This is an optimization exercise on Yosys and OpenROAD, whose aim is a short achievable clock period and few clock cycles, not a production implementation.
Only simulation tests tie the RTL to the original design; equivalence was not proved.
Not every run is shown, and edits may drop behaviour that the tests do not exercise.
Power is estimated from default activity; no workload was simulated.

--- design/flow/config.mk ---
export PLATFORM = sky130hd
export DESIGN_NAME = Main_Controller
export DESIGN_NICKNAME = Main_Controller
export VERILOG_FILES = /design/flow/design.v
export SDC_FILE = /design/flow/constraint.sdc
export NUM_CORES = 4
export LEC_CHECK = 0
export CAP_MARGIN = 20
export CORE_MARGIN = 2
export CORE_UTILIZATION = 40
export PLACE_DENSITY = 0.6
export SLEW_MARGIN = 20
--- design/flow/constraint.sdc ---
create_clock -name core_clock -period 9.0 [get_ports {clk}]
set_input_delay 1.8000 -clock core_clock [delete_from_list [all_inputs] [get_ports {clk}]]
set_output_delay 1.8000 -clock core_clock [all_outputs]
set_load 0.01 [all_outputs]
--- design/flow/design.v ---
module ALU(
  input [31:0] Data1,
  input [31:0] Data2,
  input [31:0] Instruction,
  input [3:0] Opcode_ALU,
  output reg [31:0] Result
);
  wire [15:0] Immediate_Branch;             
  assign Immediate_Branch= Instruction[15:0];
  always @(*) begin
    Result = 32'd0;
    case (Opcode_ALU)
      4'b0000: Result = Data1 + Data2;  
      4'b0001: Result = Data1 - Data2;  
      4'b0010: Result = Data1 + Data2;  
      4'b0011: Result = Data1 - Data2;  
      4'b0110: Result = Data1 & Data2;  
      4'b0111: Result = Data1 | Data2;  
      4'b0100: Result = Data1 + {{16{Immediate_Branch[15]}}, Immediate_Branch[15:0]};  
      4'b0101: Result = Data1 + {{16{1'b0}}, Immediate_Branch[15:0]};  
      4'b1000: Result = Data1 & {{16{Immediate_Branch[15]}}, Data2[15:0]};  
      4'b1001: Result = Data1 | {{16{Immediate_Branch[15]}}, Data2[15:0]};  
      4'b1010: Result = Data1 << Data2[4:0];  
      4'b1011: Result = Data1 >> Data2[4:0];  
      4'b1100: Result = ($signed(Data1) < $signed(Data2)) ? 1:0;  
      4'b1101:  Result = ($signed(Data1) < $signed({{16{1'b0}}, Immediate_Branch[15:0]}))?1:0 ;  
      default: Result = 32'd0;
    endcase
  end
endmodule
module Branching(
  input [31:0] Data1,
  input [31:0] Data2,
  input [31:0] Instruction,
  input [9:0] PC,    
  input [3:0] Opcode_Branch,
  output reg [9:0] Next_PC
);
wire [25:0] Immediate_Jump;
assign Immediate_Jump= Instruction[25:0];
wire [15:0] Immediate_Branch;
assign Immediate_Branch= Instruction[15:0];
  always @(*) begin
    Next_PC = PC;
    case (Opcode_Branch)
    4'b0000:Next_PC = ($signed(Data1) == $signed(Data2)) ? (PC + $signed(Immediate_Branch)) : PC ;    
    4'b0001: Next_PC = ($signed(Data1) != $signed(Data2)) ? (PC + $signed(Immediate_Branch)) : PC;    
    4'b0010:Next_PC = ($signed(Data1) > $signed(Data2)) ? (PC + $signed(Immediate_Branch)) :PC ;    
    4'b0011:Next_PC = ($signed(Data1) >= $signed(Data2)) ? (PC + $signed(Immediate_Branch)) : PC;     
    4'b0100:Next_PC = ($signed(Data1) < $signed(Data2)) ? (PC + $signed(Immediate_Branch)) : PC;    
    4'b0101:Next_PC = ($signed(Data1) <= $signed(Data2)) ? (PC + $signed(Immediate_Branch)) : PC;     
    4'b0110: Next_PC= Immediate_Jump-1;       
    4'b0111: Next_PC= Data1-1;         
    4'b1000:   begin
        Next_PC= $signed(Immediate_Jump)-1;      
    end
    default: Next_PC = PC;
    endcase
end
endmodule
module Decode(
  input [31:0] Instruction,
  output reg [3:0] Opcode_ALU, Opcode_Branch,
  output reg Opcode_Data,
  output reg[2:0] Mode
);
wire [5:0] opcode, func;
assign opcode= Instruction[31:26];
assign func= Instruction[5:0];
  always @(*) begin
    Mode = 3'b000;
    Opcode_Data = 0;   
    Opcode_ALU = 4'b0000;
    Opcode_Branch = 4'b1111;
    if(opcode == 6'b000000) begin
      Mode=3'b001;
      case(func)
        6'b100000: begin 
          Opcode_ALU = 4'b0000;    
        end
        6'b100010: begin             
          Opcode_ALU = 4'b0001; 
        end
        6'b100001: begin           
        Opcode_ALU = 4'b0010;
        end 
        6'b100011: begin           
          Opcode_ALU = 4'b0011; 
        end
        6'b100100: begin             
          Opcode_ALU = 4'b0110;
        end 
        6'b100101: begin              
          Opcode_ALU = 4'b0111;
        end 
        6'b000000: begin               
          Opcode_ALU = 4'b1010; 
        end
        6'b000010: begin             
          Opcode_ALU = 4'b1011; 
        end
        6'b101010: begin               
          Opcode_ALU = 4'b1100;
        end 
        6'b001000: begin             
          Mode = 3'b000;
          Opcode_Branch = 4'b0111;
        end
        default: Mode = 3'b101;
      endcase
    end
    else if(opcode == 6'b000010)begin
      Opcode_Branch = 4'b0110;  
    end
    else if(opcode == 6'b000011)begin
      Opcode_Branch= 4'b1000;  
    end
    else begin
      case(opcode)
        6'b001000: begin  
          Opcode_ALU = 4'b0100;
          Mode = 3'b010; 
          end 
        6'b001001: begin  
          Opcode_ALU = 4'b0101; 
          Mode = 3'b010; 
          end 
        6'b001100: begin  
          Opcode_ALU = 4'b1000; 
          Mode = 3'b010; 
          end  
        6'b001101: begin  
          Opcode_ALU = 4'b1001; 
          Mode = 3'b010; 
          end  
        6'b101011: begin  
          Opcode_Data = 1'b1; 
          Mode = 3'b011; 
          end 
        6'b100011: begin  
          Opcode_Data = 1'b0; 
          Mode = 3'b100; 
          end
        6'b001010: begin   
          Opcode_ALU = 4'b1101; 
          Mode = 3'b010; 
          end  
        6'b000100: Opcode_Branch = 4'b0000;   
        6'b000101: Opcode_Branch = 4'b0001;   
        6'b000111: Opcode_Branch = 4'b0010;   
        6'b011000: Opcode_Branch = 4'b0011;   
        6'b011001: Opcode_Branch = 4'b0100;   
        6'b010101: Opcode_Branch = 4'b0101;   
        default: Mode = 3'b101;
      endcase
    end
  end
endmodule
module Store_Load(
  input  reset,
  input [31:0] Data_Value,
  input [31:0] Address,
  input [31:0] Instruction,
  input Opcode_Data,
  output [31:0] Dataout,
  output [9:0] Mem_Address,
  output Mem_Write,
  output [31:0] Mem_Write_Data,
  input [31:0] Mem_Read_Data
);
  wire [15:0] Offset;
  assign Offset= Instruction[15:0];
  assign Mem_Address = Address[9:0] + Offset[9:0];
  assign Mem_Write = Opcode_Data & ~reset;
  assign Mem_Write_Data = Data_Value;
  assign Dataout = Mem_Read_Data;
endmodule
module Main_Controller(
  input clk, reset,
  output [9:0] imem_addr,        
  input [31:0] imem_data,        
  output [9:0] dmem_addr,        
  output dmem_we,                
  output [31:0] dmem_wdata,      
  input [31:0] dmem_rdata        
);
    reg [31:0] Register_Data [31:0];  
  wire [31:0] Instruction;  
  reg [9:0] PC;      
  wire [9:0] Next_PC;        
  assign imem_addr = PC;
  assign Instruction = imem_data;
  wire [3:0] Opcode_ALU;         
  wire [3:0] Opcode_Branch;      
  wire Opcode_Data;      
  wire [31:0] Result, Dataout;
  wire [2:0] Mode_Type;
  Decode I2(
    .Instruction(Instruction), 
    .Opcode_ALU(Opcode_ALU), 
    .Opcode_Branch(Opcode_Branch), 
    .Opcode_Data(Opcode_Data),
    .Mode(Mode_Type)
  );
wire [31:0] Data1, Data2;
assign Data1= Register_Data[Instruction[25:21]];
assign Data2= Register_Data[Instruction[20:16]];
  ALU I3(
    .Data1(Data1), 
    .Data2(Data2), 
    .Instruction(Instruction),
    .Opcode_ALU(Opcode_ALU), 
    .Result(Result)
  );
  Branching I4(
    .Data1(Data1),
    .Data2(Data2),
    .Instruction(Instruction), 
    .PC(PC), 
    .Opcode_Branch(Opcode_Branch), 
    .Next_PC(Next_PC)
  );
  Store_Load I5( 
    .reset(reset), 
    .Data_Value(Data2), 
    .Address(Data1),
    .Instruction(Instruction),
    .Opcode_Data(Opcode_Data),
    .Dataout(Dataout),
    .Mem_Address(dmem_addr),
    .Mem_Write(dmem_we),
    .Mem_Write_Data(dmem_wdata),
    .Mem_Read_Data(dmem_rdata)
  );
  integer i;
  always @(posedge clk) begin
    if (reset) begin
      PC <= 10'd0;
      for (i = 0; i < 32; i = i + 1)
        Register_Data[i] <= 32'd0;
    end
    else if(Mode_Type==3'b000)begin
      PC <= Next_PC + 1;                        
    end
    else if(Mode_Type==3'b001)begin
      PC <= PC + 1;
      Register_Data[Instruction[15:11]] <= Result;     
    end
    else if(Mode_Type==3'b010)begin
      PC <= PC + 1;                               
      Register_Data[Instruction[20:16]] <= Result;
    end
    else if(Mode_Type==3'b011)begin
      PC <= PC + 1;                                
    end
    else if(Mode_Type==3'b100)begin
      PC <= PC + 1;
      Register_Data[Instruction[20:16]] <= Dataout;          
    end
    else begin
      PC <= PC + 1;                                
    end
  end
endmodule
--- design/flow/run.sh ---
#!/bin/bash
# synth_recipe.tcl (not shown) runs the flow's synth.tcl, then flattens the netlist and writes it again
# the make line also repeats each setting of config.mk as NAME=value (left out here)
make -C /OpenROAD-flow-scripts/flow DESIGN_CONFIG=/design/flow/config.mk WORK_HOME=/design/flow/orfs CLKGATE_MAP_FILE= SYNTH_SCRIPT=/design/flow/synth_recipe.tcl finish
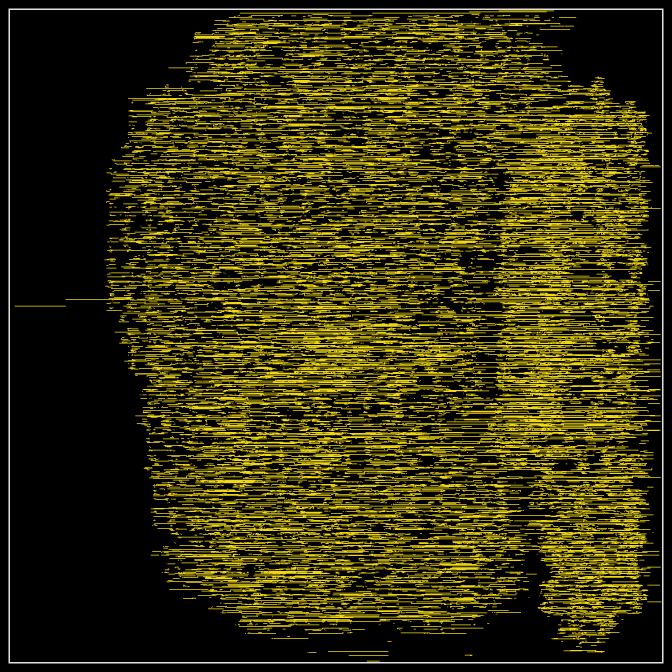
Figure 1: run 1, metal 1.
- main direction: horizontal
- longest straight run: 82.1 microns
- wire length on this layer: 91.9 mm
- share of all routed wire: 35%
- nets with wire on the layer: 5208
met1 capacity usage during global routing: 0.391
vias after detailed routing: 49413
total wire length after detailed routing: 263000 microns

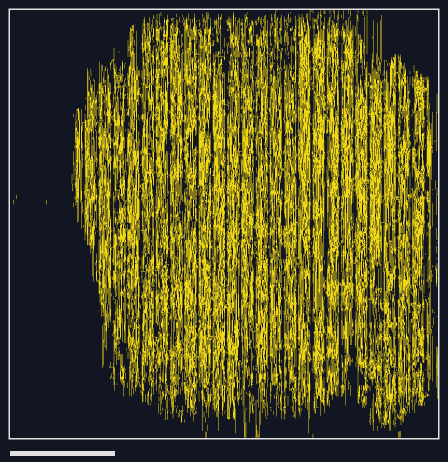
Figure 2: run 1, signal wires on met2.
Scale bar: 100 microns.
- nets with wire on the layer: 4660
- longest straight run: 238 microns
- share of all routed wire: 46%
fraction of met2 tracks used by global routing: 0.488

==> run summary, run 1 <==
The antenna violation net count after detailed routing is 0. The tool flagged a number of max-cap violations equal to 0. The portion of synthesized cell area occupied by the leading cell type is 0.472. Measured along the x axis, the die boundary spans 408 microns.

After synthesis, the cell types taking the most area are edfxtp_1, mux4_2, nor2_1. The largest net degree at the start of global routing is 58. Walking the worst path, the cells encountered are buf_8, mux4_2, a22o_1, a221oi_1, and3_1, inv_2, ha_1, inv_1, a21oi_1, nor2_1, nor2_1, o21bai_1, a21oi_1, o21bai_1, a21oi_1, nor2_1, nor2_1, o21bai_1, xnor2_1, clkdlybuf4s50_1.

The final core area utilization came out at 0.453. The count of port buffers added during placement is approximately 120. The count of distinct cell types in the synthesized netlist came out at 113. The run finished with no timing, DRC or antenna violations. The number of flip-flops in the largest register came out at 1024. The combined flip-flop and latch cell area came out at approximately 31000 sq um. The via count of the first global-routing pass was ~48000. For this design, the sink count on the clock tree is 1034.

The area enclosed by the die boundary came out at 166000 sq um. The synthesized-area fraction occupied by ao, oa, aoi and oai cells came out at 0.0719. Of the total synthesized cell area, the portion taken by XOR and XNOR cells is 0.0116. The highest net fanout along the worst path came out at 35. The post-synthesis to final-layout area growth is 12.7%.

The H-tree depth came out at 3. The maximum count of clock buffers along a single path is 3. After synthesis, the largest family of logic cells by area is multiplexers. The data required time of the critical path is 7.20 ns. The number of nets in the synthesized netlist came out at 5340. The post-CTS setup buffer count is 0.

In the routed design, unresolved DRC markers number 0. The worst setup path is launched from an input pin.
Testbench counts for the RTL of run 1, summed over its fixed seeds: cycles 63,911.
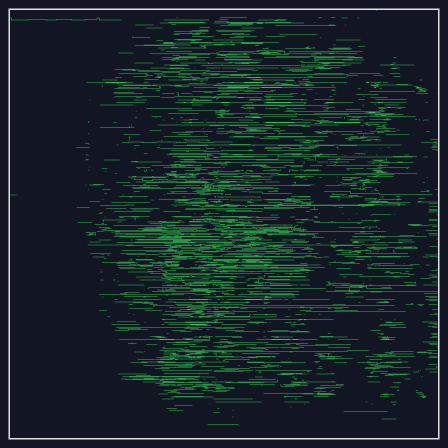
Figure 3: run 1, M3 wires.
- main direction: horizontal
- share of all routed wire: 12%
- wire length on this layer: 32.7 mm
- nets with wire on the layer: 794
met3 usage in global routing: 0.0763

-- run 1: final cells by class --
type,count,area share
clock inverter,76,0.00972
antenna,3,0.000102
inverter,131,0.00669
tap,2175,0.0370
timing repair buffer,417,0.0572
multi-input combinational,3515,0.431
clock buffer,121,0.0371
sequential,1034,0.421
-- run 1: power breakdown --
group / total [W] / leakage [nW] / internal [W] / switching, W
registers: 0.00556 / 10.7 / 0.00546 / 0.0000967
clock network: 0.00448 / 1.66 / 0.00247 / 0.00201
logic: 0.00458 / 13.9 / 0.00155 / 0.00303
-- run 1: cell usage after synthesis, drive strengths merged (7+ instances only) --
| cell | n |
|---|---|
| nor2 | 1107 |
| edfxtp | 1024 |
| mux4 | 598 |
| buf | 255 |
| mux2i | 226 |
| a21oi | 202 |
| nand2 | 197 |
| clkbuf | 193 |
| nor3 | 167 |
| ha | 142 |
| o21ai | 141 |
| inv | 130 |
| xnor2 | 55 |
| nand2b | 50 |
| nand3 | 46 |
| a21o | 41 |
| o22ai | 36 |
| mux2 | 35 |
| o211ai | 32 |
| xor2 | 31 |
| a22oi | 28 |
| nor2b | 25 |
| a211oi | 24 |
| o31ai | 18 |
| a31oi | 17 |
| o21a | 17 |
| and3 | 16 |
| o221ai | 16 |
| and2 | 15 |
| nand4 | 15 |
| nor4 | 15 |
| a2111oi | 13 |
| a221oi | 13 |
| or3 | 12 |
| o21bai | 11 |
| or2 | 11 |
| a211o | 10 |
| dfxtp | 10 |
| nor3b | 9 |
| a221o | 8 |
| a311oi | 7 |
| a31o | 7 |
| and4 | 7 |
| nand3b | 7 |
-- run 1: metrics by stage --
stage	power, W	std cells
2_1_floorplan	0.00849	5128
3_3_place_gp	0.0101	7271
3_5_place_dp	0.0101	7271
4_1_cts	0.0145	7468
5_1_grt	0.0150	7469
6_report	0.0146	7472
-- run 1: final timing paths --
kind                              from            to  slack (ns)  cells after the start
setup / recovery         imem_data[22]  dmem_addr[9]        0.65                     20
hold / removal                   PC[5]         PC[5]        0.76                      3
setup reg to reg  Register_Data[23][1]         PC[4]        2.32                     22
hold reg to reg                  PC[5]         PC[5]        0.76                      3
-- run 1: worst reg2reg max path: cells and delay by family (launching register included) --
kind            cells  cell delay (ns)
buf+inv             4             0.84
compound gates      7             2.15
mux                 1             0.52
xor+xnor            1             0.13
flops               1             0.37
simple gates        7             1.83
fa+ha+maj           2             0.71
--- run 2 (changed files replaced; the others as in run 1) ---
==> design/flow/design.v <==
module ALU(
  input [31:0] A,
  input [31:0] B,
  input [31:0] Imm,
  input Hi_Imm, Lo_Imm,
  input [6:0] Op,                
  output [31:0] Result
);
  wire [31:0] C = {Hi_Imm ? Imm[31:16] : B[31:16], Lo_Imm ? Imm[15:0] : B[15:0]};
  wire [31:0] sum = A + C;
  wire [31:0] dif = A - B;
  wire lt = $signed(A) < $signed(C);
  assign Result = ({32{Op[0]}} & sum) |
                  ({32{Op[1]}} & dif) |
                  ({32{Op[2]}} & (A & C)) |
                  ({32{Op[3]}} & (A | C)) |
                  ({32{Op[4]}} & (A << B[4:0])) |
                  ({32{Op[5]}} & (A >> B[4:0])) |
                  ({32{Op[6]}} & {31'd0, lt});
endmodule
module Branching(
  input [31:0] A,
  input [31:0] B,
  input [5:0] Br,                
  output Taken
);
  wire eq = (A == B);
  wire lt = $signed(A) < $signed(B);
  wire gt = ~lt & ~eq;
  assign Taken = (Br[0] & eq) | (Br[1] & ~eq) | (Br[2] & gt) |
                 (Br[3] & ~lt) | (Br[4] & lt) | (Br[5] & ~gt);
endmodule
module Decode(
  input [31:0] Instruction,
  output Is_Jump,                
  output Is_Jr,
  output Reg_Write,
  output Rd_Dest,                
  output Is_Load,
  output Is_Store,
  output [5:0] Branch,           
  output [6:0] Alu_Op,           
  output [31:0] Imm,             
  output Hi_Imm,                 
  output Lo_Imm                  
);
  wire [5:0] op = Instruction[31:26];
  wire [5:0] func = Instruction[5:0];
  wire [15:0] imm = Instruction[15:0];
  wire rtype = (op == 6'd0);
  wire f_add  = rtype & (func == 6'd32 || func == 6'd33);
  wire f_sub  = rtype & (func == 6'd34 || func == 6'd35);
  wire f_and  = rtype & (func == 6'd36);
  wire f_or   = rtype & (func == 6'd37);
  wire f_sll  = rtype & (func == 6'd0);
  wire f_srl  = rtype & (func == 6'd2);
  wire f_slt  = rtype & (func == 6'd42);
  wire f_jr   = rtype & (func == 6'd8);
  wire o_addi  = (op == 6'd8);
  wire o_addiu = (op == 6'd9);
  wire o_slti  = (op == 6'd10);
  wire o_andi  = (op == 6'd12);
  wire o_ori   = (op == 6'd13);
  wire o_lw    = (op == 6'd35);
  wire o_sw    = (op == 6'd43);
  assign Is_Jump = (op == 6'd2) | (op == 6'd3);
  assign Is_Jr = f_jr;
  assign Is_Load = o_lw;
  assign Is_Store = o_sw;
  assign Rd_Dest = rtype;
  assign Reg_Write = f_add | f_sub | f_and | f_or | f_sll | f_srl | f_slt |
                     o_addi | o_addiu | o_slti | o_andi | o_ori | o_lw;
  assign Branch = {op == 6'd21, op == 6'd25, op == 6'd24, op == 6'd7, op == 6'd5, op == 6'd4};
  assign Alu_Op = {f_slt | o_slti, f_srl, f_sll, f_or | o_ori, f_and | o_andi, f_sub,
                   f_add | o_addi | o_addiu};
  assign Imm = {{16{imm[15] & ~(o_addiu | o_slti)}}, imm};
  assign Hi_Imm = o_addi | o_addiu | o_slti | o_andi | o_ori;
  assign Lo_Imm = o_addi | o_addiu | o_slti;
endmodule
module Store_Load(
  input reset,
  input [31:0] A,
  input [31:0] B,
  input [9:0] Offset,
  input Is_Store,
  input Is_Load,
  input [31:0] Alu_Result,
  output [31:0] Result,
  output [9:0] Mem_Address,
  output Mem_Write,
  output [31:0] Mem_Write_Data,
  input [31:0] Mem_Read_Data
);
  assign Mem_Address = A[9:0] + Offset;
  assign Mem_Write = Is_Store & ~reset;
  assign Mem_Write_Data = B;
  assign Result = Is_Load ? Mem_Read_Data : Alu_Result;
endmodule
module Main_Controller(
  input clk, reset,
  output [9:0] imem_addr,        
  input [31:0] imem_data,        
  output [9:0] dmem_addr,        
  output dmem_we,                
  output [31:0] dmem_wdata,      
  input [31:0] dmem_rdata        
);
  reg [31:0] Register_Data [31:0];
  reg [9:0] PC;                  
  reg [31:0] e_a, e_b;           
  reg [31:0] e_imm;              
  reg e_hi_imm, e_lo_imm;        
  reg [9:0] e_off;               
  reg [4:0] e_rd;
  reg e_we, e_lw, e_sw, e_jr;
  reg [5:0] e_br;                
  reg [6:0] e_op;                
  reg [9:0] e_tgt, e_tgt1;       
  wire [31:0] alu_out;
  ALU I3(
    .A(e_a), .B(e_b), .Imm(e_imm), .Hi_Imm(e_hi_imm), .Lo_Imm(e_lo_imm),
    .Op(e_op), .Result(alu_out)
  );
  wire taken;
  Branching I4(.A(e_a), .B(e_b), .Br(e_br), .Taken(taken));
  wire [31:0] wb_data;
  Store_Load I5(
    .reset(reset), .A(e_a), .B(e_b), .Offset(e_off), .Is_Store(e_sw), .Is_Load(e_lw),
    .Alu_Result(alu_out), .Result(wb_data),
    .Mem_Address(dmem_addr), .Mem_Write(dmem_we), .Mem_Write_Data(dmem_wdata),
    .Mem_Read_Data(dmem_rdata)
  );
  wire redirect = taken | e_jr;
  wire [9:0] red_tgt  = e_jr ? e_a[9:0] : e_tgt;
  wire [9:0] red_tgt1 = e_jr ? e_a[9:0] + 10'd1 : e_tgt1;
  wire [9:0] fetch  = redirect ? red_tgt : PC;
  wire [9:0] fetch1 = redirect ? red_tgt1 : PC + 10'd1;
  assign imem_addr = fetch;
  wire [31:0] I = imem_data;
  wire [4:0] rs = I[25:21], rt = I[20:16], rd = I[15:11];
  wire d_j, d_jr, d_we, d_lw, d_sw, d_rdst, d_hi_imm, d_lo_imm;
  wire [5:0] d_br;
  wire [6:0] d_op;
  wire [31:0] d_imm;
  Decode I2(
    .Instruction(I), .Is_Jump(d_j), .Is_Jr(d_jr), .Reg_Write(d_we), .Rd_Dest(d_rdst),
    .Is_Load(d_lw), .Is_Store(d_sw), .Branch(d_br), .Alu_Op(d_op),
    .Imm(d_imm), .Hi_Imm(d_hi_imm), .Lo_Imm(d_lo_imm)
  );
  wire [31:0] rf_a = (e_we && e_rd == rs) ? wb_data : Register_Data[rs];
  wire [31:0] rf_b = (e_we && e_rd == rt) ? wb_data : Register_Data[rt];
  integer i;
  always @(posedge clk) begin
    if (reset) begin
      PC <= 10'd0;
      for (i = 0; i < 32; i = i + 1)
        Register_Data[i] <= 32'd0;
      e_we <= 1'b0;
      e_lw <= 1'b0;
      e_sw <= 1'b0;
      e_jr <= 1'b0;
      e_br <= 6'd0;
    end else begin
      if (e_we)
        Register_Data[e_rd] <= wb_data;
      PC <= d_j ? I[9:0] : fetch1;
      e_we <= d_we;
      e_lw <= d_lw;
      e_sw <= d_sw;
      e_jr <= d_jr;
      e_br <= d_br;
    end
    e_a <= rf_a;
    e_b <= rf_b;
    e_imm <= d_imm;
    e_hi_imm <= d_hi_imm;
    e_lo_imm <= d_lo_imm;
    e_off <= I[9:0];
    e_rd <= d_rdst ? rd : rt;
    e_op <= d_op;
    e_tgt <= fetch1 + I[9:0];
    e_tgt1 <= fetch1 + I[9:0] + 10'd1;
  end
endmodule
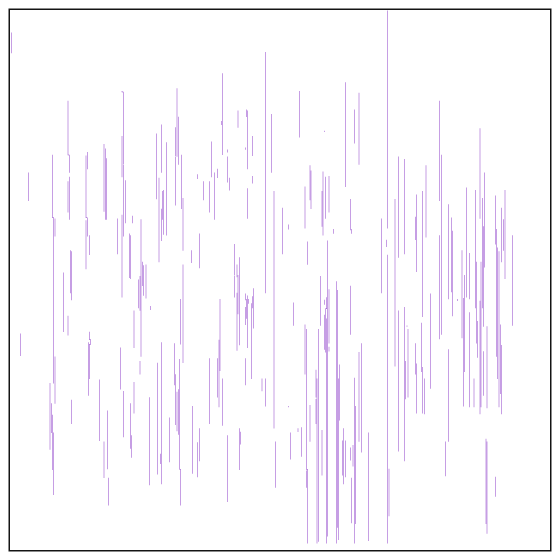
Figure 4: run 2, signal wires on met4.
- longest straight run: 227 microns
- share of all routed wire: 4.9%
- wire length on this layer: 11900 microns
- nets with wire on the layer: 149
- main direction: vertical
total wire length after detailed routing: 243000 microns
vias after detailed routing: 47496

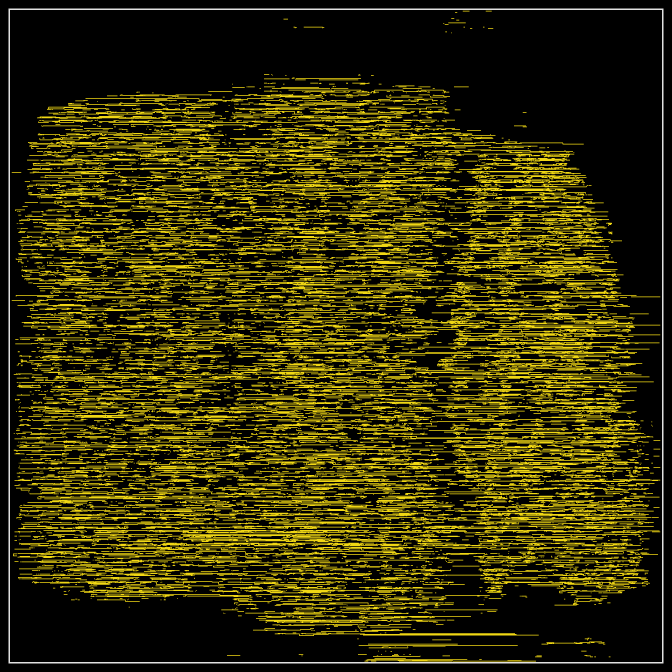
Figure 5: run 2, metal 1.
met1 capacity usage during global routing: 0.363

==> run 2 against run 1 <==
  * Via count is 3.9% lower
  * Clock skew is 0.067 ns higher
  * Global-route usage is 3.2 points lower
  * Sequential power is 13% higher
  * Critical path type is now flip-flop to primary output
  * Critical endpoint is now imem_addr[0]
  * Highest routed layer unchanged
==> run summary, run 2 <==
Leaving out fill and tap cells, the most frequent cells in the layout are nor2_1, edfxtp_1, mux4_2. The sequential share of the synthesized area is 0.495. The initial antenna violation count is 19.

The post-route fraction of the period consumed by the critical path came out at 0.862. The critical path is of the flip-flop to primary output type. The leakage power summed over all cells came out at 25.3 nW. The arrival time of the worst setup path is approximately 6 ns.

The post-synthesis register bit count came out at 1159. The critical path goes through inv_1, fa_1, a211oi_2, nor3_1, nor2_1, o221ai_1, a31oi_1, mux2i_4, buf_4, mux2_2, clkdlybuf4s50_1. The portion of synthesized cell area occupied by the leading cell type was 0.455 (-0.0165). The number of cells in the design after placement is 7213 (-0.80%). The global-route usage over all layers came out at 0.279. The summed instance area of the synthesized netlist is 67600 sq um. Setup total negative slack on the finished layout was measured at 0 ns. The data required time of the critical path is 7.20 ns (about the same). The final core area utilization came to 0.448 (-0.00528). Ranked by instance count, the synthesized netlist is headed by nor2_1, edfxtp_1, mux4_2. The number of hold-repair buffers added at the cts stage is 0. The largest net degree at the start of global routing came out at 96 (+66%). The area enclosed by the die boundary came out at 172000 sq um (+3.6%).

The post-synthesis to final-layout area growth is 11.0%. The H-tree depth came out at 3 (unchanged). The highest net fanout along the worst path is 41 (+17%).

The max-slew violation total from the final report came out at 0. The flow ran to the end and the layout has no timing, DRC or antenna violations. The post-CTS setup buffer count is 0 (unchanged). The antenna violation net count after detailed routing is 0 (unchanged). The DRC violation count after routing came to 0 (unchanged). The peak clock frequency supported by timing is 129 MHz. The number of flip-flops in the largest register came out at 1024 (unchanged). The count of flip-flops with a built-in enable after synthesis is around 1000. The die width is 415 microns (+1.8%).

The initial utilization of the core area, before any placement, comes to 0.404. The sum of internal, switching and leakage power is 0.0146 W (-0.33%). The number of buffers added by the clock tree synthesis step is 118. The count of port buffers added during placement came out at 118 (unchanged). The via count of the first global-routing pass was 47057 (-2.8%). The number of max-capacitance violations reported is 0 (unchanged). The maximum count of clock buffers along a single path came out at 3 (unchanged).

The largest incremental delay on the critical path came out at 0.72 ns. The global placer's final weighted congestion came out at 0.961. Setup repair after global routing left no endpoint under its margin. Register_Data holds more flip-flops than any other register.

After clock tree synthesis, the clock-pin slew on the worst setup and hold paths is 0.08 ns. The final instance count without filler cells came out at 7441 (-0.41%). The most instantiated flip-flop cell in the synthesis netlist is edfxtp_1. The post-CTS resize count came out at 0.

STA classifies the critical path startpoint as a flip-flop. The final hold violation count is 0. The count of distinct cell types in the synthesized netlist is 94 (-17%). The most numerous cell in the Yosys netlist is nor2_1. The remaining global-route overflow came out at 0. Sorting the synthesized cells by area gives the leading types as edfxtp_1, mux4_2, nor2_1. The per-instance average area after synthesis is 12.9 sq um. The number of nets in the synthesized netlist is 5485 (+2.7%). The number of placed I/O pins came out at 119. The worst pin sits at a relative slew slack of 0.243.
Testbench counts for the RTL of run 2, summed over its fixed seeds: cycles 64,001.
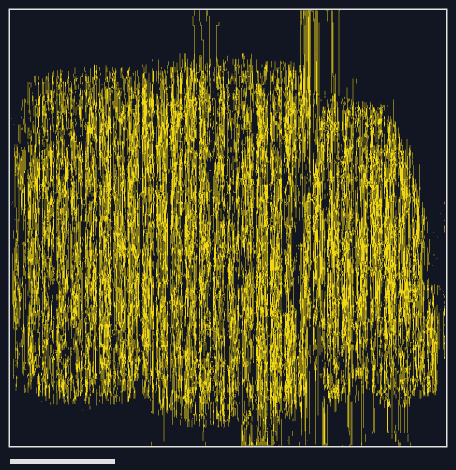
Figure 6: run 2, signal wires on met2.
Scale bar: 100 microns.
- nets with wire on the layer: 4576
- wire length on this layer: 115 mm
- longest straight run: 140 microns
fraction of met2 tracks used by global routing: 0.449

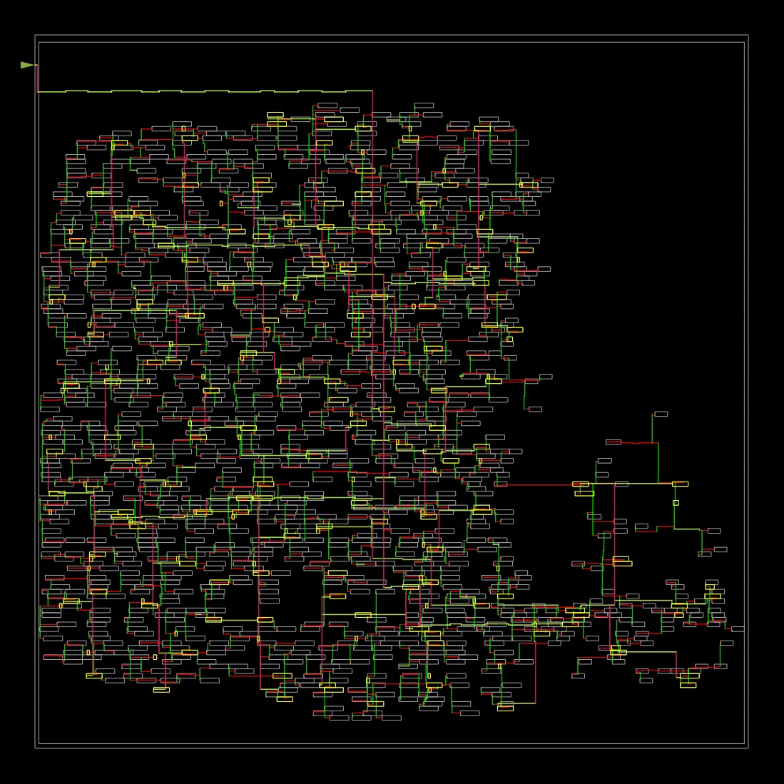
Figure 7: run 2, clock routing.
total number of sequential cells: 1159
clock sink count: 1159
clock buffers: 148

run 2: cell count changes in the layout (fill, tap and decap cells not counted), sizes merged, moves of 39 or more:
cell / change
a211oi: +66
buf: -158
dfxtp: +125
mux2i: -159
mux4: +89
nor2: +39
nor2b: +52
nor3: -96
run 2: final cells by class:
type,count,area (sq um)
repair buffers,257,2370
diodes,1,2.50
clock buffers,148,3120
well taps,2204,2760
clock inverters,76,1000
fillers,15068,92400
flip-flops and latches,1159,33500
inverters,145,544
multi-input cells,3451,31700
run 2: cell families after synthesis:
group / synth area share
buf+inv: 0.0395
compound gates: 0.0682
fa+ha+maj: 0.0345
xor+xnor: 0.0122
mux: 0.244
flops: 0.495
simple gates: 0.106
run 2: power by group:
group	switching, W	internal, W	leakage [nW]
clock	0.00227	0.00304	2.00
sequential	0.000207	0.00607	11.7
combinational	0.00180	0.00119	11.6
run 2: worst max-delay path: cells and delay by family (launching register included):
kind / cells / cell delay (ns)
buffers and inverters: 3 / 1.22
AOI/OAI and AO/OA: 3 / 1.15
muxes: 2 / 1.01
DFF: 1 / 0.72
adders and majority gates: 1 / 0.58
and+or+nand+nor: 2 / 0.49
run 2: final timing paths:
kind                  endpoint  depth (start not counted)  slack, ns  startpoint
setup reg to reg     e_tgt1[9]                         20       2.17      e_b[1]
hold reg to reg          PC[6]                          3       0.71   e_tgt1[6]
setup / recovery  imem_addr[0]                         11       1.24      e_b[1]
hold / removal           PC[6]                          3       0.71   e_tgt1[6]
run 2: routing by layer:
layer / GRT usage / share of wire / up-vias
met4: 0.117 / 0.049 / 12
met2: 0.449 / 0.47 / 2854
met3: 0.0647 / 0.11 / 583
met5: 0 / 0.00035 / -
met1: 0.363 / 0.37 / 24368
li1: - / - / 19679
run 2: stage by stage:
| stage | hold slack [ns] | setup slack [ns] | area, sq um |
|---|---|---|---|
| after floorplan | 0.627 | 3.53 | 67600 |
| after global placement | 0.710 | 2.11 | 70800 |
| after detailed placement | 0.698 | 2.10 | 70800 |
| after CTS | 0.717 | 1.25 | 74900 |
| after global routing | 0.766 | 1.03 | 75000 |
| final | 0.713 | 1.24 | 75000 |
==> inputs of run 3 (changes only) <==
--- a/design/flow/design.v
+++ b/design/flow/design.v
@@ -24,3 +24,5 @@
   input [5:0] Br,                
-  output Taken
+  input Pred,                    
+  output Taken,
+  output Mispredict
 );
@@ -31,2 +33,3 @@
                  (Br[3] & ~lt) | (Br[4] & lt) | (Br[5] & ~gt);
+  assign Mispredict = (|Br) & (Taken ^ Pred);
 endmodule
@@ -109,2 +112,10 @@
   reg [9:0] PC;                  
+  reg        pt_v   [0:63];
+  reg [3:0]  pt_tag [0:63];
+  reg        pt_j   [0:63];      
+  reg [5:0]  pt_br  [0:63];
+  reg [4:0]  pt_rs  [0:63];
+  reg [4:0]  pt_rt  [0:63];
+  reg [9:0]  pt_tgt [0:63];
+  reg [1:0]  cnt    [0:63];
   reg [31:0] e_a, e_b;           
@@ -117,3 +128,10 @@
   reg [6:0] e_op;                
-  reg [9:0] e_tgt, e_tgt1;       
+  reg e_pred;                    
+  reg [9:0] e_alt;               
+  reg [9:0] e_pc;
+  reg [5:0] p_br;
+  reg [4:0] p_rs, p_rt;
+  reg p_pred;
+  reg [9:0] p_alt;
+  reg [9:0] p_pc;
   wire [31:0] alu_out;
@@ -123,4 +141,4 @@
   );
-  wire taken;
-  Branching I4(.A(e_a), .B(e_b), .Br(e_br), .Taken(taken));
+  wire e_taken, e_mis;
+  Branching I4(.A(e_a), .B(e_b), .Br(e_br), .Pred(e_pred), .Taken(e_taken), .Mispredict(e_mis));
   wire [31:0] wb_data;
@@ -132,8 +150,9 @@
   );
-  wire redirect = taken | e_jr;
-  wire [9:0] red_tgt  = e_jr ? e_a[9:0] : e_tgt;
-  wire [9:0] red_tgt1 = e_jr ? e_a[9:0] + 10'd1 : e_tgt1;
-  wire [9:0] fetch  = redirect ? red_tgt : PC;
-  wire [9:0] fetch1 = redirect ? red_tgt1 : PC + 10'd1;
-  assign imem_addr = fetch;
+  wire [31:0] p_a = (e_we && e_rd == p_rs) ? wb_data : Register_Data[p_rs];
+  wire [31:0] p_b = (e_we && e_rd == p_rt) ? wb_data : Register_Data[p_rt];
+  wire p_taken, p_mis;
+  Branching I6(.A(p_a), .B(p_b), .Br(p_br), .Pred(p_pred), .Taken(p_taken), .Mispredict(p_mis));
+  wire squash = e_mis | e_jr | p_mis;
+  wire [9:0] alt = e_mis ? e_alt : e_jr ? e_a[9:0] : p_alt;
+  assign imem_addr = PC;
   wire [31:0] I = imem_data;
@@ -149,4 +168,29 @@
   );
+  wire d_isbr = |d_br;
+  wire d_ctl = d_j | d_jr | d_isbr;
   wire [31:0] rf_a = (e_we && e_rd == rs) ? wb_data : Register_Data[rs];
   wire [31:0] rf_b = (e_we && e_rd == rt) ? wb_data : Register_Data[rt];
+  wire [9:0] pc1 = PC + 10'd1;
+  wire [9:0] pc2 = PC + 10'd2;
+  wire [9:0] pcm1 = PC - 10'd1;
+  wire [9:0] d_tgt = pc1 + I[9:0];           
+  wire d_pred = cnt[PC[5:0]][1];
+  wire [5:0] ti = PC[5:0];
+  wire t_hit = pt_v[ti] && pt_tag[ti] == PC[9:6];
+  wire f_pred = cnt[pc1[5:0]][1];
+  wire fold_j  = t_hit & pt_j[ti] & ~d_ctl;
+  wire fold_br = t_hit & ~pt_j[ti] & ~d_ctl;
+  reg [9:0] npc;
+  always @(*) begin
+    if (squash)                   npc = alt;
+    else if (d_j)                 npc = I[9:0];
+    else if (d_isbr)              npc = d_pred ? d_tgt : pc1;
+    else if (fold_j)              npc = pt_tgt[ti];
+    else if (fold_br)             npc = f_pred ? pt_tgt[ti] : pc2;
+    else                          npc = pc1;
+  end
+  wire r_br = (|e_br) | (|p_br);
+  wire r_taken = (|e_br) ? e_taken : p_taken;
+  wire [5:0] r_idx = (|e_br) ? e_pc[5:0] : p_pc[5:0];
+  wire [1:0] r_cnt = cnt[r_idx];
   integer i;
@@ -157,2 +201,6 @@
         Register_Data[i] <= 32'd0;
+      for (i = 0; i < 64; i = i + 1) begin
+        pt_v[i] <= 1'b0;
+        cnt[i] <= 2'b01;
+      end
       e_we <= 1'b0;
@@ -162,2 +210,3 @@
       e_br <= 6'd0;
+      p_br <= 6'd0;
     end else begin
@@ -165,8 +214,24 @@
         Register_Data[e_rd] <= wb_data;
-      PC <= d_j ? I[9:0] : fetch1;
-      e_we <= d_we;
-      e_lw <= d_lw;
-      e_sw <= d_sw;
-      e_jr <= d_jr;
-      e_br <= d_br;
+      PC <= npc;
+      e_we <= d_we & ~squash;
+      e_lw <= d_lw & ~squash;
+      e_sw <= d_sw & ~squash;
+      e_jr <= d_jr & ~squash;
+      e_br <= squash ? 6'd0 : d_br;
+      p_br <= (fold_br & ~squash) ? pt_br[ti] : 6'd0;
+      if (d_j | d_isbr) begin
+        pt_v[pcm1[5:0]] <= 1'b1;
+        pt_tag[pcm1[5:0]] <= pcm1[9:6];
+        pt_j[pcm1[5:0]] <= d_j;
+        pt_br[pcm1[5:0]] <= d_br;
+        pt_rs[pcm1[5:0]] <= rs;
+        pt_rt[pcm1[5:0]] <= rt;
+        pt_tgt[pcm1[5:0]] <= d_j ? I[9:0] : d_tgt;
+      end
+      if (r_br) begin
+        if (r_taken)
+          cnt[r_idx] <= (r_cnt == 2'b11) ? 2'b11 : r_cnt + 2'b01;
+        else
+          cnt[r_idx] <= (r_cnt == 2'b00) ? 2'b00 : r_cnt - 2'b01;
+      end
     end
@@ -180,4 +245,10 @@
     e_op <= d_op;
-    e_tgt <= fetch1 + I[9:0];
-    e_tgt1 <= fetch1 + I[9:0] + 10'd1;
+    e_pred <= d_pred;
+    e_alt <= d_pred ? pc1 : d_tgt;
+    e_pc <= PC;
+    p_rs <= pt_rs[ti];
+    p_rt <= pt_rt[ti];
+    p_pred <= f_pred;
+    p_alt <= f_pred ? pc2 : pt_tgt[ti];
+    p_pc <= pc1;
   end
--- a/design/flow/config.mk
+++ b/design/flow/config.mk
@@ -7,2 +7,3 @@
 export LEC_CHECK = 0
+export ABC_CLOCK_PERIOD_IN_PS = 3500
 export CAP_MARGIN = 20
@@ -11,2 +12,4 @@
 export PLACE_DENSITY = 0.6
+export SETUP_SLACK_MARGIN = 5
 export SLEW_MARGIN = 20
+export TNS_END_PERCENT = 100
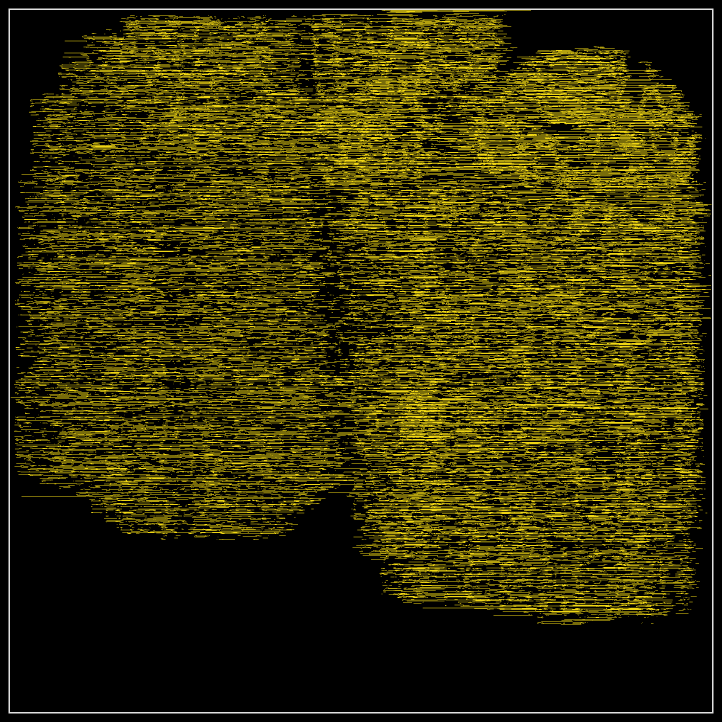
Figure 8: run 3, metal 1.
total wire length after detailed routing: 648000 microns
vias after detailed routing: 112150

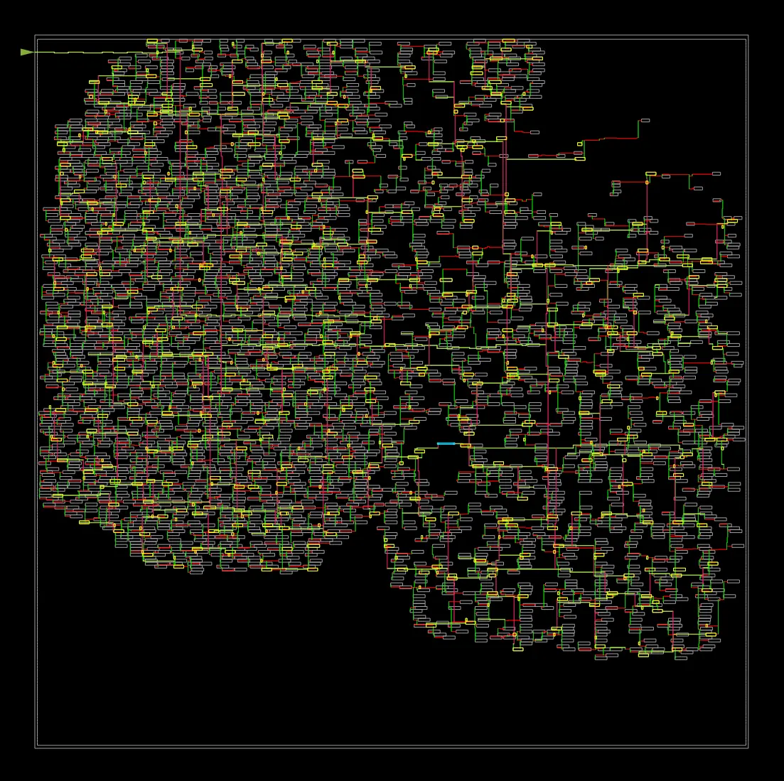
Figure 9: run 3, clock routing.
final clock skew: 0.0783 ns
power attributed to the clock group: 0.0148 W
clock buffers: 460
total number of sequential cells: 3365

==> run 3 against run 2 <==
  * Still clean on timing, DRC and antenna
  * Cell count is 120% higher
  * Worst hold slack worse by 0.24 ns
  * Synthesized cell count is 97% higher
  * Clock skew is 0.030 ns lower
  * Critical path depth is 6 higher
  * Synthesized area grew to 2.5 times the previous value
  * Maximum frequency is 10% higher
==> run summary, run 3 <==
The run finished with no timing, DRC or antenna violations. The DRC violation count after routing is 0 (unchanged). The fraction of the mapped netlist area in adder cells is 0.0141 (-0.0204). The setup TNS after final layout is 0 ns (unchanged). The number of placed I/O pins is 119 (unchanged).

The sequential share of the synthesized area came out at 0.579 (+0.0843). The post-synthesis to final-layout area growth came out at 17.4%. The slack of the critical path came out at 1.96 ns (+0.718 ns).

The worst register-to-register path ends at p_br[5]. The number of nets in the synthesized netlist is 10592 (+93%). The global placer's final weighted congestion was 0.956 (-0.57%). The number of cells on the worst hold path is 2 (-1). The largest net degree at the start of global routing was 95 (-1.0%).

The portion of synthesized cell area occupied by the leading cell type is 0.553 (+0.0974). The die width was 657 microns (+58%). Among all flip-flop cells after synthesis, the most frequent one is edfxtp_1. The H-tree depth came out at 5 (+2). The post-route fraction of the period consumed by the critical path came out at 0.783 (-0.0798). More flip-flops sit in one register than any other, and that register is Register_Data. STA classifies the critical path startpoint as a flip-flop. The remaining global-route overflow came out at 0 (unchanged). The peak clock frequency supported by timing was 142 MHz (+10%). The number of buffers added by the clock tree synthesis step came out at 354 (+200%). The maximum count of clock buffers along a single path is 4 (+1). Yosys instantiated no cell more often than edfxtp_1. The worst reg2reg path startpoint is p_rt[0]. The arrival time of the worst setup path came to 7.94 ns (+1.98 ns). The post-route worst hold slack is 0.471 ns (-0.242 ns). Setup repair after global routing could not meet its margin everywhere. By count the netlist is led by edfxtp_1, mux4_2, nor2_1. The final core area utilization came out at 0.472 (+0.0242). The count of flip-flops with a built-in enable after synthesis came to 3136 (+210%).

After synthesis, the cell types taking the most area are edfxtp_1, mux4_2, nor2_1. The per-instance average area after synthesis is 16.5 sq um (+28%). The synthesized-area fraction occupied by ao, oa, aoi and oai cells came out at 0.0397 (-0.0284).

The data required time of the critical path is 9.90 ns (+2.70 ns). The via count of the first global-routing pass came to 109349 (+130%). The pre-CTS setup slack came out at 0.518 ns (-1.58 ns). After synthesis, the largest family of logic cells by area is multiplexers.

The number of clock sinks was 3365 (+190%). The area enclosed by the die boundary is 431000 sq um (+150%). The initial antenna violation count came out at 58 (+39). The area share of and/or/nand/nor cells after synthesis came to 0.0585 (-0.0479). The number of hold-repair buffers added at the cts stage is 0 (unchanged). The global-route usage over all layers came out at 0.293 (+0.0144). The number of cells in the design after placement is 15617 (+120%). The count of port buffers added during placement is 118 (unchanged). The final instance count without filler cells is 16664 (+120%). The summed instance area of the synthesized netlist came to 170000 sq um (+150%). The register clock-pin slew on the reported worst setup and hold paths is 0.06 ns (-0.02 ns). The worst hold path begins at pt_v[18]. The antenna violation net count after detailed routing came out at 0 (unchanged).

The cell area after placement is 180000 sq um (+150%). The worst setup path is of the flip-flop to flip-flop kind. The sum of internal, switching and leakage power came out at 0.0573 W (+290%).
Testbench counts for the RTL of run 3, summed over its fixed seeds: cycles 49,765.
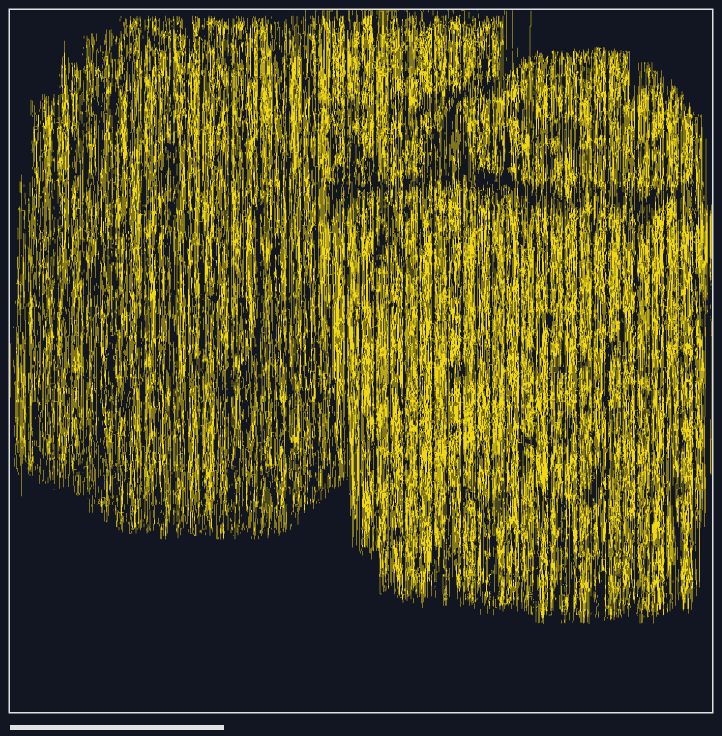
Figure 10: run 3, signal wires on met2.
Scale bar: 200 microns.
- main direction: vertical
- wire length on this layer: 287 mm
- nets with wire on the layer: 9785
- share of all routed wire: 44%
- longest straight run: 217 microns
fraction of met2 tracks used by global routing: 0.436

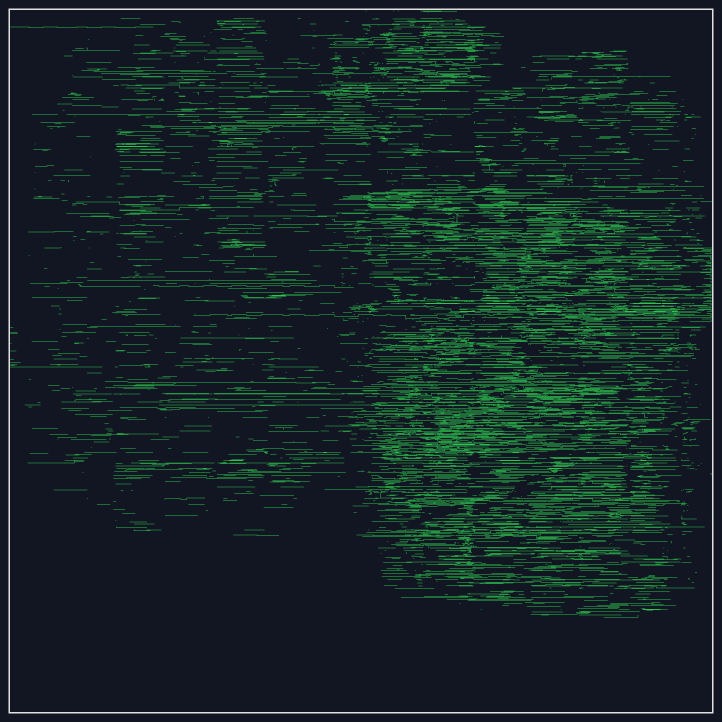
Figure 11: run 3, M3 wires.
- longest straight run: 243 microns
- share of all routed wire: 13%
met3 usage in global routing: 0.0749

-- run 3: cell count changes after synthesis, moves of 69 or more --
cell and change:
buf_1 +101, inv_1 +82, edfxtp_1 +2112, nand2_1 +158
o22ai_1 +95, a21oi_1 +69, mux4_2 +1315, clkbuf_1 +330
mux2i_1 +80, dfxtp_1 +94, nor2_1 +274
-- run 3: how the worst max path moves through the flow --
stage / cells past startpoint / startpoint / to
after floorplan: 32 / e_b[0] / p_br[0]
after global placement: 29 / e_lo_imm / cnt[55][0]
after detailed placement: 28 / e_lo_imm / e_lw
after CTS: 32 / e_lo_imm / cnt[37][1]
after global routing: 29 / e_lo_imm / p_br[5]
final: 17 / p_rt[0] / p_br[5]
-- run 3: logic make-up (layout without fill, tap and decap cells) --
group           Yosys count  in the layout
compound gates         1039           1046
xor+xnor                116            116
fa+ha+maj               190            190
buf+inv                1121           1714
flops                  3365           3365
mux                    2202           2202
other cells               0             52
simple gates           2305           2316
-- run 3: critical path: stages (launching register included) --
cell and delay (ns):
dfxtp_4 0.89, buf_12 0.35, mux4_2 0.61, mux4_2 0.48
mux2i_1 0.83, mux2_2 0.31, ha_1 0.25, nand4_1 0.25
buf_4 0.18, nor2_1 0.03, a2bb2oi_1 0.48, a31oi_4 0.18
o221a_2 0.33, or2_4 0.27, and4_4 0.19, or4_4 0.55
or4_4 0.51, nor2b_2 0.14
-- run 3: cell type report --
class	instances	area [sq um]
inverters	230	927
diodes	52	130
multi-input cells	5870	71700
clock inverters	181	1930
well taps	5663	7090
flip-flops and latches	3365	98900
clock buffers	460	9500
repair buffers	843	9980
fillers	35681	224000
-- run 3: where the power goes --
part,switching (W),total [W],internal [W]
combinational,0.0132,0.0231,0.00995
clock,0.00636,0.0148,0.00844
sequential,0.000878,0.0194,0.0185
total,0.0204,0.0573,0.0369
-- run 3: what timing repair did --
action                                  4_1_cts  5_1_grt
endpoints found under the setup margin     3981     2307
gates resized for setup                     559      452
setup buffers                               209       66
hold endpoints to repair                      0        0
pin swaps                                   104       99
gates cloned                                 52       27
-- run 3: metal layers --
metal	track usage	part of all wire	vias up
met5	0	0.00023	-
met4	0.187	0.076	20
met3	0.0749	0.13	1949
met2	0.436	0.44	8791
met1	0.385	0.35	58686
li1	-	-	42704
--- run 4 (changed files replaced; the others as in run 3) ---
==> design/flow/design.v <==
module ALU(
  input [31:0] A,
  input [31:0] C,                
  input Cin,
  input [4:0] Shamt,             
  input [5:0] Sel,               
  output [31:0] Result
);
  wire [31:0] sum = A + C + {31'd0, Cin};
  wire lt = (A[31] & C[31]) | ((A[31] ^ C[31]) & sum[31]);
  assign Result = ({32{Sel[0]}} & sum) |
                  ({32{Sel[1]}} & (A & C)) |
                  ({32{Sel[2]}} & (A | C)) |
                  ({32{Sel[3]}} & (A << Shamt)) |
                  ({32{Sel[4]}} & (A >> Shamt)) |
                  ({32{Sel[5]}} & {31'd0, lt});
endmodule
module Branching(
  input [31:0] A,
  input [31:0] B,
  input [5:0] Br,                
  input Pred,                    
  output Taken,
  output Mispredict
);
  wire eq = (A == B);
  wire lt = $signed(A) < $signed(B);
  wire gt = ~lt & ~eq;
  assign Taken = (Br[0] & eq) | (Br[1] & ~eq) | (Br[2] & gt) |
                 (Br[3] & ~lt) | (Br[4] & lt) | (Br[5] & ~gt);
  assign Mispredict = (|Br) & (Taken ^ Pred);
endmodule
module Decode(
  input [31:0] Instruction,
  output Is_Jump,                
  output Is_Jr,
  output Reg_Write,
  output Rd_Dest,                
  output Is_Load,
  output Is_Store,
  output [5:0] Branch,           
  output [5:0] Alu_Sel,          
  output Use_Imm,                
  output Use_Imm_Lo,             
  output Invert,                 
  output [31:0] Imm              
);
  wire [5:0] op = Instruction[31:26];
  wire [5:0] func = Instruction[5:0];
  wire [15:0] imm = Instruction[15:0];
  wire rtype = (op == 6'd0);
  wire f_add  = rtype & (func == 6'd32 || func == 6'd33);
  wire f_sub  = rtype & (func == 6'd34 || func == 6'd35);
  wire f_and  = rtype & (func == 6'd36);
  wire f_or   = rtype & (func == 6'd37);
  wire f_sll  = rtype & (func == 6'd0);
  wire f_srl  = rtype & (func == 6'd2);
  wire f_slt  = rtype & (func == 6'd42);
  wire f_jr   = rtype & (func == 6'd8);
  wire o_addi  = (op == 6'd8);
  wire o_addiu = (op == 6'd9);
  wire o_slti  = (op == 6'd10);
  wire o_andi  = (op == 6'd12);
  wire o_ori   = (op == 6'd13);
  wire o_lw    = (op == 6'd35);
  wire o_sw    = (op == 6'd43);
  assign Is_Jump = (op == 6'd2) | (op == 6'd3);
  assign Is_Jr = f_jr;
  assign Is_Load = o_lw;
  assign Is_Store = o_sw;
  assign Rd_Dest = rtype;
  assign Reg_Write = f_add | f_sub | f_and | f_or | f_sll | f_srl | f_slt |
                     o_addi | o_addiu | o_slti | o_andi | o_ori | o_lw;
  assign Branch = {op == 6'd21, op == 6'd25, op == 6'd24, op == 6'd7, op == 6'd5, op == 6'd4};
  assign Alu_Sel = {f_slt | o_slti, f_srl, f_sll, f_or | o_ori, f_and | o_andi,
                    f_add | f_sub | o_addi | o_addiu};
  assign Use_Imm = o_addi | o_addiu | o_slti | o_andi | o_ori;
  assign Use_Imm_Lo = o_addi | o_addiu | o_slti;
  assign Invert = f_sub | f_slt | o_slti;
  assign Imm = {{16{imm[15] & ~(o_addiu | o_slti)}}, imm};
endmodule
module Store_Load(
  input clk,
  input reset,
  input Is_Load,                 
  input Store,                   
  input [9:0] Address,           
  input [31:0] Store_Data,
  output [31:0] Load_Data,
  output [9:0] Mem_Address,
  output Mem_Write,
  output [31:0] Mem_Write_Data,
  input [31:0] Mem_Read_Data
);
  reg sb_v;
  reg [9:0] sb_addr;
  reg [31:0] sb_data;
  assign Mem_Address = Is_Load ? Address : sb_addr;
  assign Mem_Write = sb_v & ~Is_Load & ~reset;
  assign Mem_Write_Data = sb_data;
  assign Load_Data = (sb_v && sb_addr == Address) ? sb_data : Mem_Read_Data;
  always @(posedge clk) begin
    if (reset)
      sb_v <= 1'b0;
    else if (Store)
      sb_v <= 1'b1;
    else if (~Is_Load)
      sb_v <= 1'b0;
    if (Store) begin
      sb_addr <= Address;
      sb_data <= Store_Data;
    end
  end
endmodule
module Main_Controller(
  input clk, reset,
  output [9:0] imem_addr,        
  input [31:0] imem_data,        
  output [9:0] dmem_addr,        
  output dmem_we,                
  output [31:0] dmem_wdata,      
  input [31:0] dmem_rdata        
);
  reg [31:0] Register_Data [31:0];
  reg [9:0] PC;                  
  reg        bt_v   [0:63];
  reg [3:0]  bt_tag [0:63];
  reg        bt_j   [0:63];      
  reg [5:0]  bt_br  [0:63];
  reg [4:0]  bt_rs  [0:63];
  reg [4:0]  bt_rt  [0:63];
  reg [9:0]  bt_tgt [0:63];
  reg [1:0]  cnt    [0:63];      
  reg        jb_v   [0:63];
  reg [3:0]  jb_tag [0:63];
  reg [5:0]  jb_br  [0:63];
  reg [4:0]  jb_rs  [0:63];
  reg [4:0]  jb_rt  [0:63];
  reg [9:0]  jb_tgt [0:63];      
  reg [9:0]  jb_nxt [0:63];      
  reg [1:0]  jb_cnt [0:63];
  reg [31:0] e_a;                
  reg [31:0] e_b;                
  reg [31:0] e_c;                
  reg e_cin;
  reg [5:0] e_sel;
  reg [4:0] e_rd;
  reg e_we, e_lw, e_sw, e_jr;
  reg [9:0] e_addr;              
  reg [5:0] e_br;                
  reg e_pred;                    
  reg [9:0] e_alt;               
  reg [5:0] e_ci;                
  reg [5:0] p_br;
  reg [4:0] p_rs, p_rt;
  reg p_pred;
  reg [9:0] p_alt;
  reg p_cj;                      
  reg [5:0] p_ci;
  reg [5:0] q_br;
  reg [31:0] q_a, q_b;
  reg q_pred;
  reg [9:0] q_alt;
  reg q_cj;
  reg [5:0] q_ci;
  reg lj_v;
  reg [9:0] lj_pc;
  wire q_taken, q_mis;
  Branching I6(.A(q_a), .B(q_b), .Br(q_br), .Pred(q_pred), .Taken(q_taken), .Mispredict(q_mis));
  wire [31:0] alu_out;
  ALU I3(.A(e_a), .C(e_c), .Cin(e_cin), .Shamt(e_b[4:0]), .Sel(e_sel), .Result(alu_out));
  wire e_taken, e_mis;
  Branching I4(.A(e_a), .B(e_b), .Br(e_br), .Pred(e_pred), .Taken(e_taken), .Mispredict(e_mis));
  wire [31:0] ld_data;
  Store_Load I5(
    .clk(clk), .reset(reset), .Is_Load(e_lw), .Store(e_sw & ~q_mis), .Address(e_addr),
    .Store_Data(e_b), .Load_Data(ld_data),
    .Mem_Address(dmem_addr), .Mem_Write(dmem_we), .Mem_Write_Data(dmem_wdata),
    .Mem_Read_Data(dmem_rdata)
  );
  wire [31:0] wb_data = e_lw ? ld_data : alu_out;
  wire squash = q_mis | e_mis | e_jr;
  wire [9:0] alt = q_mis ? q_alt : e_mis ? e_alt : e_a[9:0];
  wire [31:0] p_a = (e_we && e_rd == p_rs) ? wb_data : Register_Data[p_rs];
  wire [31:0] p_b = (e_we && e_rd == p_rt) ? wb_data : Register_Data[p_rt];
  assign imem_addr = PC;
  wire [31:0] I = imem_data;
  wire [4:0] rs = I[25:21], rt = I[20:16], rd = I[15:11];
  wire d_j, d_jr, d_we, d_lw, d_sw, d_rdst, d_imm_hi, d_imm_lo, d_inv;
  wire [5:0] d_br, d_sel;
  wire [31:0] d_imm;
  Decode I2(
    .Instruction(I), .Is_Jump(d_j), .Is_Jr(d_jr), .Reg_Write(d_we), .Rd_Dest(d_rdst),
    .Is_Load(d_lw), .Is_Store(d_sw), .Branch(d_br), .Alu_Sel(d_sel),
    .Use_Imm(d_imm_hi), .Use_Imm_Lo(d_imm_lo), .Invert(d_inv), .Imm(d_imm)
  );
  wire d_isbr = |d_br;
  wire [31:0] rf_a = (e_we && e_rd == rs) ? wb_data : Register_Data[rs];
  wire [31:0] rf_b = (e_we && e_rd == rt) ? wb_data : Register_Data[rt];
  wire [31:0] op2 = {d_imm_hi ? d_imm[31:16] : rf_b[31:16], d_imm_lo ? d_imm[15:0] : rf_b[15:0]};
  wire [9:0] pc1 = PC + 10'd1;
  wire [9:0] pc2 = PC + 10'd2;
  wire [9:0] jt = I[9:0];
  wire [9:0] d_tgt = pc1 + I[9:0];           
  wire d_pred = cnt[PC[5:0]][1];
  wire [5:0] i1 = pc1[5:0];
  wire h1 = bt_v[i1] && bt_tag[i1] == pc1[9:6];
  wire [9:0] t1 = bt_tgt[i1];
  wire pr1 = cnt[i1][1];
  wire h2 = jb_v[i1] && jb_tag[i1] == pc1[9:6];
  wire pr2 = jb_cnt[i1][1];
  wire [5:0] i0 = PC[5:0];
  wire h3 = jb_v[i0] && jb_tag[i0] == PC[9:6];
  wire pr3 = jb_cnt[i0][1];
  wire seq = ~d_j & ~d_jr & ~(d_isbr & d_pred);
  wire fold1_j  = seq & h1 & bt_j[i1];
  wire fold1_br = seq & h1 & ~bt_j[i1];
  wire fold2_br = fold1_j & h2;
  wire fold3_br = d_j & h3;
  reg [9:0] npc;
  always @(*) begin
    if (squash)                     npc = alt;
    else if (d_j)                   npc = h3 ? (pr3 ? jb_tgt[i0] : jb_nxt[i0]) : jt;
    else if (d_isbr & d_pred)       npc = d_tgt;
    else if (fold1_br)              npc = pr1 ? t1 : pc2;
    else if (fold1_j)               npc = h2 ? (pr2 ? jb_tgt[i1] : jb_nxt[i1]) : t1;
    else                            npc = pc1;
  end
  reg [5:0] n_br;
  reg [4:0] n_rs, n_rt;
  reg n_pred, n_cj;
  reg [9:0] n_alt;
  reg [5:0] n_ci;
  always @(*) begin
    if (d_j) begin
      n_br = h3 ? jb_br[i0] : 6'd0; n_rs = jb_rs[i0]; n_rt = jb_rt[i0]; n_pred = pr3;
      n_alt = pr3 ? jb_nxt[i0] : jb_tgt[i0]; n_cj = 1'b1; n_ci = i0;
    end else if (fold1_j) begin
      n_br = h2 ? jb_br[i1] : 6'd0; n_rs = jb_rs[i1]; n_rt = jb_rt[i1]; n_pred = pr2;
      n_alt = pr2 ? jb_nxt[i1] : jb_tgt[i1]; n_cj = 1'b1; n_ci = i1;
    end else begin
      n_br = fold1_br ? bt_br[i1] : 6'd0; n_rs = bt_rs[i1]; n_rt = bt_rt[i1]; n_pred = pr1;
      n_alt = pr1 ? pc2 : t1; n_cj = 1'b0; n_ci = i1;
    end
  end
  wire u_e = (|e_br) & ~q_mis;
  wire u_q = |q_br;
  wire [1:0] ce = cnt[e_ci];
  wire [1:0] cq = q_cj ? jb_cnt[q_ci] : cnt[q_ci];
  wire [1:0] ce_n = e_taken ? ((ce == 2'b11) ? 2'b11 : ce + 2'b01) : ((ce == 2'b00) ? 2'b00 : ce - 2'b01);
  wire [1:0] cq_n = q_taken ? ((cq == 2'b11) ? 2'b11 : cq + 2'b01) : ((cq == 2'b00) ? 2'b00 : cq - 2'b01);
  wire jb_w = lj_v & d_isbr;
  wire [5:0] jw = lj_pc[5:0];
  integer i;
  always @(posedge clk) begin
    if (reset) begin
      PC <= 10'd0;
      for (i = 0; i < 32; i = i + 1)
        Register_Data[i] <= 32'd0;
      for (i = 0; i < 64; i = i + 1) begin
        bt_v[i] <= 1'b0;
        jb_v[i] <= 1'b0;
        cnt[i] <= 2'b01;
      end
      e_we <= 1'b0;
      e_lw <= 1'b0;
      e_sw <= 1'b0;
      e_jr <= 1'b0;
      e_br <= 6'd0;
      p_br <= 6'd0;
      q_br <= 6'd0;
      lj_v <= 1'b0;
    end else begin
      if (e_we & ~q_mis)
        Register_Data[e_rd] <= wb_data;
      PC <= npc;
      e_we <= d_we & ~squash;
      e_lw <= d_lw & ~squash;
      e_sw <= d_sw & ~squash;
      e_jr <= d_jr & ~squash;
      e_br <= squash ? 6'd0 : d_br;
      p_br <= squash ? 6'd0 : n_br;
      q_br <= squash ? 6'd0 : p_br;
      lj_v <= ~squash & ((d_j & ~h3) | (fold1_j & ~h2));
      if (d_j | d_isbr) begin
        bt_v[i0] <= 1'b1;
        bt_tag[i0] <= PC[9:6];
        bt_j[i0] <= d_j;
        bt_br[i0] <= d_br;
        bt_rs[i0] <= rs;
        bt_rt[i0] <= rt;
        bt_tgt[i0] <= d_j ? jt : d_tgt;
      end
      for (i = 0; i < 64; i = i + 1) begin
        if (u_e && e_ci == i)
          cnt[i] <= ce_n;
        else if (u_q && !q_cj && q_ci == i)
          cnt[i] <= cq_n;
        if (jb_w && jw == i) begin
          jb_v[i] <= 1'b1;
          jb_cnt[i] <= cnt[i0];
        end else if (u_q && q_cj && q_ci == i)
          jb_cnt[i] <= cq_n;
      end
      if (jb_w) begin
        jb_tag[jw] <= lj_pc[9:6];
        jb_br[jw] <= d_br;
        jb_rs[jw] <= rs;
        jb_rt[jw] <= rt;
        jb_tgt[jw] <= d_tgt;
        jb_nxt[jw] <= pc1;
      end
    end
    lj_pc <= d_j ? PC : pc1;
    e_a <= rf_a;
    e_b <= rf_b;
    e_c <= d_inv ? ~op2 : op2;
    e_cin <= d_inv;
    e_sel <= d_sel;
    e_rd <= d_rdst ? rd : rt;
    e_addr <= rf_a[9:0] + I[9:0];
    e_pred <= d_pred;
    e_alt <= d_pred ? pc1 : d_tgt;
    e_ci <= i0;
    p_rs <= n_rs;
    p_rt <= n_rt;
    p_pred <= n_pred;
    p_alt <= n_alt;
    p_cj <= n_cj;
    p_ci <= n_ci;
    q_a <= p_a;
    q_b <= p_b;
    q_pred <= p_pred;
    q_alt <= p_alt;
    q_cj <= p_cj;
    q_ci <= p_ci;
  end
endmodule
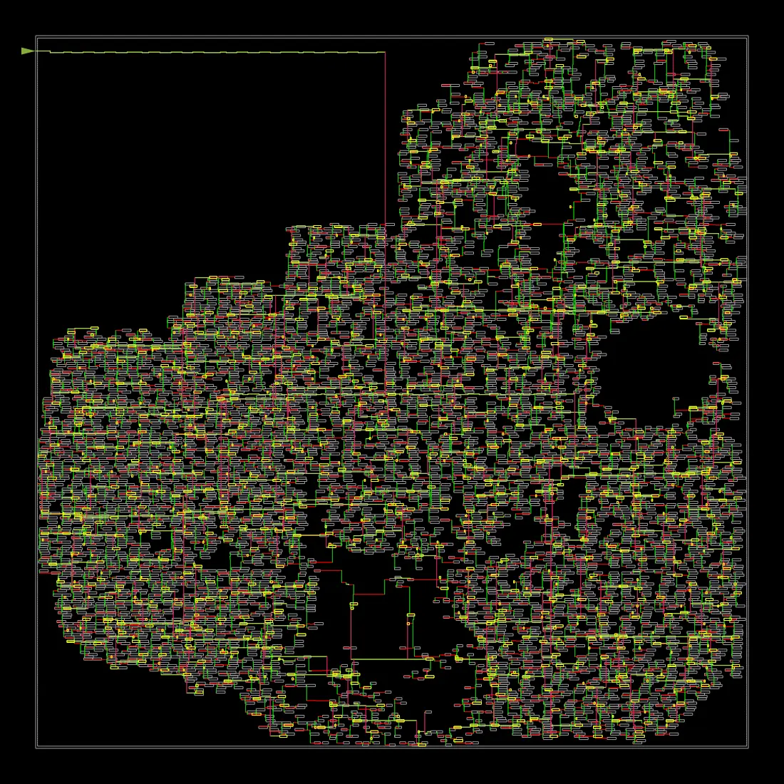
Figure 12: run 4, clock routing.
power attributed to the clock group: 0.0280 W
clock latency on the worst-skew pair: 1.25 ns
total number of sequential cells: 6277
clock sink count: 6277

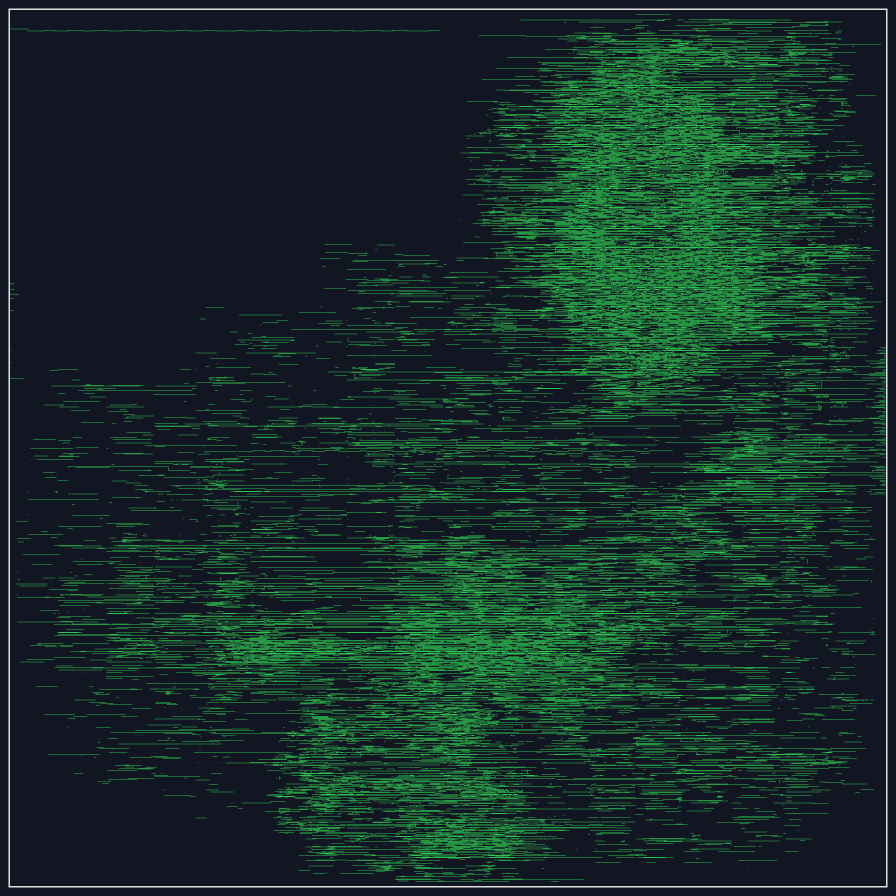
Figure 13: run 4, M3 wires.
- longest straight run: 470 microns
- wire length on this layer: 222 mm
- main direction: horizontal
- share of all routed wire: 16%
- nets with wire on the layer: 4112
met3 usage in global routing: 0.143
vias after detailed routing: 214386
total wire length after detailed routing: 1350000 microns

==> run 4 against run 3 <==
  * Sequential cell count up 2912
  * Design area up 92%
  * Non-clock buffer count up 1491
  * Critical path type unchanged
  * Largest cell class unchanged
  * Setup slack better by 0.84 ns
  * Power up 97%
  * Critical path depth up 8
  * Highest routed layer unchanged
  * First-iteration DRC count up 120%
  * Global-route usage up 3.6 points
  * Count of clock-buffer cells in the layout up 417
  * Combinational power up 110%
  * Now fails the layout checks on capacitance limit, slew limit
  * Synthesized area up 80%
  * Clock skew up 0.10 ns
==> run summary, run 4 <==
The summed instance area of the synthesized netlist came to 306000 sq um (+80%). The run finished, with violations left. The slowest stage of the critical path is the nand4_1 cell.

The most numerous cell in the Yosys netlist is edfxtp_1. The data required time of the critical path was 9.92 ns (+0.02 ns). The largest net degree at the start of global routing is 124 (+31%). The die width is 879 microns (+34%). The wire length on met2 is 561000 microns (+95%). The worst min-delay path startpoint is p_alt[9]. TritonCTS built the clock tree. The maximum count of clock buffers along a single path is 4 (unchanged). The area enclosed by the die boundary came out at 772000 sq um (+79%). The topmost layer with routed signal wires is met5. The setup TNS after final layout was 0 ns (unchanged).

The post-route fraction of the period consumed by the critical path is 0.690 (-0.0929). The count of flip-flops with a built-in enable after synthesis is 5738 (+83%). The worst clock skew was 0.179 ns (+0.100 ns). The arrival time of the worst setup path is 7.12 ns (-0.82 ns). The max-slew violation total from the final report came to 10. The slack of the critical path is 2.79 ns (+0.836 ns). The largest incremental delay on the critical path came out at 0.58 ns (-0.31 ns). The pre-CTS setup slack came out at 1.75 ns (+1.23 ns). Setup repair after global routing could not meet its margin everywhere. The cell area after placement came out at 322000 sq um (+79%).

The critical path starts at q_b[8]. The post-synthesis to final-layout area growth is 25.7%. The register clock-pin slew on the reported worst setup and hold paths came to 0.08 ns (+0.02 ns). The sum of internal, switching and leakage power is 0.113 W (+97%).

The DRC violation count after routing is 0 (unchanged). The capturing point of the worst reg2reg path is Register_Data[10][12]. The most used flip-flop cell after synthesis is edfxtp_1. Across the run, the number of max-cap violations was 3. The sum of routed wire segments on met1 was 457000 microns (+99%). In the synthesized netlist, the cells that appear most often are edfxtp_1, mux4_2, nor2_1.

The number of nets in the synthesized netlist came to 17613 (+66%). The number of buffers and inverters on the critical path is 12 (+10). The global-route usage over all layers is 0.330 (+0.0362). The via count of the first global-routing pass came out at 199603 (+83%). The depth of the critical timing path with buffers and inverters included is 25 (+8).

The remaining global-route overflow is 0 (unchanged). The sequential share of the synthesized area came out at 0.598 (+0.0186). The worst reg2reg path startpoint is q_b[8]. STA classifies the critical path startpoint as a flip-flop. The layout checks failed on capacitance limit, slew limit.

On the critical path the largest part of the delay comes from simple AND/OR/NAND/NOR gates. The initial antenna violation count is 131 (+130%). The wire-length estimate of the detail-placed layout is around 730000 microns.

The number of placed I/O pins is 119 (unchanged). Yosys attributes the largest share of cell area to edfxtp_1, mux4_2, dfxtp_1. The number of hold-repair buffers added at the cts stage is 0 (unchanged). The critical setup path kind is flip-flop to flip-flop.

The per-instance average area after synthesis is 17.6 sq um (+6.8%). The count of port buffers added during placement is 118 (unchanged). The met2 capacity usage during global routing came out at 0.467 (+0.0316). The H-tree depth is 6 (+1).
Testbench counts for the RTL of run 4, summed over its fixed seeds: cycles 47,516.
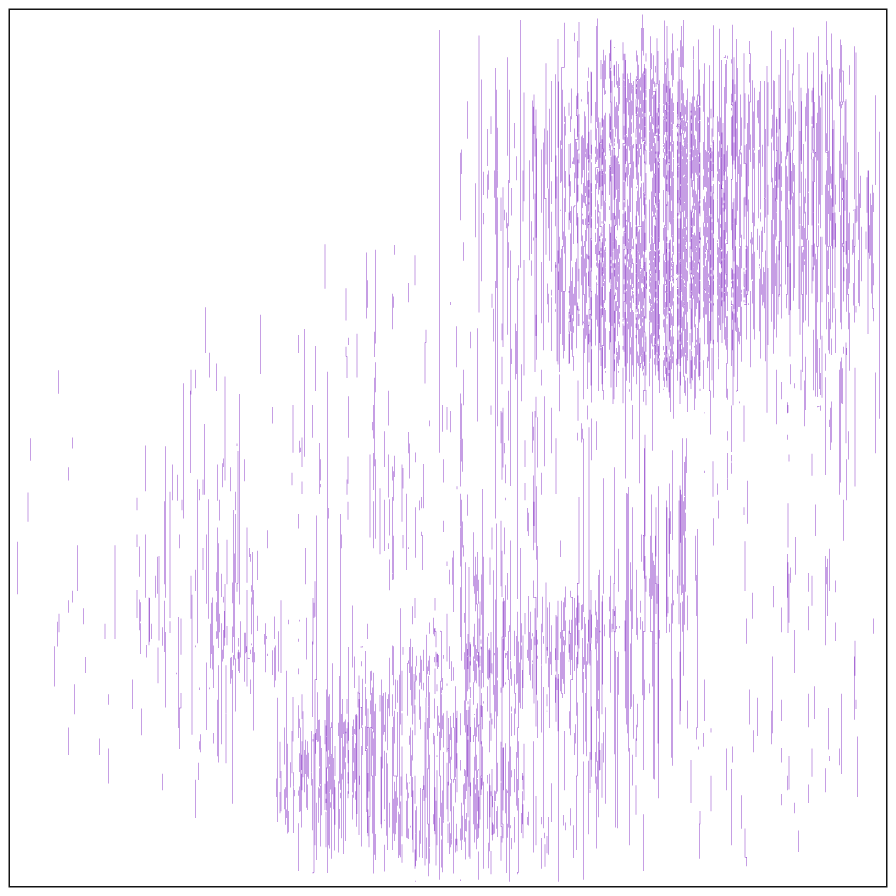
Figure 14: run 4, signal wires on met4.

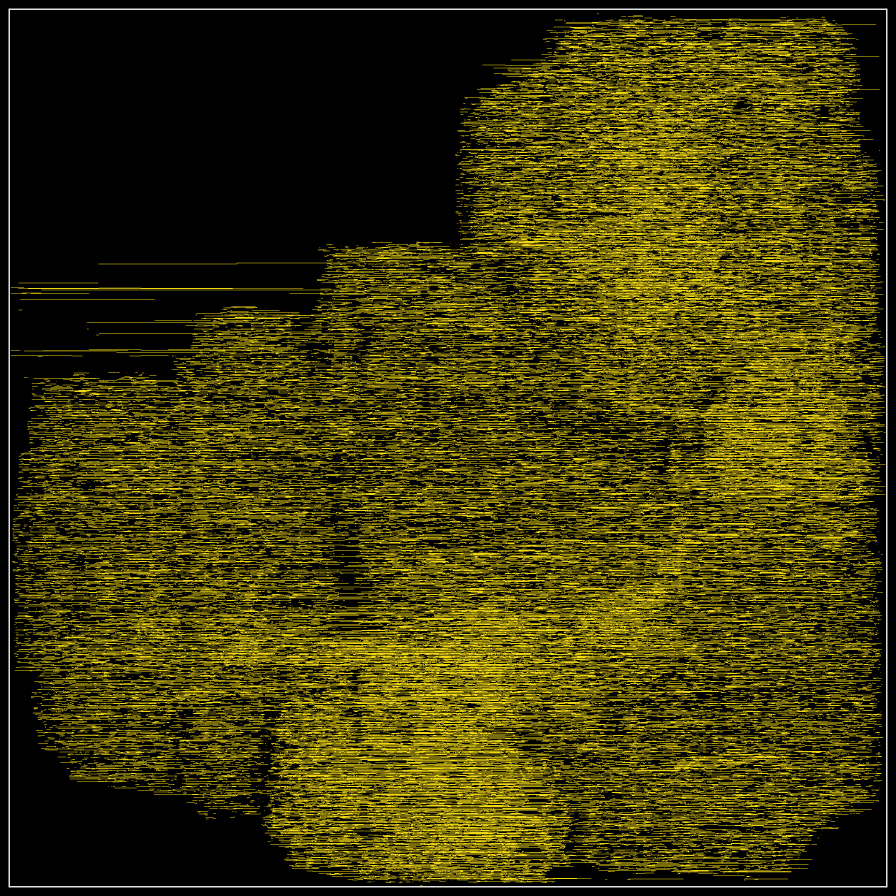
Figure 15: run 4, metal 1.
- wire length on this layer: 457 mm
- main direction: horizontal
met1 capacity usage during global routing: 0.423

==> run 4: cell types whose count changed in the layout (fill, tap and decap cells not counted), sizes merged, moves of 265 or more <==
cell and change:
dfxtp +310, buf +1401, mux4 +1599, edfxtp +2602, clkbuf +457, nor2 +265
nand2 +421
==> run 4: timing repair <==
| item | CTS | global route |
|---|---|---|
| setup buffers | 921 | 224 |
| cloned | 328 | 66 |
| setup endpoints to repair | 8720 | 4940 |
| pin swaps | 378 | 316 |
| gates resized for setup | 2587 | 2435 |
==> run 4: cell type report <==
class / count / area, sq um
Fill cell: 60534 / 379000
Sequential cell: 6277 / 183000
Multi-Input combinational cell: 9467 / 131000
Timing Repair Buffer: 2334 / 34600
Clock buffer: 877 / 18100
Tap cell: 10174 / 12700
Clock inverter: 358 / 3500
Inverter: 193 / 916
Antenna cell: 71 / 178
Timing Repair inverter: 12 / 158
==> run 4: how the worst min path moves through the flow <==
stage	end	slack [ns]	cells past startpoint
global route	q_alt[9]	0.33	0
finish	q_alt[9]	0.33	0
floorplan	q_alt[0]	0.31	0
CTS	q_alt[5]	0.33	0
global placement	q_alt[0]	0.31	0
detailed placement	q_alt[8]	0.31	0
==> run 4: kinds of logic (layout without fill, tap and decap cells) <==
logic type / Yosys count / in the layout / synth area share
AOI/OAI and AO/OA: 2011 / 2013 / 0.0456
xor gates and xnor gates: 126 / 126 / 0.00375
adders and majority gates: 165 / 173 / 0.00683
buffers and inverters: 1712 / 3774 / 0.0248
DFF: 6277 / 6277 / 0.598
muxes: 3932 / 3932 / 0.276
other: 0 / 71 / 0
and+or+nand+nor: 3163 / 3223 / 0.0451
==> run 4: where the power goes <==
part	switching, W	leakage, nW	total (W)	internal (W)
Sequential	0.00106	58.2	0.0353	0.0342
Clock	0.0123	10.6	0.0280	0.0156
Combinational	0.0282	55.4	0.0496	0.0213
Total	0.0416	124	0.113	0.0712
==> run 4: through the flow <==
stage | utilization | cells | hold WS, ns
finish | 0.504 | 29763 | 0.330
global route | 0.504 | 29708 | 0.333
CTS | 0.486 | 29395 | 0.330
detailed placement | 0.422 | 26911 | 0.314
global placement | 0.422 | 26906 | 0.312
floorplan | - | 17386 | 0.310
--- run 5 (changed files replaced; the others as in run 4) ---
==> design/flow/design.v <==
module ALU(
  input [31:0] A,
  input [31:0] C,                
  input Sub,                     
  input [4:0] Shamt,             
  input [5:0] Sel,               
  output [31:0] Result
);
  wire [31:0] sum = A + C;
  wire [31:0] dif = A - C;
  wire lt = (A[31] & ~C[31]) | (~(A[31] ^ C[31]) & dif[31]);
  assign Result = ({32{Sel[0] & ~Sub}} & sum) |
                  ({32{Sel[0] & Sub}} & dif) |
                  ({32{Sel[1]}} & (A & C)) |
                  ({32{Sel[2]}} & (A | C)) |
                  ({32{Sel[3]}} & (A << Shamt)) |
                  ({32{Sel[4]}} & (A >> Shamt)) |
                  ({32{Sel[5]}} & {31'd0, lt});
endmodule
module Branching(
  input [31:0] A,
  input [31:0] B,
  input [5:0] Br,                
  input Pred,                    
  output Taken,
  output Mispredict
);
  wire eq = (A == B);
  wire lt = $signed(A) < $signed(B);
  wire gt = ~lt & ~eq;
  assign Taken = (Br[0] & eq) | (Br[1] & ~eq) | (Br[2] & gt) |
                 (Br[3] & ~lt) | (Br[4] & lt) | (Br[5] & ~gt);
  assign Mispredict = (|Br) & (Taken ^ Pred);
endmodule
module Decode(
  input [31:0] Instruction,
  output Is_Jump,                
  output Is_Jr,
  output Reg_Write,
  output Rd_Dest,                
  output Is_Load,
  output Is_Store,
  output [5:0] Branch,           
  output [5:0] Alu_Sel,          
  output Use_Imm,                
  output Use_Imm_Lo,             
  output Invert,                 
  output [31:0] Imm              
);
  wire [5:0] op = Instruction[31:26];
  wire [5:0] func = Instruction[5:0];
  wire [15:0] imm = Instruction[15:0];
  wire rtype = (op == 6'd0);
  wire f_add  = rtype & (func == 6'd32 || func == 6'd33);
  wire f_sub  = rtype & (func == 6'd34 || func == 6'd35);
  wire f_and  = rtype & (func == 6'd36);
  wire f_or   = rtype & (func == 6'd37);
  wire f_sll  = rtype & (func == 6'd0);
  wire f_srl  = rtype & (func == 6'd2);
  wire f_slt  = rtype & (func == 6'd42);
  wire f_jr   = rtype & (func == 6'd8);
  wire o_addi  = (op == 6'd8);
  wire o_addiu = (op == 6'd9);
  wire o_slti  = (op == 6'd10);
  wire o_andi  = (op == 6'd12);
  wire o_ori   = (op == 6'd13);
  wire o_lw    = (op == 6'd35);
  wire o_sw    = (op == 6'd43);
  assign Is_Jump = (op == 6'd2) | (op == 6'd3);
  assign Is_Jr = f_jr;
  assign Is_Load = o_lw;
  assign Is_Store = o_sw;
  assign Rd_Dest = rtype;
  assign Reg_Write = f_add | f_sub | f_and | f_or | f_sll | f_srl | f_slt |
                     o_addi | o_addiu | o_slti | o_andi | o_ori | o_lw;
  assign Branch = {op == 6'd21, op == 6'd25, op == 6'd24, op == 6'd7, op == 6'd5, op == 6'd4};
  assign Alu_Sel = {f_slt | o_slti, f_srl, f_sll, f_or | o_ori, f_and | o_andi,
                    f_add | f_sub | o_addi | o_addiu};
  assign Use_Imm = o_addi | o_addiu | o_slti | o_andi | o_ori;
  assign Use_Imm_Lo = o_addi | o_addiu | o_slti;
  assign Invert = f_sub | f_slt | o_slti;
  assign Imm = {{16{imm[15] & ~(o_addiu | o_slti)}}, imm};
endmodule
module Store_Load(
  input clk,
  input reset,
  input Is_Load,                 
  input Is_Store,                
  input Store,                   
  input [9:0] Address,           
  input [31:0] Store_Data,
  output [31:0] Load_Data,
  output [9:0] Mem_Address,
  output Mem_Write,
  output [31:0] Mem_Write_Data,
  input [31:0] Mem_Read_Data
);
  reg sb_v;
  reg [9:0] sb_addr;
  reg [31:0] sb_data;
  assign Mem_Address = Is_Load ? Address : sb_addr;
  assign Mem_Write = sb_v & ~Is_Load & ~reset;
  assign Mem_Write_Data = sb_data;
  assign Load_Data = (sb_v && sb_addr == Address) ? sb_data : Mem_Read_Data;
  always @(posedge clk) begin
    if (reset)
      sb_v <= 1'b0;
    else if (Store)
      sb_v <= 1'b1;
    else if (~Is_Load)
      sb_v <= 1'b0;
    if (Is_Store) begin
      sb_addr <= Address;
      sb_data <= Store_Data;
    end
  end
endmodule
module Main_Controller(
  input clk, reset,
  output [9:0] imem_addr,        
  input [31:0] imem_data,        
  output [9:0] dmem_addr,        
  output dmem_we,                
  output [31:0] dmem_wdata,      
  input [31:0] dmem_rdata        
);
  localparam TW = 4;             
  localparam TN = 1 << TW;       
  reg [31:0] Register_Data [31:0];
  reg [9:0] PC;                  
  reg [TN-1:0] oh0;              
  reg        bt_v   [0:TN-1];
  reg [9:TW] bt_tag [0:TN-1];
  reg        bt_j   [0:TN-1];      
  reg [5:0]  bt_br  [0:TN-1];
  reg [4:0]  bt_rs  [0:TN-1];
  reg [4:0]  bt_rt  [0:TN-1];
  reg [9:0]  bt_tgt [0:TN-1];
  reg        bt_sk  [0:TN-1];      
  reg [1:0]  cnt    [0:TN-1];      
  reg        jb_v   [0:TN-1];
  reg [9:TW] jb_tag [0:TN-1];
  reg [5:0]  jb_br  [0:TN-1];
  reg [4:0]  jb_rs  [0:TN-1];
  reg [4:0]  jb_rt  [0:TN-1];
  reg [9:0]  jb_tgt [0:TN-1];      
  reg [9:0]  jb_nxt [0:TN-1];      
  reg        jb_sk  [0:TN-1];
  reg [1:0]  jb_cnt [0:TN-1];
  reg [31:0] e_a;                
  reg [31:0] e_b;                
  reg [31:0] e_c;                
  reg e_cin;
  reg e_sum;                     
  reg [5:0] e_sel;
  reg [4:0] e_rd;
  reg e_we, e_lw, e_sw, e_jr;
  reg [9:0] e_addr;              
  reg [5:0] e_br;                
  reg e_pred;                    
  reg [9:0] e_alt;               
  reg [TW-1:0] e_ci;                
  reg e_shok;                    
  reg [5:0] p_br;
  reg [4:0] p_rs, p_rt;
  reg p_pred, p_sk;
  reg [9:0] p_alt;
  reg p_cj;                      
  reg [TW-1:0] p_ci;
  reg [5:0] q_br;
  reg [31:0] q_a, q_b;
  reg q_pred, q_sk;
  reg [9:0] q_alt;
  reg q_cj;
  reg [TW-1:0] q_ci;
  reg w_we;
  reg [4:0] w_rd;
  reg [31:0] w_data;
  reg lj_v;
  reg [9:0] lj_pc;
  wire q_taken;
  wire q_wrong;
  Branching I6(.A(q_a), .B(q_b), .Br(q_br), .Pred(q_pred), .Taken(q_taken), .Mispredict(q_wrong));
  wire q_skip = q_taken & q_sk & e_shok;
  wire q_mis = q_wrong & ~q_skip;
  wire e_kill = q_wrong;
  wire e_fwd = e_we & ~e_kill;
  wire [31:0] alu_out;
  ALU I3(.A(e_a), .C(e_c), .Sub(e_cin), .Shamt(e_b[4:0]), .Sel(e_sel), .Result(alu_out));
  wire e_taken, e_mis;
  Branching I4(.A(e_a), .B(e_b), .Br(e_br), .Pred(e_pred), .Taken(e_taken), .Mispredict(e_mis));
  wire [31:0] ld_data;
  Store_Load I5(
    .clk(clk), .reset(reset), .Is_Load(e_lw), .Is_Store(e_sw), .Store(e_sw & ~e_kill), .Address(e_addr),
    .Store_Data(e_b), .Load_Data(ld_data),
    .Mem_Address(dmem_addr), .Mem_Write(dmem_we), .Mem_Write_Data(dmem_wdata),
    .Mem_Read_Data(dmem_rdata)
  );
  wire [31:0] wb_data = e_lw ? ld_data : alu_out;
  wire squash = q_mis | e_mis | e_jr;
  wire [9:0] alt = q_mis ? q_alt : e_mis ? e_alt : e_a[9:0];
  wire [31:0] w_ps = (w_we && w_rd == p_rs) ? w_data : Register_Data[p_rs];
  wire [31:0] w_pt = (w_we && w_rd == p_rt) ? w_data : Register_Data[p_rt];
  wire [31:0] p_a = (e_fwd && e_rd == p_rs) ? wb_data : w_ps;
  wire [31:0] p_b = (e_fwd && e_rd == p_rt) ? wb_data : w_pt;
  assign imem_addr = PC;
  wire [31:0] I = imem_data;
  wire [4:0] rs = I[25:21], rt = I[20:16], rd = I[15:11];
  wire d_j, d_jr, d_we, d_lw, d_sw, d_rdst, d_imm_hi, d_imm_lo, d_inv;
  wire [5:0] d_br, d_sel;
  wire [31:0] d_imm;
  Decode I2(
    .Instruction(I), .Is_Jump(d_j), .Is_Jr(d_jr), .Reg_Write(d_we), .Rd_Dest(d_rdst),
    .Is_Load(d_lw), .Is_Store(d_sw), .Branch(d_br), .Alu_Sel(d_sel),
    .Use_Imm(d_imm_hi), .Use_Imm_Lo(d_imm_lo), .Invert(d_inv), .Imm(d_imm)
  );
  wire d_isbr = |d_br;
  wire [31:0] w_rs = (w_we && w_rd == rs) ? w_data : Register_Data[rs];
  wire [31:0] w_rt = (w_we && w_rd == rt) ? w_data : Register_Data[rt];
  wire fwd_a = e_fwd && e_rd == rs;
  wire [31:0] rf_a = fwd_a ? wb_data : w_rs;
  wire [9:0] addr_w = w_rs[9:0] + I[9:0];
  wire [9:0] cs_s = e_a[9:0] ^ e_c[9:0] ^ I[9:0];
  wire [9:0] cs_c = (e_a[9:0] & e_c[9:0]) | (e_a[9:0] & I[9:0]) | (e_c[9:0] & I[9:0]);
  wire [9:0] addr_s = cs_s + {cs_c[8:0], 1'b0};
  wire [9:0] addr_l = ld_data[9:0] + I[9:0];
  wire [9:0] addr_e = e_lw ? addr_l : addr_s;
  wire stall = e_we && e_rd == rs && (d_lw | d_sw) && !e_lw && !e_sum;
  wire f_kill = squash | stall;
  wire [31:0] rf_b = (e_fwd && e_rd == rt) ? wb_data : w_rt;
  wire [31:0] op2 = {d_imm_hi ? d_imm[31:16] : rf_b[31:16], d_imm_lo ? d_imm[15:0] : rf_b[15:0]};
  wire [9:0] pc1 = PC + 10'd1;
  wire [9:0] pc2 = PC + 10'd2;
  wire [9:0] jt = I[9:0];
  wire [9:0] d_tgt = pc1 + I[9:0];           
  wire [TN-1:0] oh1 = {oh0[TN-2:0], oh0[TN-1]};
  reg bt_v1, bt_j1, bt_sk1, jb_v1, jb_sk1, jb_v0, jb_sk0;
  reg [9:TW] bt_tag1, jb_tag1, jb_tag0;
  reg [5:0] bt_br1, jb_br1, jb_br0;
  reg [4:0] bt_rs1, bt_rt1, jb_rs1, jb_rt1, jb_rs0, jb_rt0;
  reg [9:0] bt_tgt1, jb_tgt1, jb_nxt1, jb_tgt0, jb_nxt0;
  reg [1:0] cnt1, jb_cnt1, cnt0, jb_cnt0;
  integer k;
  always @(*) begin
    bt_v1 = 1'b0; bt_j1 = 1'b0; bt_sk1 = 1'b0; bt_tag1 = 0; bt_br1 = 6'd0;
    bt_rs1 = 5'd0; bt_rt1 = 5'd0; bt_tgt1 = 10'd0; cnt1 = 2'd0;
    jb_v1 = 1'b0; jb_sk1 = 1'b0; jb_tag1 = 0; jb_br1 = 6'd0; jb_rs1 = 5'd0; jb_rt1 = 5'd0;
    jb_tgt1 = 10'd0; jb_nxt1 = 10'd0; jb_cnt1 = 2'd0;
    jb_v0 = 1'b0; jb_sk0 = 1'b0; jb_tag0 = 0; jb_br0 = 6'd0; jb_rs0 = 5'd0; jb_rt0 = 5'd0;
    jb_tgt0 = 10'd0; jb_nxt0 = 10'd0; jb_cnt0 = 2'd0; cnt0 = 2'd0;
    for (k = 0; k < TN; k = k + 1) begin
      bt_v1   = bt_v1   | (oh1[k] & bt_v[k]);
      bt_j1   = bt_j1   | (oh1[k] & bt_j[k]);
      bt_sk1  = bt_sk1  | (oh1[k] & bt_sk[k]);
      bt_tag1 = bt_tag1 | ({(10-TW){oh1[k]}} & bt_tag[k]);
      bt_br1  = bt_br1  | ({6{oh1[k]}} & bt_br[k]);
      bt_rs1  = bt_rs1  | ({5{oh1[k]}} & bt_rs[k]);
      bt_rt1  = bt_rt1  | ({5{oh1[k]}} & bt_rt[k]);
      bt_tgt1 = bt_tgt1 | ({10{oh1[k]}} & bt_tgt[k]);
      cnt1    = cnt1    | ({2{oh1[k]}} & cnt[k]);
      jb_v1   = jb_v1   | (oh1[k] & jb_v[k]);
      jb_sk1  = jb_sk1  | (oh1[k] & jb_sk[k]);
      jb_tag1 = jb_tag1 | ({(10-TW){oh1[k]}} & jb_tag[k]);
      jb_br1  = jb_br1  | ({6{oh1[k]}} & jb_br[k]);
      jb_rs1  = jb_rs1  | ({5{oh1[k]}} & jb_rs[k]);
      jb_rt1  = jb_rt1  | ({5{oh1[k]}} & jb_rt[k]);
      jb_tgt1 = jb_tgt1 | ({10{oh1[k]}} & jb_tgt[k]);
      jb_nxt1 = jb_nxt1 | ({10{oh1[k]}} & jb_nxt[k]);
      jb_cnt1 = jb_cnt1 | ({2{oh1[k]}} & jb_cnt[k]);
      jb_v0   = jb_v0   | (oh0[k] & jb_v[k]);
      jb_sk0  = jb_sk0  | (oh0[k] & jb_sk[k]);
      jb_tag0 = jb_tag0 | ({(10-TW){oh0[k]}} & jb_tag[k]);
      jb_br0  = jb_br0  | ({6{oh0[k]}} & jb_br[k]);
      jb_rs0  = jb_rs0  | ({5{oh0[k]}} & jb_rs[k]);
      jb_rt0  = jb_rt0  | ({5{oh0[k]}} & jb_rt[k]);
      jb_tgt0 = jb_tgt0 | ({10{oh0[k]}} & jb_tgt[k]);
      jb_nxt0 = jb_nxt0 | ({10{oh0[k]}} & jb_nxt[k]);
      jb_cnt0 = jb_cnt0 | ({2{oh0[k]}} & jb_cnt[k]);
      cnt0    = cnt0    | ({2{oh0[k]}} & cnt[k]);
    end
  end
  wire d_pred = cnt0[1];
  wire [TW-1:0] i1 = pc1[TW-1:0];
  wire h1 = bt_v1 && bt_tag1 == pc1[9:TW];
  wire [9:0] t1 = bt_tgt1;
  wire pr1 = cnt1[1] & ~bt_sk1;
  wire h2 = jb_v1 && jb_tag1 == pc1[9:TW];
  wire pr2 = jb_cnt1[1] & ~jb_sk1;
  wire [TW-1:0] i0 = PC[TW-1:0];
  wire h3 = jb_v0 && jb_tag0 == PC[9:TW];
  wire pr3 = jb_cnt0[1] & ~jb_sk0;
  wire seq = ~d_j & ~d_jr & ~(d_isbr & d_pred);
  wire fold1_j  = seq & h1 & bt_j1;
  wire fold1_br = seq & h1 & ~bt_j1;
  wire fold2_br = fold1_j & h2;
  wire fold3_br = d_j & h3;
  reg [9:0] npc;
  always @(*) begin
    if (squash)                     npc = alt;
    else if (stall)                 npc = PC;
    else if (d_j)                   npc = h3 ? (pr3 ? jb_tgt0 : jb_nxt0) : jt;
    else if (d_isbr & d_pred)       npc = d_tgt;
    else if (fold1_br)              npc = pr1 ? t1 : pc2;
    else if (fold1_j)               npc = h2 ? (pr2 ? jb_tgt1 : jb_nxt1) : t1;
    else                            npc = pc1;
  end
  reg [5:0] n_br;
  reg [4:0] n_rs, n_rt;
  reg n_pred, n_cj, n_sk;
  reg [9:0] n_alt;
  reg [TW-1:0] n_ci;
  always @(*) begin
    if (d_j) begin
      n_br = h3 ? jb_br0 : 6'd0; n_rs = jb_rs0; n_rt = jb_rt0; n_pred = pr3; n_sk = jb_sk0;
      n_alt = pr3 ? jb_nxt0 : jb_tgt0; n_cj = 1'b1; n_ci = i0;
    end else if (fold1_j) begin
      n_br = h2 ? jb_br1 : 6'd0; n_rs = jb_rs1; n_rt = jb_rt1; n_pred = pr2; n_sk = jb_sk1;
      n_alt = pr2 ? jb_nxt1 : jb_tgt1; n_cj = 1'b1; n_ci = i1;
    end else begin
      n_br = fold1_br ? bt_br1 : 6'd0; n_rs = bt_rs1; n_rt = bt_rt1; n_pred = pr1; n_sk = bt_sk1;
      n_alt = pr1 ? pc2 : t1; n_cj = 1'b0; n_ci = i1;
    end
  end
  wire u_e = |e_br;
  wire u_q = |q_br;
  wire [1:0] ce = cnt[e_ci];
  wire [1:0] cq = q_cj ? jb_cnt[q_ci] : cnt[q_ci];
  wire [1:0] ce_n = e_taken ? ((ce == 2'b11) ? 2'b11 : ce + 2'b01) : ((ce == 2'b00) ? 2'b00 : ce - 2'b01);
  wire [1:0] cq_n = q_taken ? ((cq == 2'b11) ? 2'b11 : cq + 2'b01) : ((cq == 2'b00) ? 2'b00 : cq - 2'b01);
  wire jb_w = lj_v & d_isbr;
  wire [TW-1:0] jw = lj_pc[TW-1:0];
  integer i;
  always @(posedge clk) begin
    if (reset) begin
      PC <= 10'd0;
      oh0 <= 1;
      for (i = 0; i < 32; i = i + 1)
        Register_Data[i] <= 32'd0;
      for (i = 0; i < TN; i = i + 1) begin
        bt_v[i] <= 1'b0;
        jb_v[i] <= 1'b0;
        cnt[i] <= 2'b01;
      end
      e_we <= 1'b0;
      e_lw <= 1'b0;
      e_sw <= 1'b0;
      e_jr <= 1'b0;
      e_br <= 6'd0;
      p_br <= 6'd0;
      q_br <= 6'd0;
      lj_v <= 1'b0;
      w_we <= 1'b0;
    end else begin
      if (w_we)
        Register_Data[w_rd] <= w_data;
      w_we <= e_fwd;
      PC <= npc;
      for (i = 0; i < TN; i = i + 1)
        oh0[i] <= npc[TW-1:0] == i;
      e_we <= d_we & ~f_kill;
      e_lw <= d_lw & ~f_kill;
      e_sw <= d_sw & ~f_kill;
      e_jr <= d_jr & ~f_kill;
      e_br <= f_kill ? 6'd0 : d_br;
      p_br <= f_kill ? 6'd0 : n_br;
      q_br <= squash ? 6'd0 : p_br;
      lj_v <= ~f_kill & ((d_j & ~h3) | (fold1_j & ~h2));
      if (d_j | d_isbr) begin
        bt_v[i0] <= 1'b1;
        bt_tag[i0] <= PC[9:TW];
        bt_j[i0] <= d_j;
        bt_br[i0] <= d_br;
        bt_rs[i0] <= rs;
        bt_rt[i0] <= rt;
        bt_tgt[i0] <= d_j ? jt : d_tgt;
        bt_sk[i0] <= I[9:0] == 10'd1;
      end
      for (i = 0; i < TN; i = i + 1) begin
        if (u_e && e_ci == i)
          cnt[i] <= ce_n;
        else if (u_q && !q_cj && q_ci == i)
          cnt[i] <= cq_n;
        if (jb_w && jw == i) begin
          jb_v[i] <= 1'b1;
          jb_cnt[i] <= cnt0;
        end else if (u_q && q_cj && q_ci == i)
          jb_cnt[i] <= cq_n;
      end
      if (jb_w) begin
        jb_tag[jw] <= lj_pc[9:TW];
        jb_br[jw] <= d_br;
        jb_rs[jw] <= rs;
        jb_rt[jw] <= rt;
        jb_tgt[jw] <= d_tgt;
        jb_nxt[jw] <= pc1;
        jb_sk[jw] <= I[9:0] == 10'd1;
      end
    end
    lj_pc <= d_j ? PC : pc1;
    w_rd <= e_rd;
    w_data <= wb_data;
    e_a <= rf_a;
    e_b <= rf_b;
    e_c <= op2;
    e_cin <= d_inv;
    e_sum <= d_sel[0] & ~d_inv;
    e_sel <= d_sel;
    e_rd <= d_rdst ? rd : rt;
    e_addr <= fwd_a ? addr_e : addr_w;
    e_pred <= d_pred;
    e_alt <= d_pred ? pc1 : d_tgt;
    e_ci <= i0;
    e_shok <= ~d_j & ~d_jr & ~d_isbr;
    p_rs <= n_rs;
    p_rt <= n_rt;
    p_pred <= n_pred;
    p_sk <= n_sk;
    p_alt <= n_alt;
    p_cj <= n_cj;
    p_ci <= n_ci;
    q_a <= p_a;
    q_b <= p_b;
    q_pred <= p_pred;
    q_sk <= p_sk;
    q_alt <= p_alt;
    q_cj <= p_cj;
    q_ci <= p_ci;
  end
endmodule
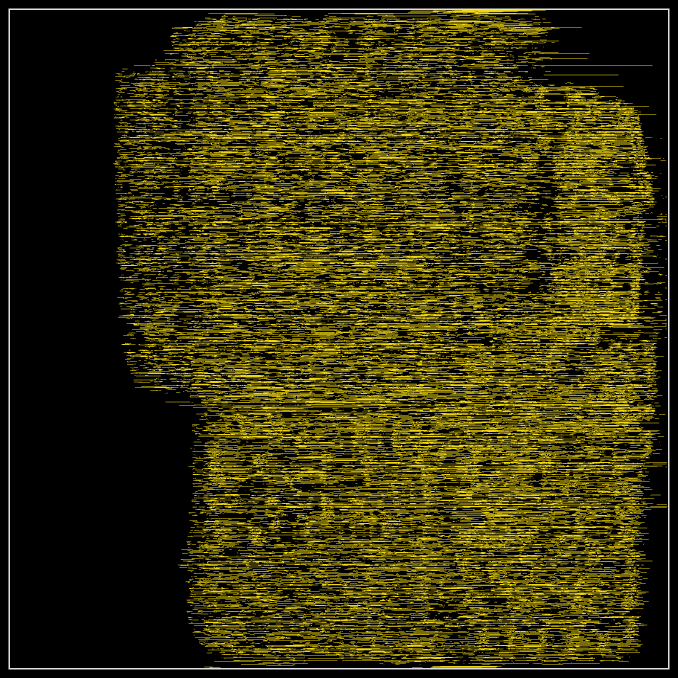
Figure 16: run 5, metal 1.
- longest straight run: 123 microns
- nets with wire on the layer: 10746
vias after detailed routing: 112918
total wire length after detailed routing: 637000 microns
met1 capacity usage during global routing: 0.405

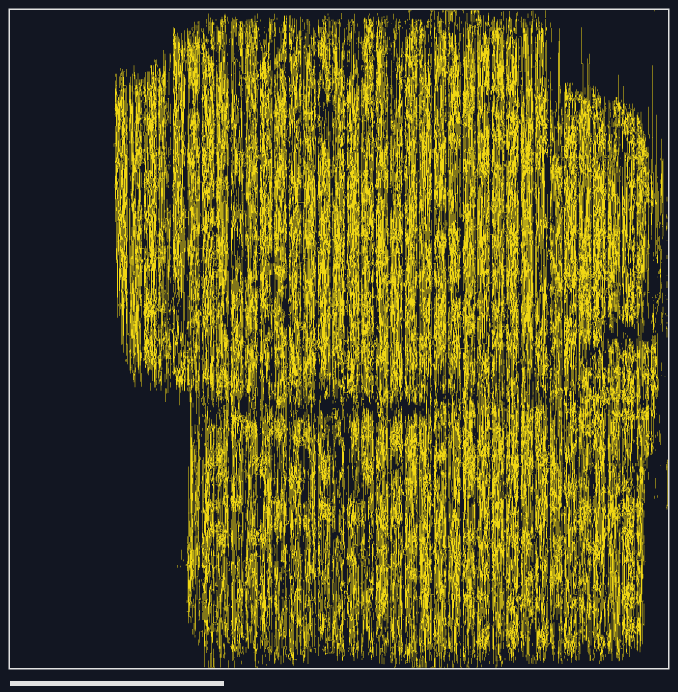
Figure 17: run 5, signal wires on met2.
Scale bar: 200 microns.
fraction of met2 tracks used by global routing: 0.486

==> run 5 against run 4 <==
  * Synthesized cell count fell by 38%
  * Cell count fell by 46%
  * Critical path type unchanged
  * The run now finishes clean
  * Critical endpoint is now e_c[0]
  * Routed wire length fell by 53%
  * Clock power fell by 56%
  * Largest cell class unchanged
  * Sequential power fell by 54%
==> run summary, run 5 <==
The post-CTS setup buffer count was 172 (-81%). The DRC violation count after routing is 0 (unchanged). By startpoint and endpoint, the worst setup path is classified as flip-flop to flip-flop. TritonCTS built the clock tree.

The final core area utilization is 0.467 (-0.0369). The initial antenna violation count is 64 (-51%). The detailed-placement wirelength estimate is 359000 microns (-51%). The max-slew violation total from the final report is 0 (-10). The number of cells on the worst hold path came out at 0 (unchanged). The number of max-capacitance violations reported is 0 (-3). The via count of the first global-routing pass came to 107866 (-46%). The remaining global-route overflow came to 0 (unchanged). Ranked by instance count, the synthesized netlist is headed by edfxtp_1, mux4_2, and2_1. The number of nets in the synthesized netlist came out at 11145 (-37%).

Yosys attributes the largest share of cell area to edfxtp_1, mux4_2, dfxtp_1. The most numerous cell in the Yosys netlist is edfxtp_1. The summed instance area of the synthesized netlist is 150000 sq um (-51%). The global-route usage over all layers came out at 0.322 (-0.00719). STA classifies the critical path startpoint as a flip-flop. The sequential share of the synthesized area came to 0.520 (-0.0778). The setup TNS after final layout was 0 ns (unchanged). The startpoint identified for the worst hold timing path is p_alt[6]. The register clock-pin slew on the reported worst setup and hold paths is 0.07 ns (about the same). The data required time of the critical path came out at 9.83 ns (-0.09 ns). The arrival time of the worst setup path is 5.63 ns (-1.49 ns).

Setup repair after global routing could not meet its margin everywhere. The per-instance average area after synthesis came out at 13.8 sq um (-22%). The die width is 616 microns (-30%). The combined flip-flop and latch cell area is 78200 sq um (-57%). The sum of internal, switching and leakage power came to 0.0464 W (-59%). The largest net degree at the start of global routing is 112 (-9.7%). The run finished with no timing, DRC or antenna violations.

The count of flip-flops with a built-in enable after synthesis is 2330 (-59%).
Testbench counts for the RTL of run 5, summed over its fixed seeds: cycles 46,299.
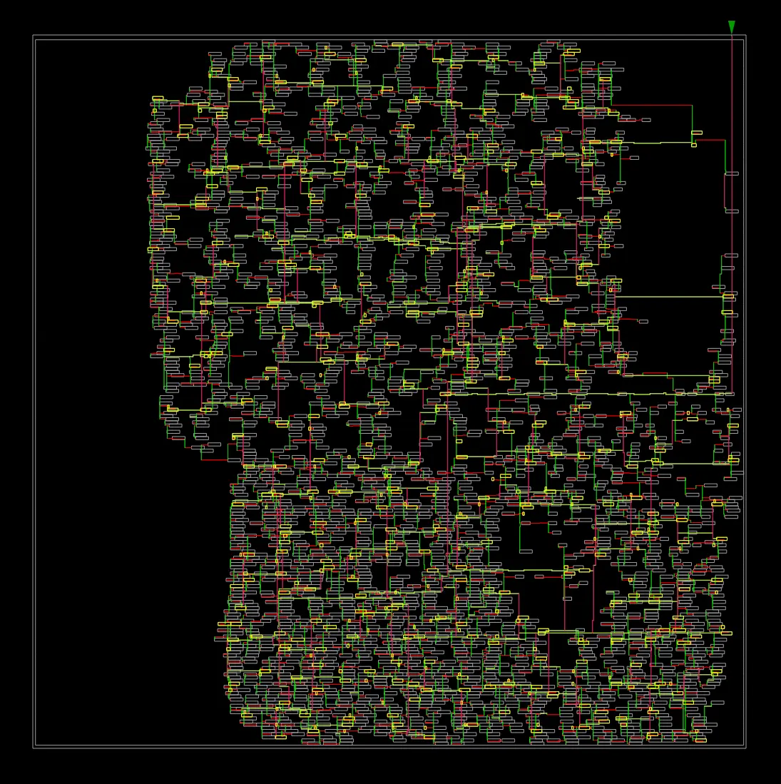
Figure 18: run 5, clock routing.
clock sink count: 2731
clock latency on the worst-skew pair: 0.95 ns
power attributed to the clock group: 0.0124 W
final clock skew: 0.0577 ns
clock buffers: 389

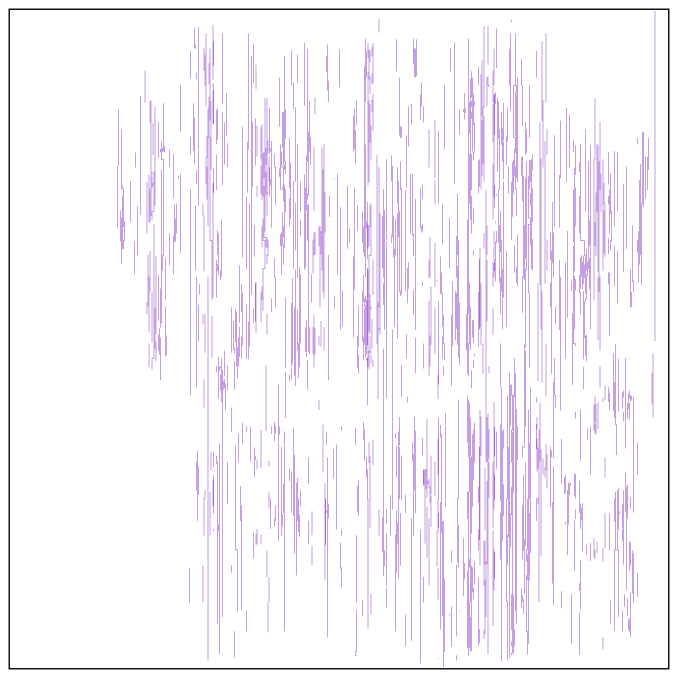
Figure 19: run 5, signal wires on met4.

==> run 5: changes by cell type after synthesis, moves of 248 or more <==
cell,previous run,this run
nor2_1,1661,526
nand2_1,721,359
a22o_1,42,302
mux4_2,3597,1289
and2_1,28,1050
a22oi_1,223,477
edfxtp_1,5738,2330
clkbuf_1,876,628
==> run 5: per-stage QoR <==
stage / hold WS [ns] / instance area (sq um) / setup WS [ns] / std cells
CTS: 0.326 / 172000 / 4.29 / 16009
finish: 0.326 / 174000 / 4.20 / 16181
floorplan: 0.310 / 151000 / 3.69 / 10863
global route: 0.335 / 174000 / 4.17 / 16125
global placement: 0.313 / 157000 / 1.88 / 15264
detailed placement: 0.312 / 157000 / 2.23 / 15266
==> run 5: power by group <==
group | switching (W) | internal [W] | total, W
Clock | 0.00532 | 0.00713 | 0.0124
Combinational | 0.0103 | 0.00720 | 0.0175
Sequential | 0.00131 | 0.0151 | 0.0164
==> run 5: layout make-up <==
cell class / instances / share of cell area
clock buffer: 389 / 0.0475
inverter: 276 / 0.00614
multi-input combinational: 6859 / 0.402
sequential: 2731 / 0.449
tap: 4972 / 0.0357
antenna: 74 / 0.00106
clock inverter: 144 / 0.00800
timing repair buffer: 736 / 0.0500
==> run 5: cells by family (layout without fill, tap and decap cells) <==
group                      count (synthesis)  in the layout  synth area share
adders and majority gates                218            218            0.0190
and+or+nand+nor                         2564           2573            0.0911
other                                      0             74                 0
muxes                                   1732           1732             0.224
xor gates and xnor gates                 143            143           0.00846
DFF                                     2731           2731             0.520
buffers and inverters                   1284           1545            0.0333
AOI/OAI and AO/OA                       2191           2193             0.104
==> run 5: worst max-delay path, stage by stage, from the launching register on <==
cell and delay [ns]:
dfxtp_2 0.40, inv_1 0.11, ha_4 0.30, nor4_4 0.39, a2111oi_4 0.15, o41a_1 0.45
or3_4 0.40, a31oi_4 0.20, o21ai_2 0.10, a211oi_2 0.23, nor2_1 0.06, nor2_1 0.09
nor2_1 0.08, fa_2 0.46, a222oi_1 0.36, o2111ai_2 0.21, o22ai_4 0.23, mux2i_2 0.13
mux2_4 0.32
==> run 5: routing by layer <==
metal  vias to the layer above  global-route usage  wire (microns)
li1                      43481                   -               -
met3                      2329               0.106           94100
met4                        34               0.190           46100
met1                     56939               0.405          216000
met2                     10135               0.486          280000
met5                         -             0.00429             370
==> inputs of run 6 (changes only) <==
--- a/design/flow/design.v
+++ b/design/flow/design.v
@@ -8,5 +8,7 @@
 );
-  wire [31:0] sum = A + C;
-  wire [31:0] dif = A - C;
-  wire lt = (A[31] & ~C[31]) | (~(A[31] ^ C[31]) & dif[31]);
+  wire [31:0] sum, dif;
+  Adder S0(.A(A), .B(C), .Cin(1'b0), .S(sum));
+  Adder S1(.A(A), .B(~C), .Cin(1'b1), .S(dif));
+  wire lt, eq;
+  Compare C0(.A(A), .B(C), .Lt(lt), .Eq(eq));
   assign Result = ({32{Sel[0] & ~Sub}} & sum) |
@@ -19,2 +21,24 @@
 endmodule
+module Adder(
+  input [31:0] A,
+  input [31:0] B,
+  input Cin,
+  output [31:0] S
+);
+  wire [31:0] p = A ^ B;
+  reg [31:0] g, t;
+  integer k, s;
+  always @(*) begin
+    g = A & B;
+    t = p;
+    g[0] = g[0] | (p[0] & Cin);
+    for (s = 1; s < 32; s = s * 2)
+      for (k = 31; k >= 0; k = k - 1)
+        if ((k & s) != 0) begin
+          g[k] = g[k] | (t[k] & g[(k & ~(s - 1)) - 1]);
+          t[k] = t[k] & t[(k & ~(s - 1)) - 1];
+        end
+  end
+  assign S = p ^ {g[30:0], Cin};
+endmodule
 module Branching(
@@ -27,4 +51,4 @@
 );
-  wire eq = (A == B);
-  wire lt = $signed(A) < $signed(B);
+  wire eq, lt;
+  Compare C0(.A(A), .B(B), .Lt(lt), .Eq(eq));
   wire gt = ~lt & ~eq;
@@ -34,2 +58,24 @@
 endmodule
+module Compare(
+  input [31:0] A,
+  input [31:0] B,
+  output Lt,                     
+  output Eq
+);
+  wire [31:0] a = {~A[31], A[30:0]};
+  wire [31:0] b = {~B[31], B[30:0]};
+  reg [31:0] l, e;
+  integer k, s;
+  always @(*) begin
+    l = ~a & b;
+    e = ~(a ^ b);
+    for (s = 1; s < 32; s = s * 2)
+      for (k = 0; k < 32; k = k + 2 * s) begin
+        l[k] = l[k + s] | (e[k + s] & l[k]);
+        e[k] = e[k + s] & e[k];
+      end
+  end
+  assign Lt = l[0];
+  assign Eq = e[0];
+endmodule
 module Decode(
@@ -221,3 +267,6 @@
   wire [31:0] rf_a = fwd_a ? wb_data : w_rs;
-  wire [9:0] addr_w = w_rs[9:0] + I[9:0];
+  wire [5:0] aw_lo = {1'b0, w_rs[4:0]} + {1'b0, I[4:0]};
+  wire [4:0] aw_h0 = w_rs[9:5] + I[9:5];
+  wire [4:0] aw_h1 = w_rs[9:5] + I[9:5] + 5'd1;
+  wire [9:0] addr_w = {aw_lo[5] ? aw_h1 : aw_h0, aw_lo[4:0]};
   wire [9:0] cs_s = e_a[9:0] ^ e_c[9:0] ^ I[9:0];
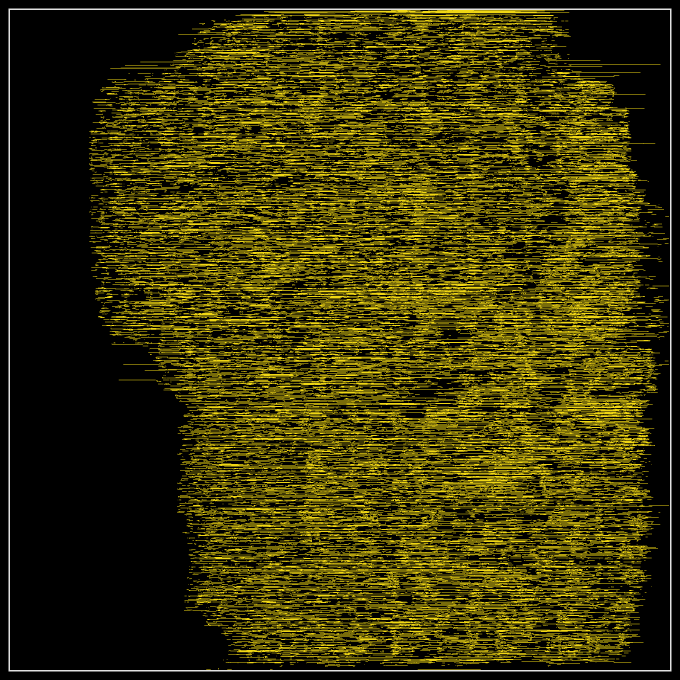
Figure 20: run 6, metal 1.
vias after detailed routing: 113521
total wire length after detailed routing: 651000 microns
met1 capacity usage during global routing: 0.416

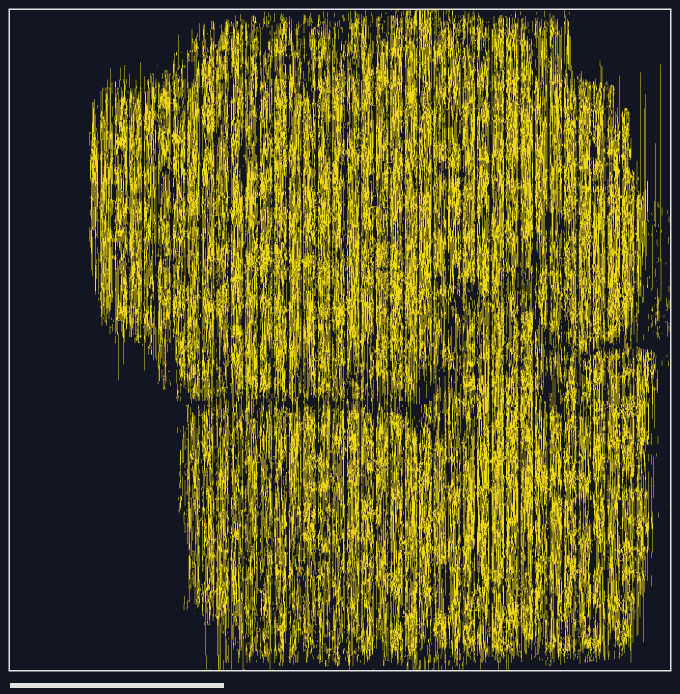
Figure 21: run 6, signal wires on met2.
Scale bar: 200 microns.
fraction of met2 tracks used by global routing: 0.482

==> run 6 against run 5 <==
  * Still clean
  * Synthesized area up 0.65%
  * Combinational power down 39%
  * Via count rose by 0.53%
  * Sequential share of layout area shrank 0.52 points
  * Maximum frequency up 9.9%
  * Die area rose by 0.65%
  * Sequential power down 8%
  * Worst hold slack lost 0.0018 ns
  * Cell count increased by 0.32%
  * Largest power group is now sequential cells
==> run summary, run 6 <==
Ranked by flip-flop count, first place goes to Register_Data. The maximum count of clock buffers along a single path came out at 4. The arrival time of the worst setup path is 5.16 ns (-0.47 ns). The worst setup path is of the input pin to flip-flop kind.

The post-route worst hold slack is 0.324 ns (-0.00177 ns). The switching fraction of total power came out at 0.322 (-0.0438). The per-instance average area after synthesis came out at 14.0 sq um (+1.3%). By area the synthesized netlist is led by edfxtp_1, mux4_2, dfxtp_1.

The worst reg2reg path startpoint is e_a[29]. The DRC violation count after routing came out at 0 (unchanged). The cell with the largest stage delay on the worst path is mux4_2. The max-slew violation total from the final report came out at 0 (unchanged).

The setup TNS after final layout is 0 ns (unchanged). The sum of internal, switching and leakage power came out at 0.0382 W (-18%). The sequential share of the synthesized area came to 0.517 (-0.00338). The number of clock sinks is 2731 (unchanged). The clock latency reported for the late side of the worst-skew pair came out at 0.95 ns (about the same).

The part of the power in combinational logic came out at 0.280 (-0.098). The number of max-capacitance violations reported came out at 0 (unchanged). Measured against its own limit, the worst slew margin works out to 0.192. The pre-CTS setup slack is 2.24 ns (+0.00409 ns). The CTS tree is built. The flow ran to the end and the layout has no timing, DRC or antenna violations. The category of the worst setup path launch point is an input pin. The post-layout instance area came out at 176000 sq um (+1.2%). The final setup violation count came out at 0. By instance count, the cell type seen most on the critical path is mux4_2. Setup repair after global routing could not meet its margin everywhere. Walking the worst path, the cells encountered are buf_16, buf_6, mux4_2, mux4_2, mux2i_4, o21ai_0, ha_1, a21oi_2, nor2_2, nand3_2, xnor2_2, xnor2_1, a21oi_1. The register share of total power came out at 0.396 (+0.043). The data required time of the critical path is 9.79 ns (-0.04 ns). The slack of the critical path is 4.63 ns (+0.431 ns). The number of nets in the synthesized netlist is 11111 (-0.31%). The global-route usage over all layers is 0.329 (+0.00670). Tracing the worst setup path back leads to its startpoint at imem_data[22].

Sorting the synthesized cells by how often they occur yields edfxtp_1, mux4_2, and2_1. The summed instance area of the synthesized netlist was 151000 sq um (+0.65%). The via count of the first global-routing pass came out at 107935 (+0.064%). The cell area after placement came to 159000 sq um (+0.97%). The largest net degree at the start of global routing is 115 (+2.7%). The largest incremental delay on the critical path came out at 0.58 ns (+0.12 ns). The clock network fraction of total power is 0.324 (+0.056). Broken down by cell family, the worst path's largest delay share belongs to multiplexers. The portion of synthesized cell area occupied by the leading cell type is 0.464. The leakage power summed over all cells came out at around 60 nW. The net load switching power was 0.0123 W (-28%).

The die width was 618 microns (+0.32%). The internal portion of total power is 0.0259 W (-12%). The initial antenna violation count came to 62 (-3.1%). The H-tree generated during clock tree synthesis spans 5 levels. The count of flip-flops with a built-in enable after synthesis came out at 2330 (unchanged).

By instance count, the leading cell after synthesis is edfxtp_1. The minimum clock period after layout came out at 4.37 ns. The startpoint identified for the worst hold timing path is p_alt[4].

The detailed-placement wirelength estimate is 374000 microns (+4.3%). The number of buffers and inverters on the critical path came out at 2 (+1). The remaining global-route overflow came out at 0 (unchanged). The register clock-pin slew on the reported worst setup and hold paths came to 0.06 ns (about the same).
Testbench counts for the RTL of run 6, summed over its fixed seeds: cycles 46,299.
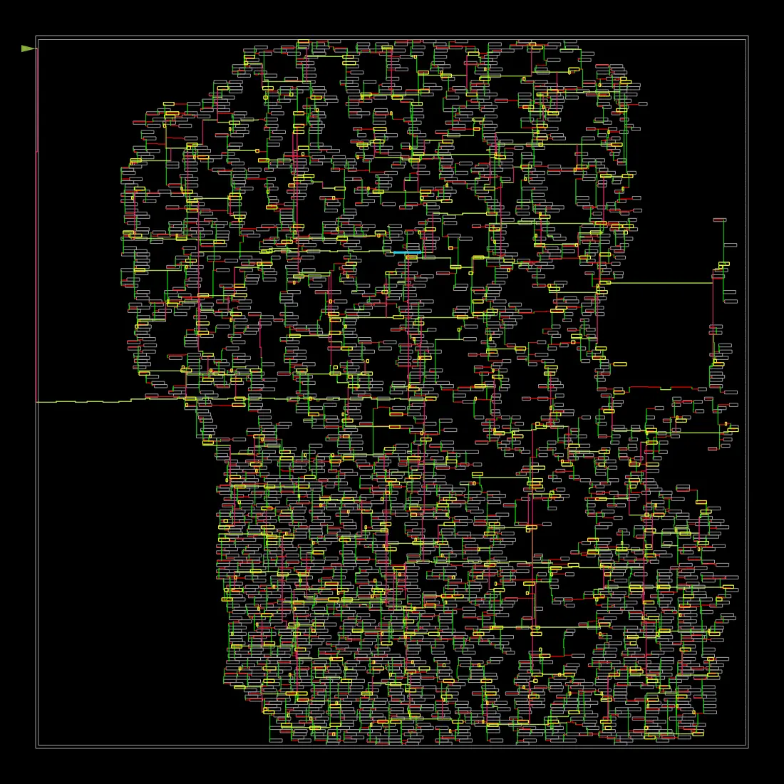
Figure 22: run 6, clock routing.
clock buffers: 388
final clock skew: 0.0521 ns
number of buffers created by CTS: 293
total number of sequential cells: 2731

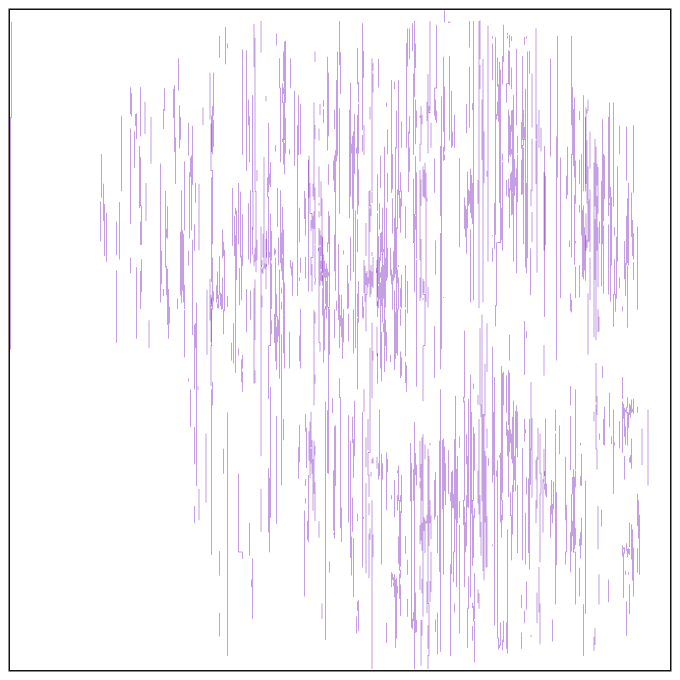
Figure 23: run 6, signal wires on met4.

-- run 6: cell count changes after synthesis, sizes merged, moves of 35 or more --
cell,previous run,this run
nor2,527,562
a22oi,477,515
mux4,1289,1338
o21ai,350,261
nand3,158,207
a21oi,361,317
-- run 6: worst paths after layout --
kind,endpoint,slack (ns),cells after the start
max reg2reg,oh0[8],4.80,18
min reg2reg,q_alt[4],0.32,0
max,e_addr[9],4.63,13
min,q_alt[4],0.32,0
-- run 6: repair_timing --
item                                    4_1_cts  5_1_grt
resized for setup                           572      304
buffers inserted                            178      129
hold endpoints to repair                      0        0
gates cloned                                 44       14
endpoints found under the setup margin     2635     1280
pin swaps                                    91      108
-- run 6: cell families (layout without fill, tap and decap cells) --
kind of cell / after synthesis / count (layout) / share of synthesized area
flip-flops: 2731 / 2731 / 0.517
AND/OR/NAND/NOR: 2581 / 2593 / 0.0907
AO/OA/AOI/OAI: 2063 / 2066 / 0.0996
multiplexers: 1760 / 1760 / 0.228
buffers and inverters: 1253 / 1601 / 0.0335
adder cells (fa/ha/maj): 259 / 259 / 0.0226
XOR/XNOR: 142 / 142 / 0.00834
other: 0 / 87 / 0
-- run 6: per-layer routing --
layer,part of all wire,track usage
met1,0.34,0.416
met2,0.43,0.482
met3,0.16,0.126
met4,0.069,0.187
met5,0.00085,0.00530
-- run 6: final cells by class --
| cell class | count | area, sq um | area share |
|---|---|---|---|
| Timing Repair inverter | 2 | 32.5 | 0.000185 |
| Inverter | 254 | 1040 | 0.00588 |
| Tap cell | 4994 | 6250 | 0.0355 |
| Clock inverter | 142 | 1390 | 0.00789 |
| Clock buffer | 388 | 8150 | 0.0463 |
| Timing Repair Buffer | 815 | 9610 | 0.0545 |
| Multi-Input combinational cell | 6820 | 71300 | 0.404 |
| Antenna cell | 87 | 218 | 0.00124 |
| Sequential cell | 2731 | 78200 | 0.444 |
-- run 6: per-stage QoR --
step / utilization / cells
finish: 0.469 / 16233
global route: 0.469 / 16175
CTS: 0.461 / 16001
detailed placement: 0.422 / 15249
global placement: 0.422 / 15238
floorplan: - / 10789
-- run 6: power groups by stage --
stage,sequential (W),combinational [W],clock (W)
after CTS,0.0151,0.00995,0.0124
after detailed placement,0.0154,0.00942,0
after floorplan,0.0149,0.00650,0
after global routing,0.0151,0.0110,0.0128
final,0.0151,0.0107,0.0124
after global placement,0.0154,0.00937,0

==> layout pictures side by side <==
M3 wires.
picture 1
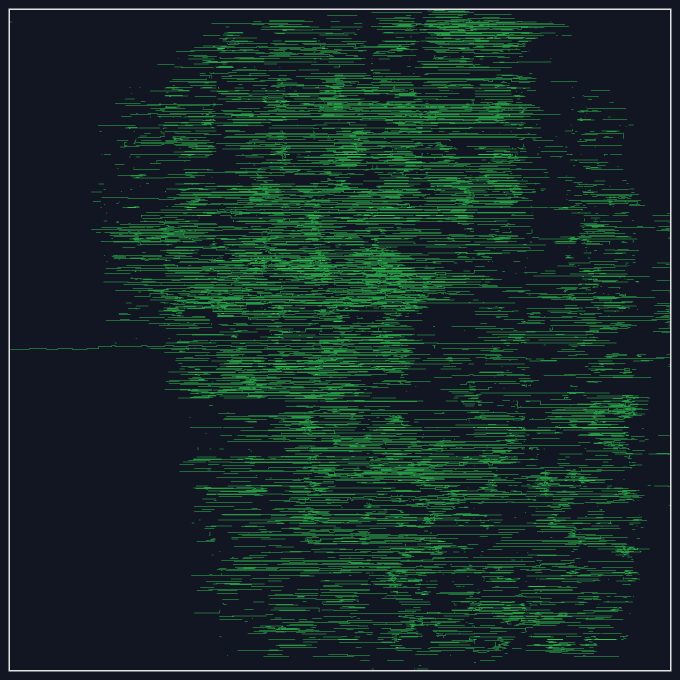
picture 2
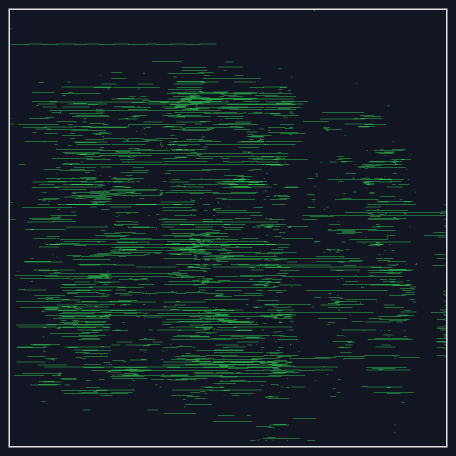
picture 3
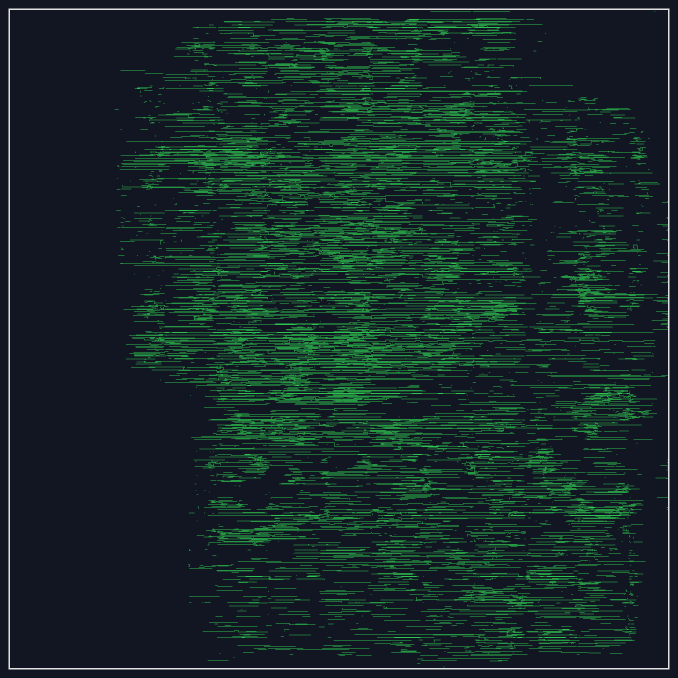
picture 3 -> run 5
picture 1 -> run 6
picture 2 -> run 2

Key to picture 2:
- wire length on this layer: 26.1 mm
- longest straight run: 216 microns

[what the ideal ports hide]
The results above use ideal ports. As a check the final layouts listed here were re-extracted and re-timed, cells and wires unchanged.
Step 1, drivers: a clkbuf_16 drives clk and a buf_2 each remaining input, both assumed.
Step 2 also shifts input and output timing later by t, the mid clock arrival at the registers, as if the neighbouring blocks saw the same clock.
Slacks: ideal ports / drivers / drivers and shift; pairs: ideal ports / drivers.
run	shift t [ns]	setup slack, ns	worst setup path after step 2	pins driven straight from the clock port
run 1	0.826	0.654 / 0.592 / 0.231	input to register	1
run 2	0.825	1.239 / 1.154 / 1.979	register to output	1
run 3	1.087	1.957 / 1.957 / 1.843	input to register	1
run 4	1.288	2.793 / 2.793 / 2.045	input to register	1
run 5	1.041	4.201 / 4.041 / 3.000	input to register	1
run 6	1.034	4.632 / 4.214 / 3.180	input to register	1
For run 6, which loses most, drivers alone change the setup slack by -0.418 ns; drivers and shift together by -1.452 ns.
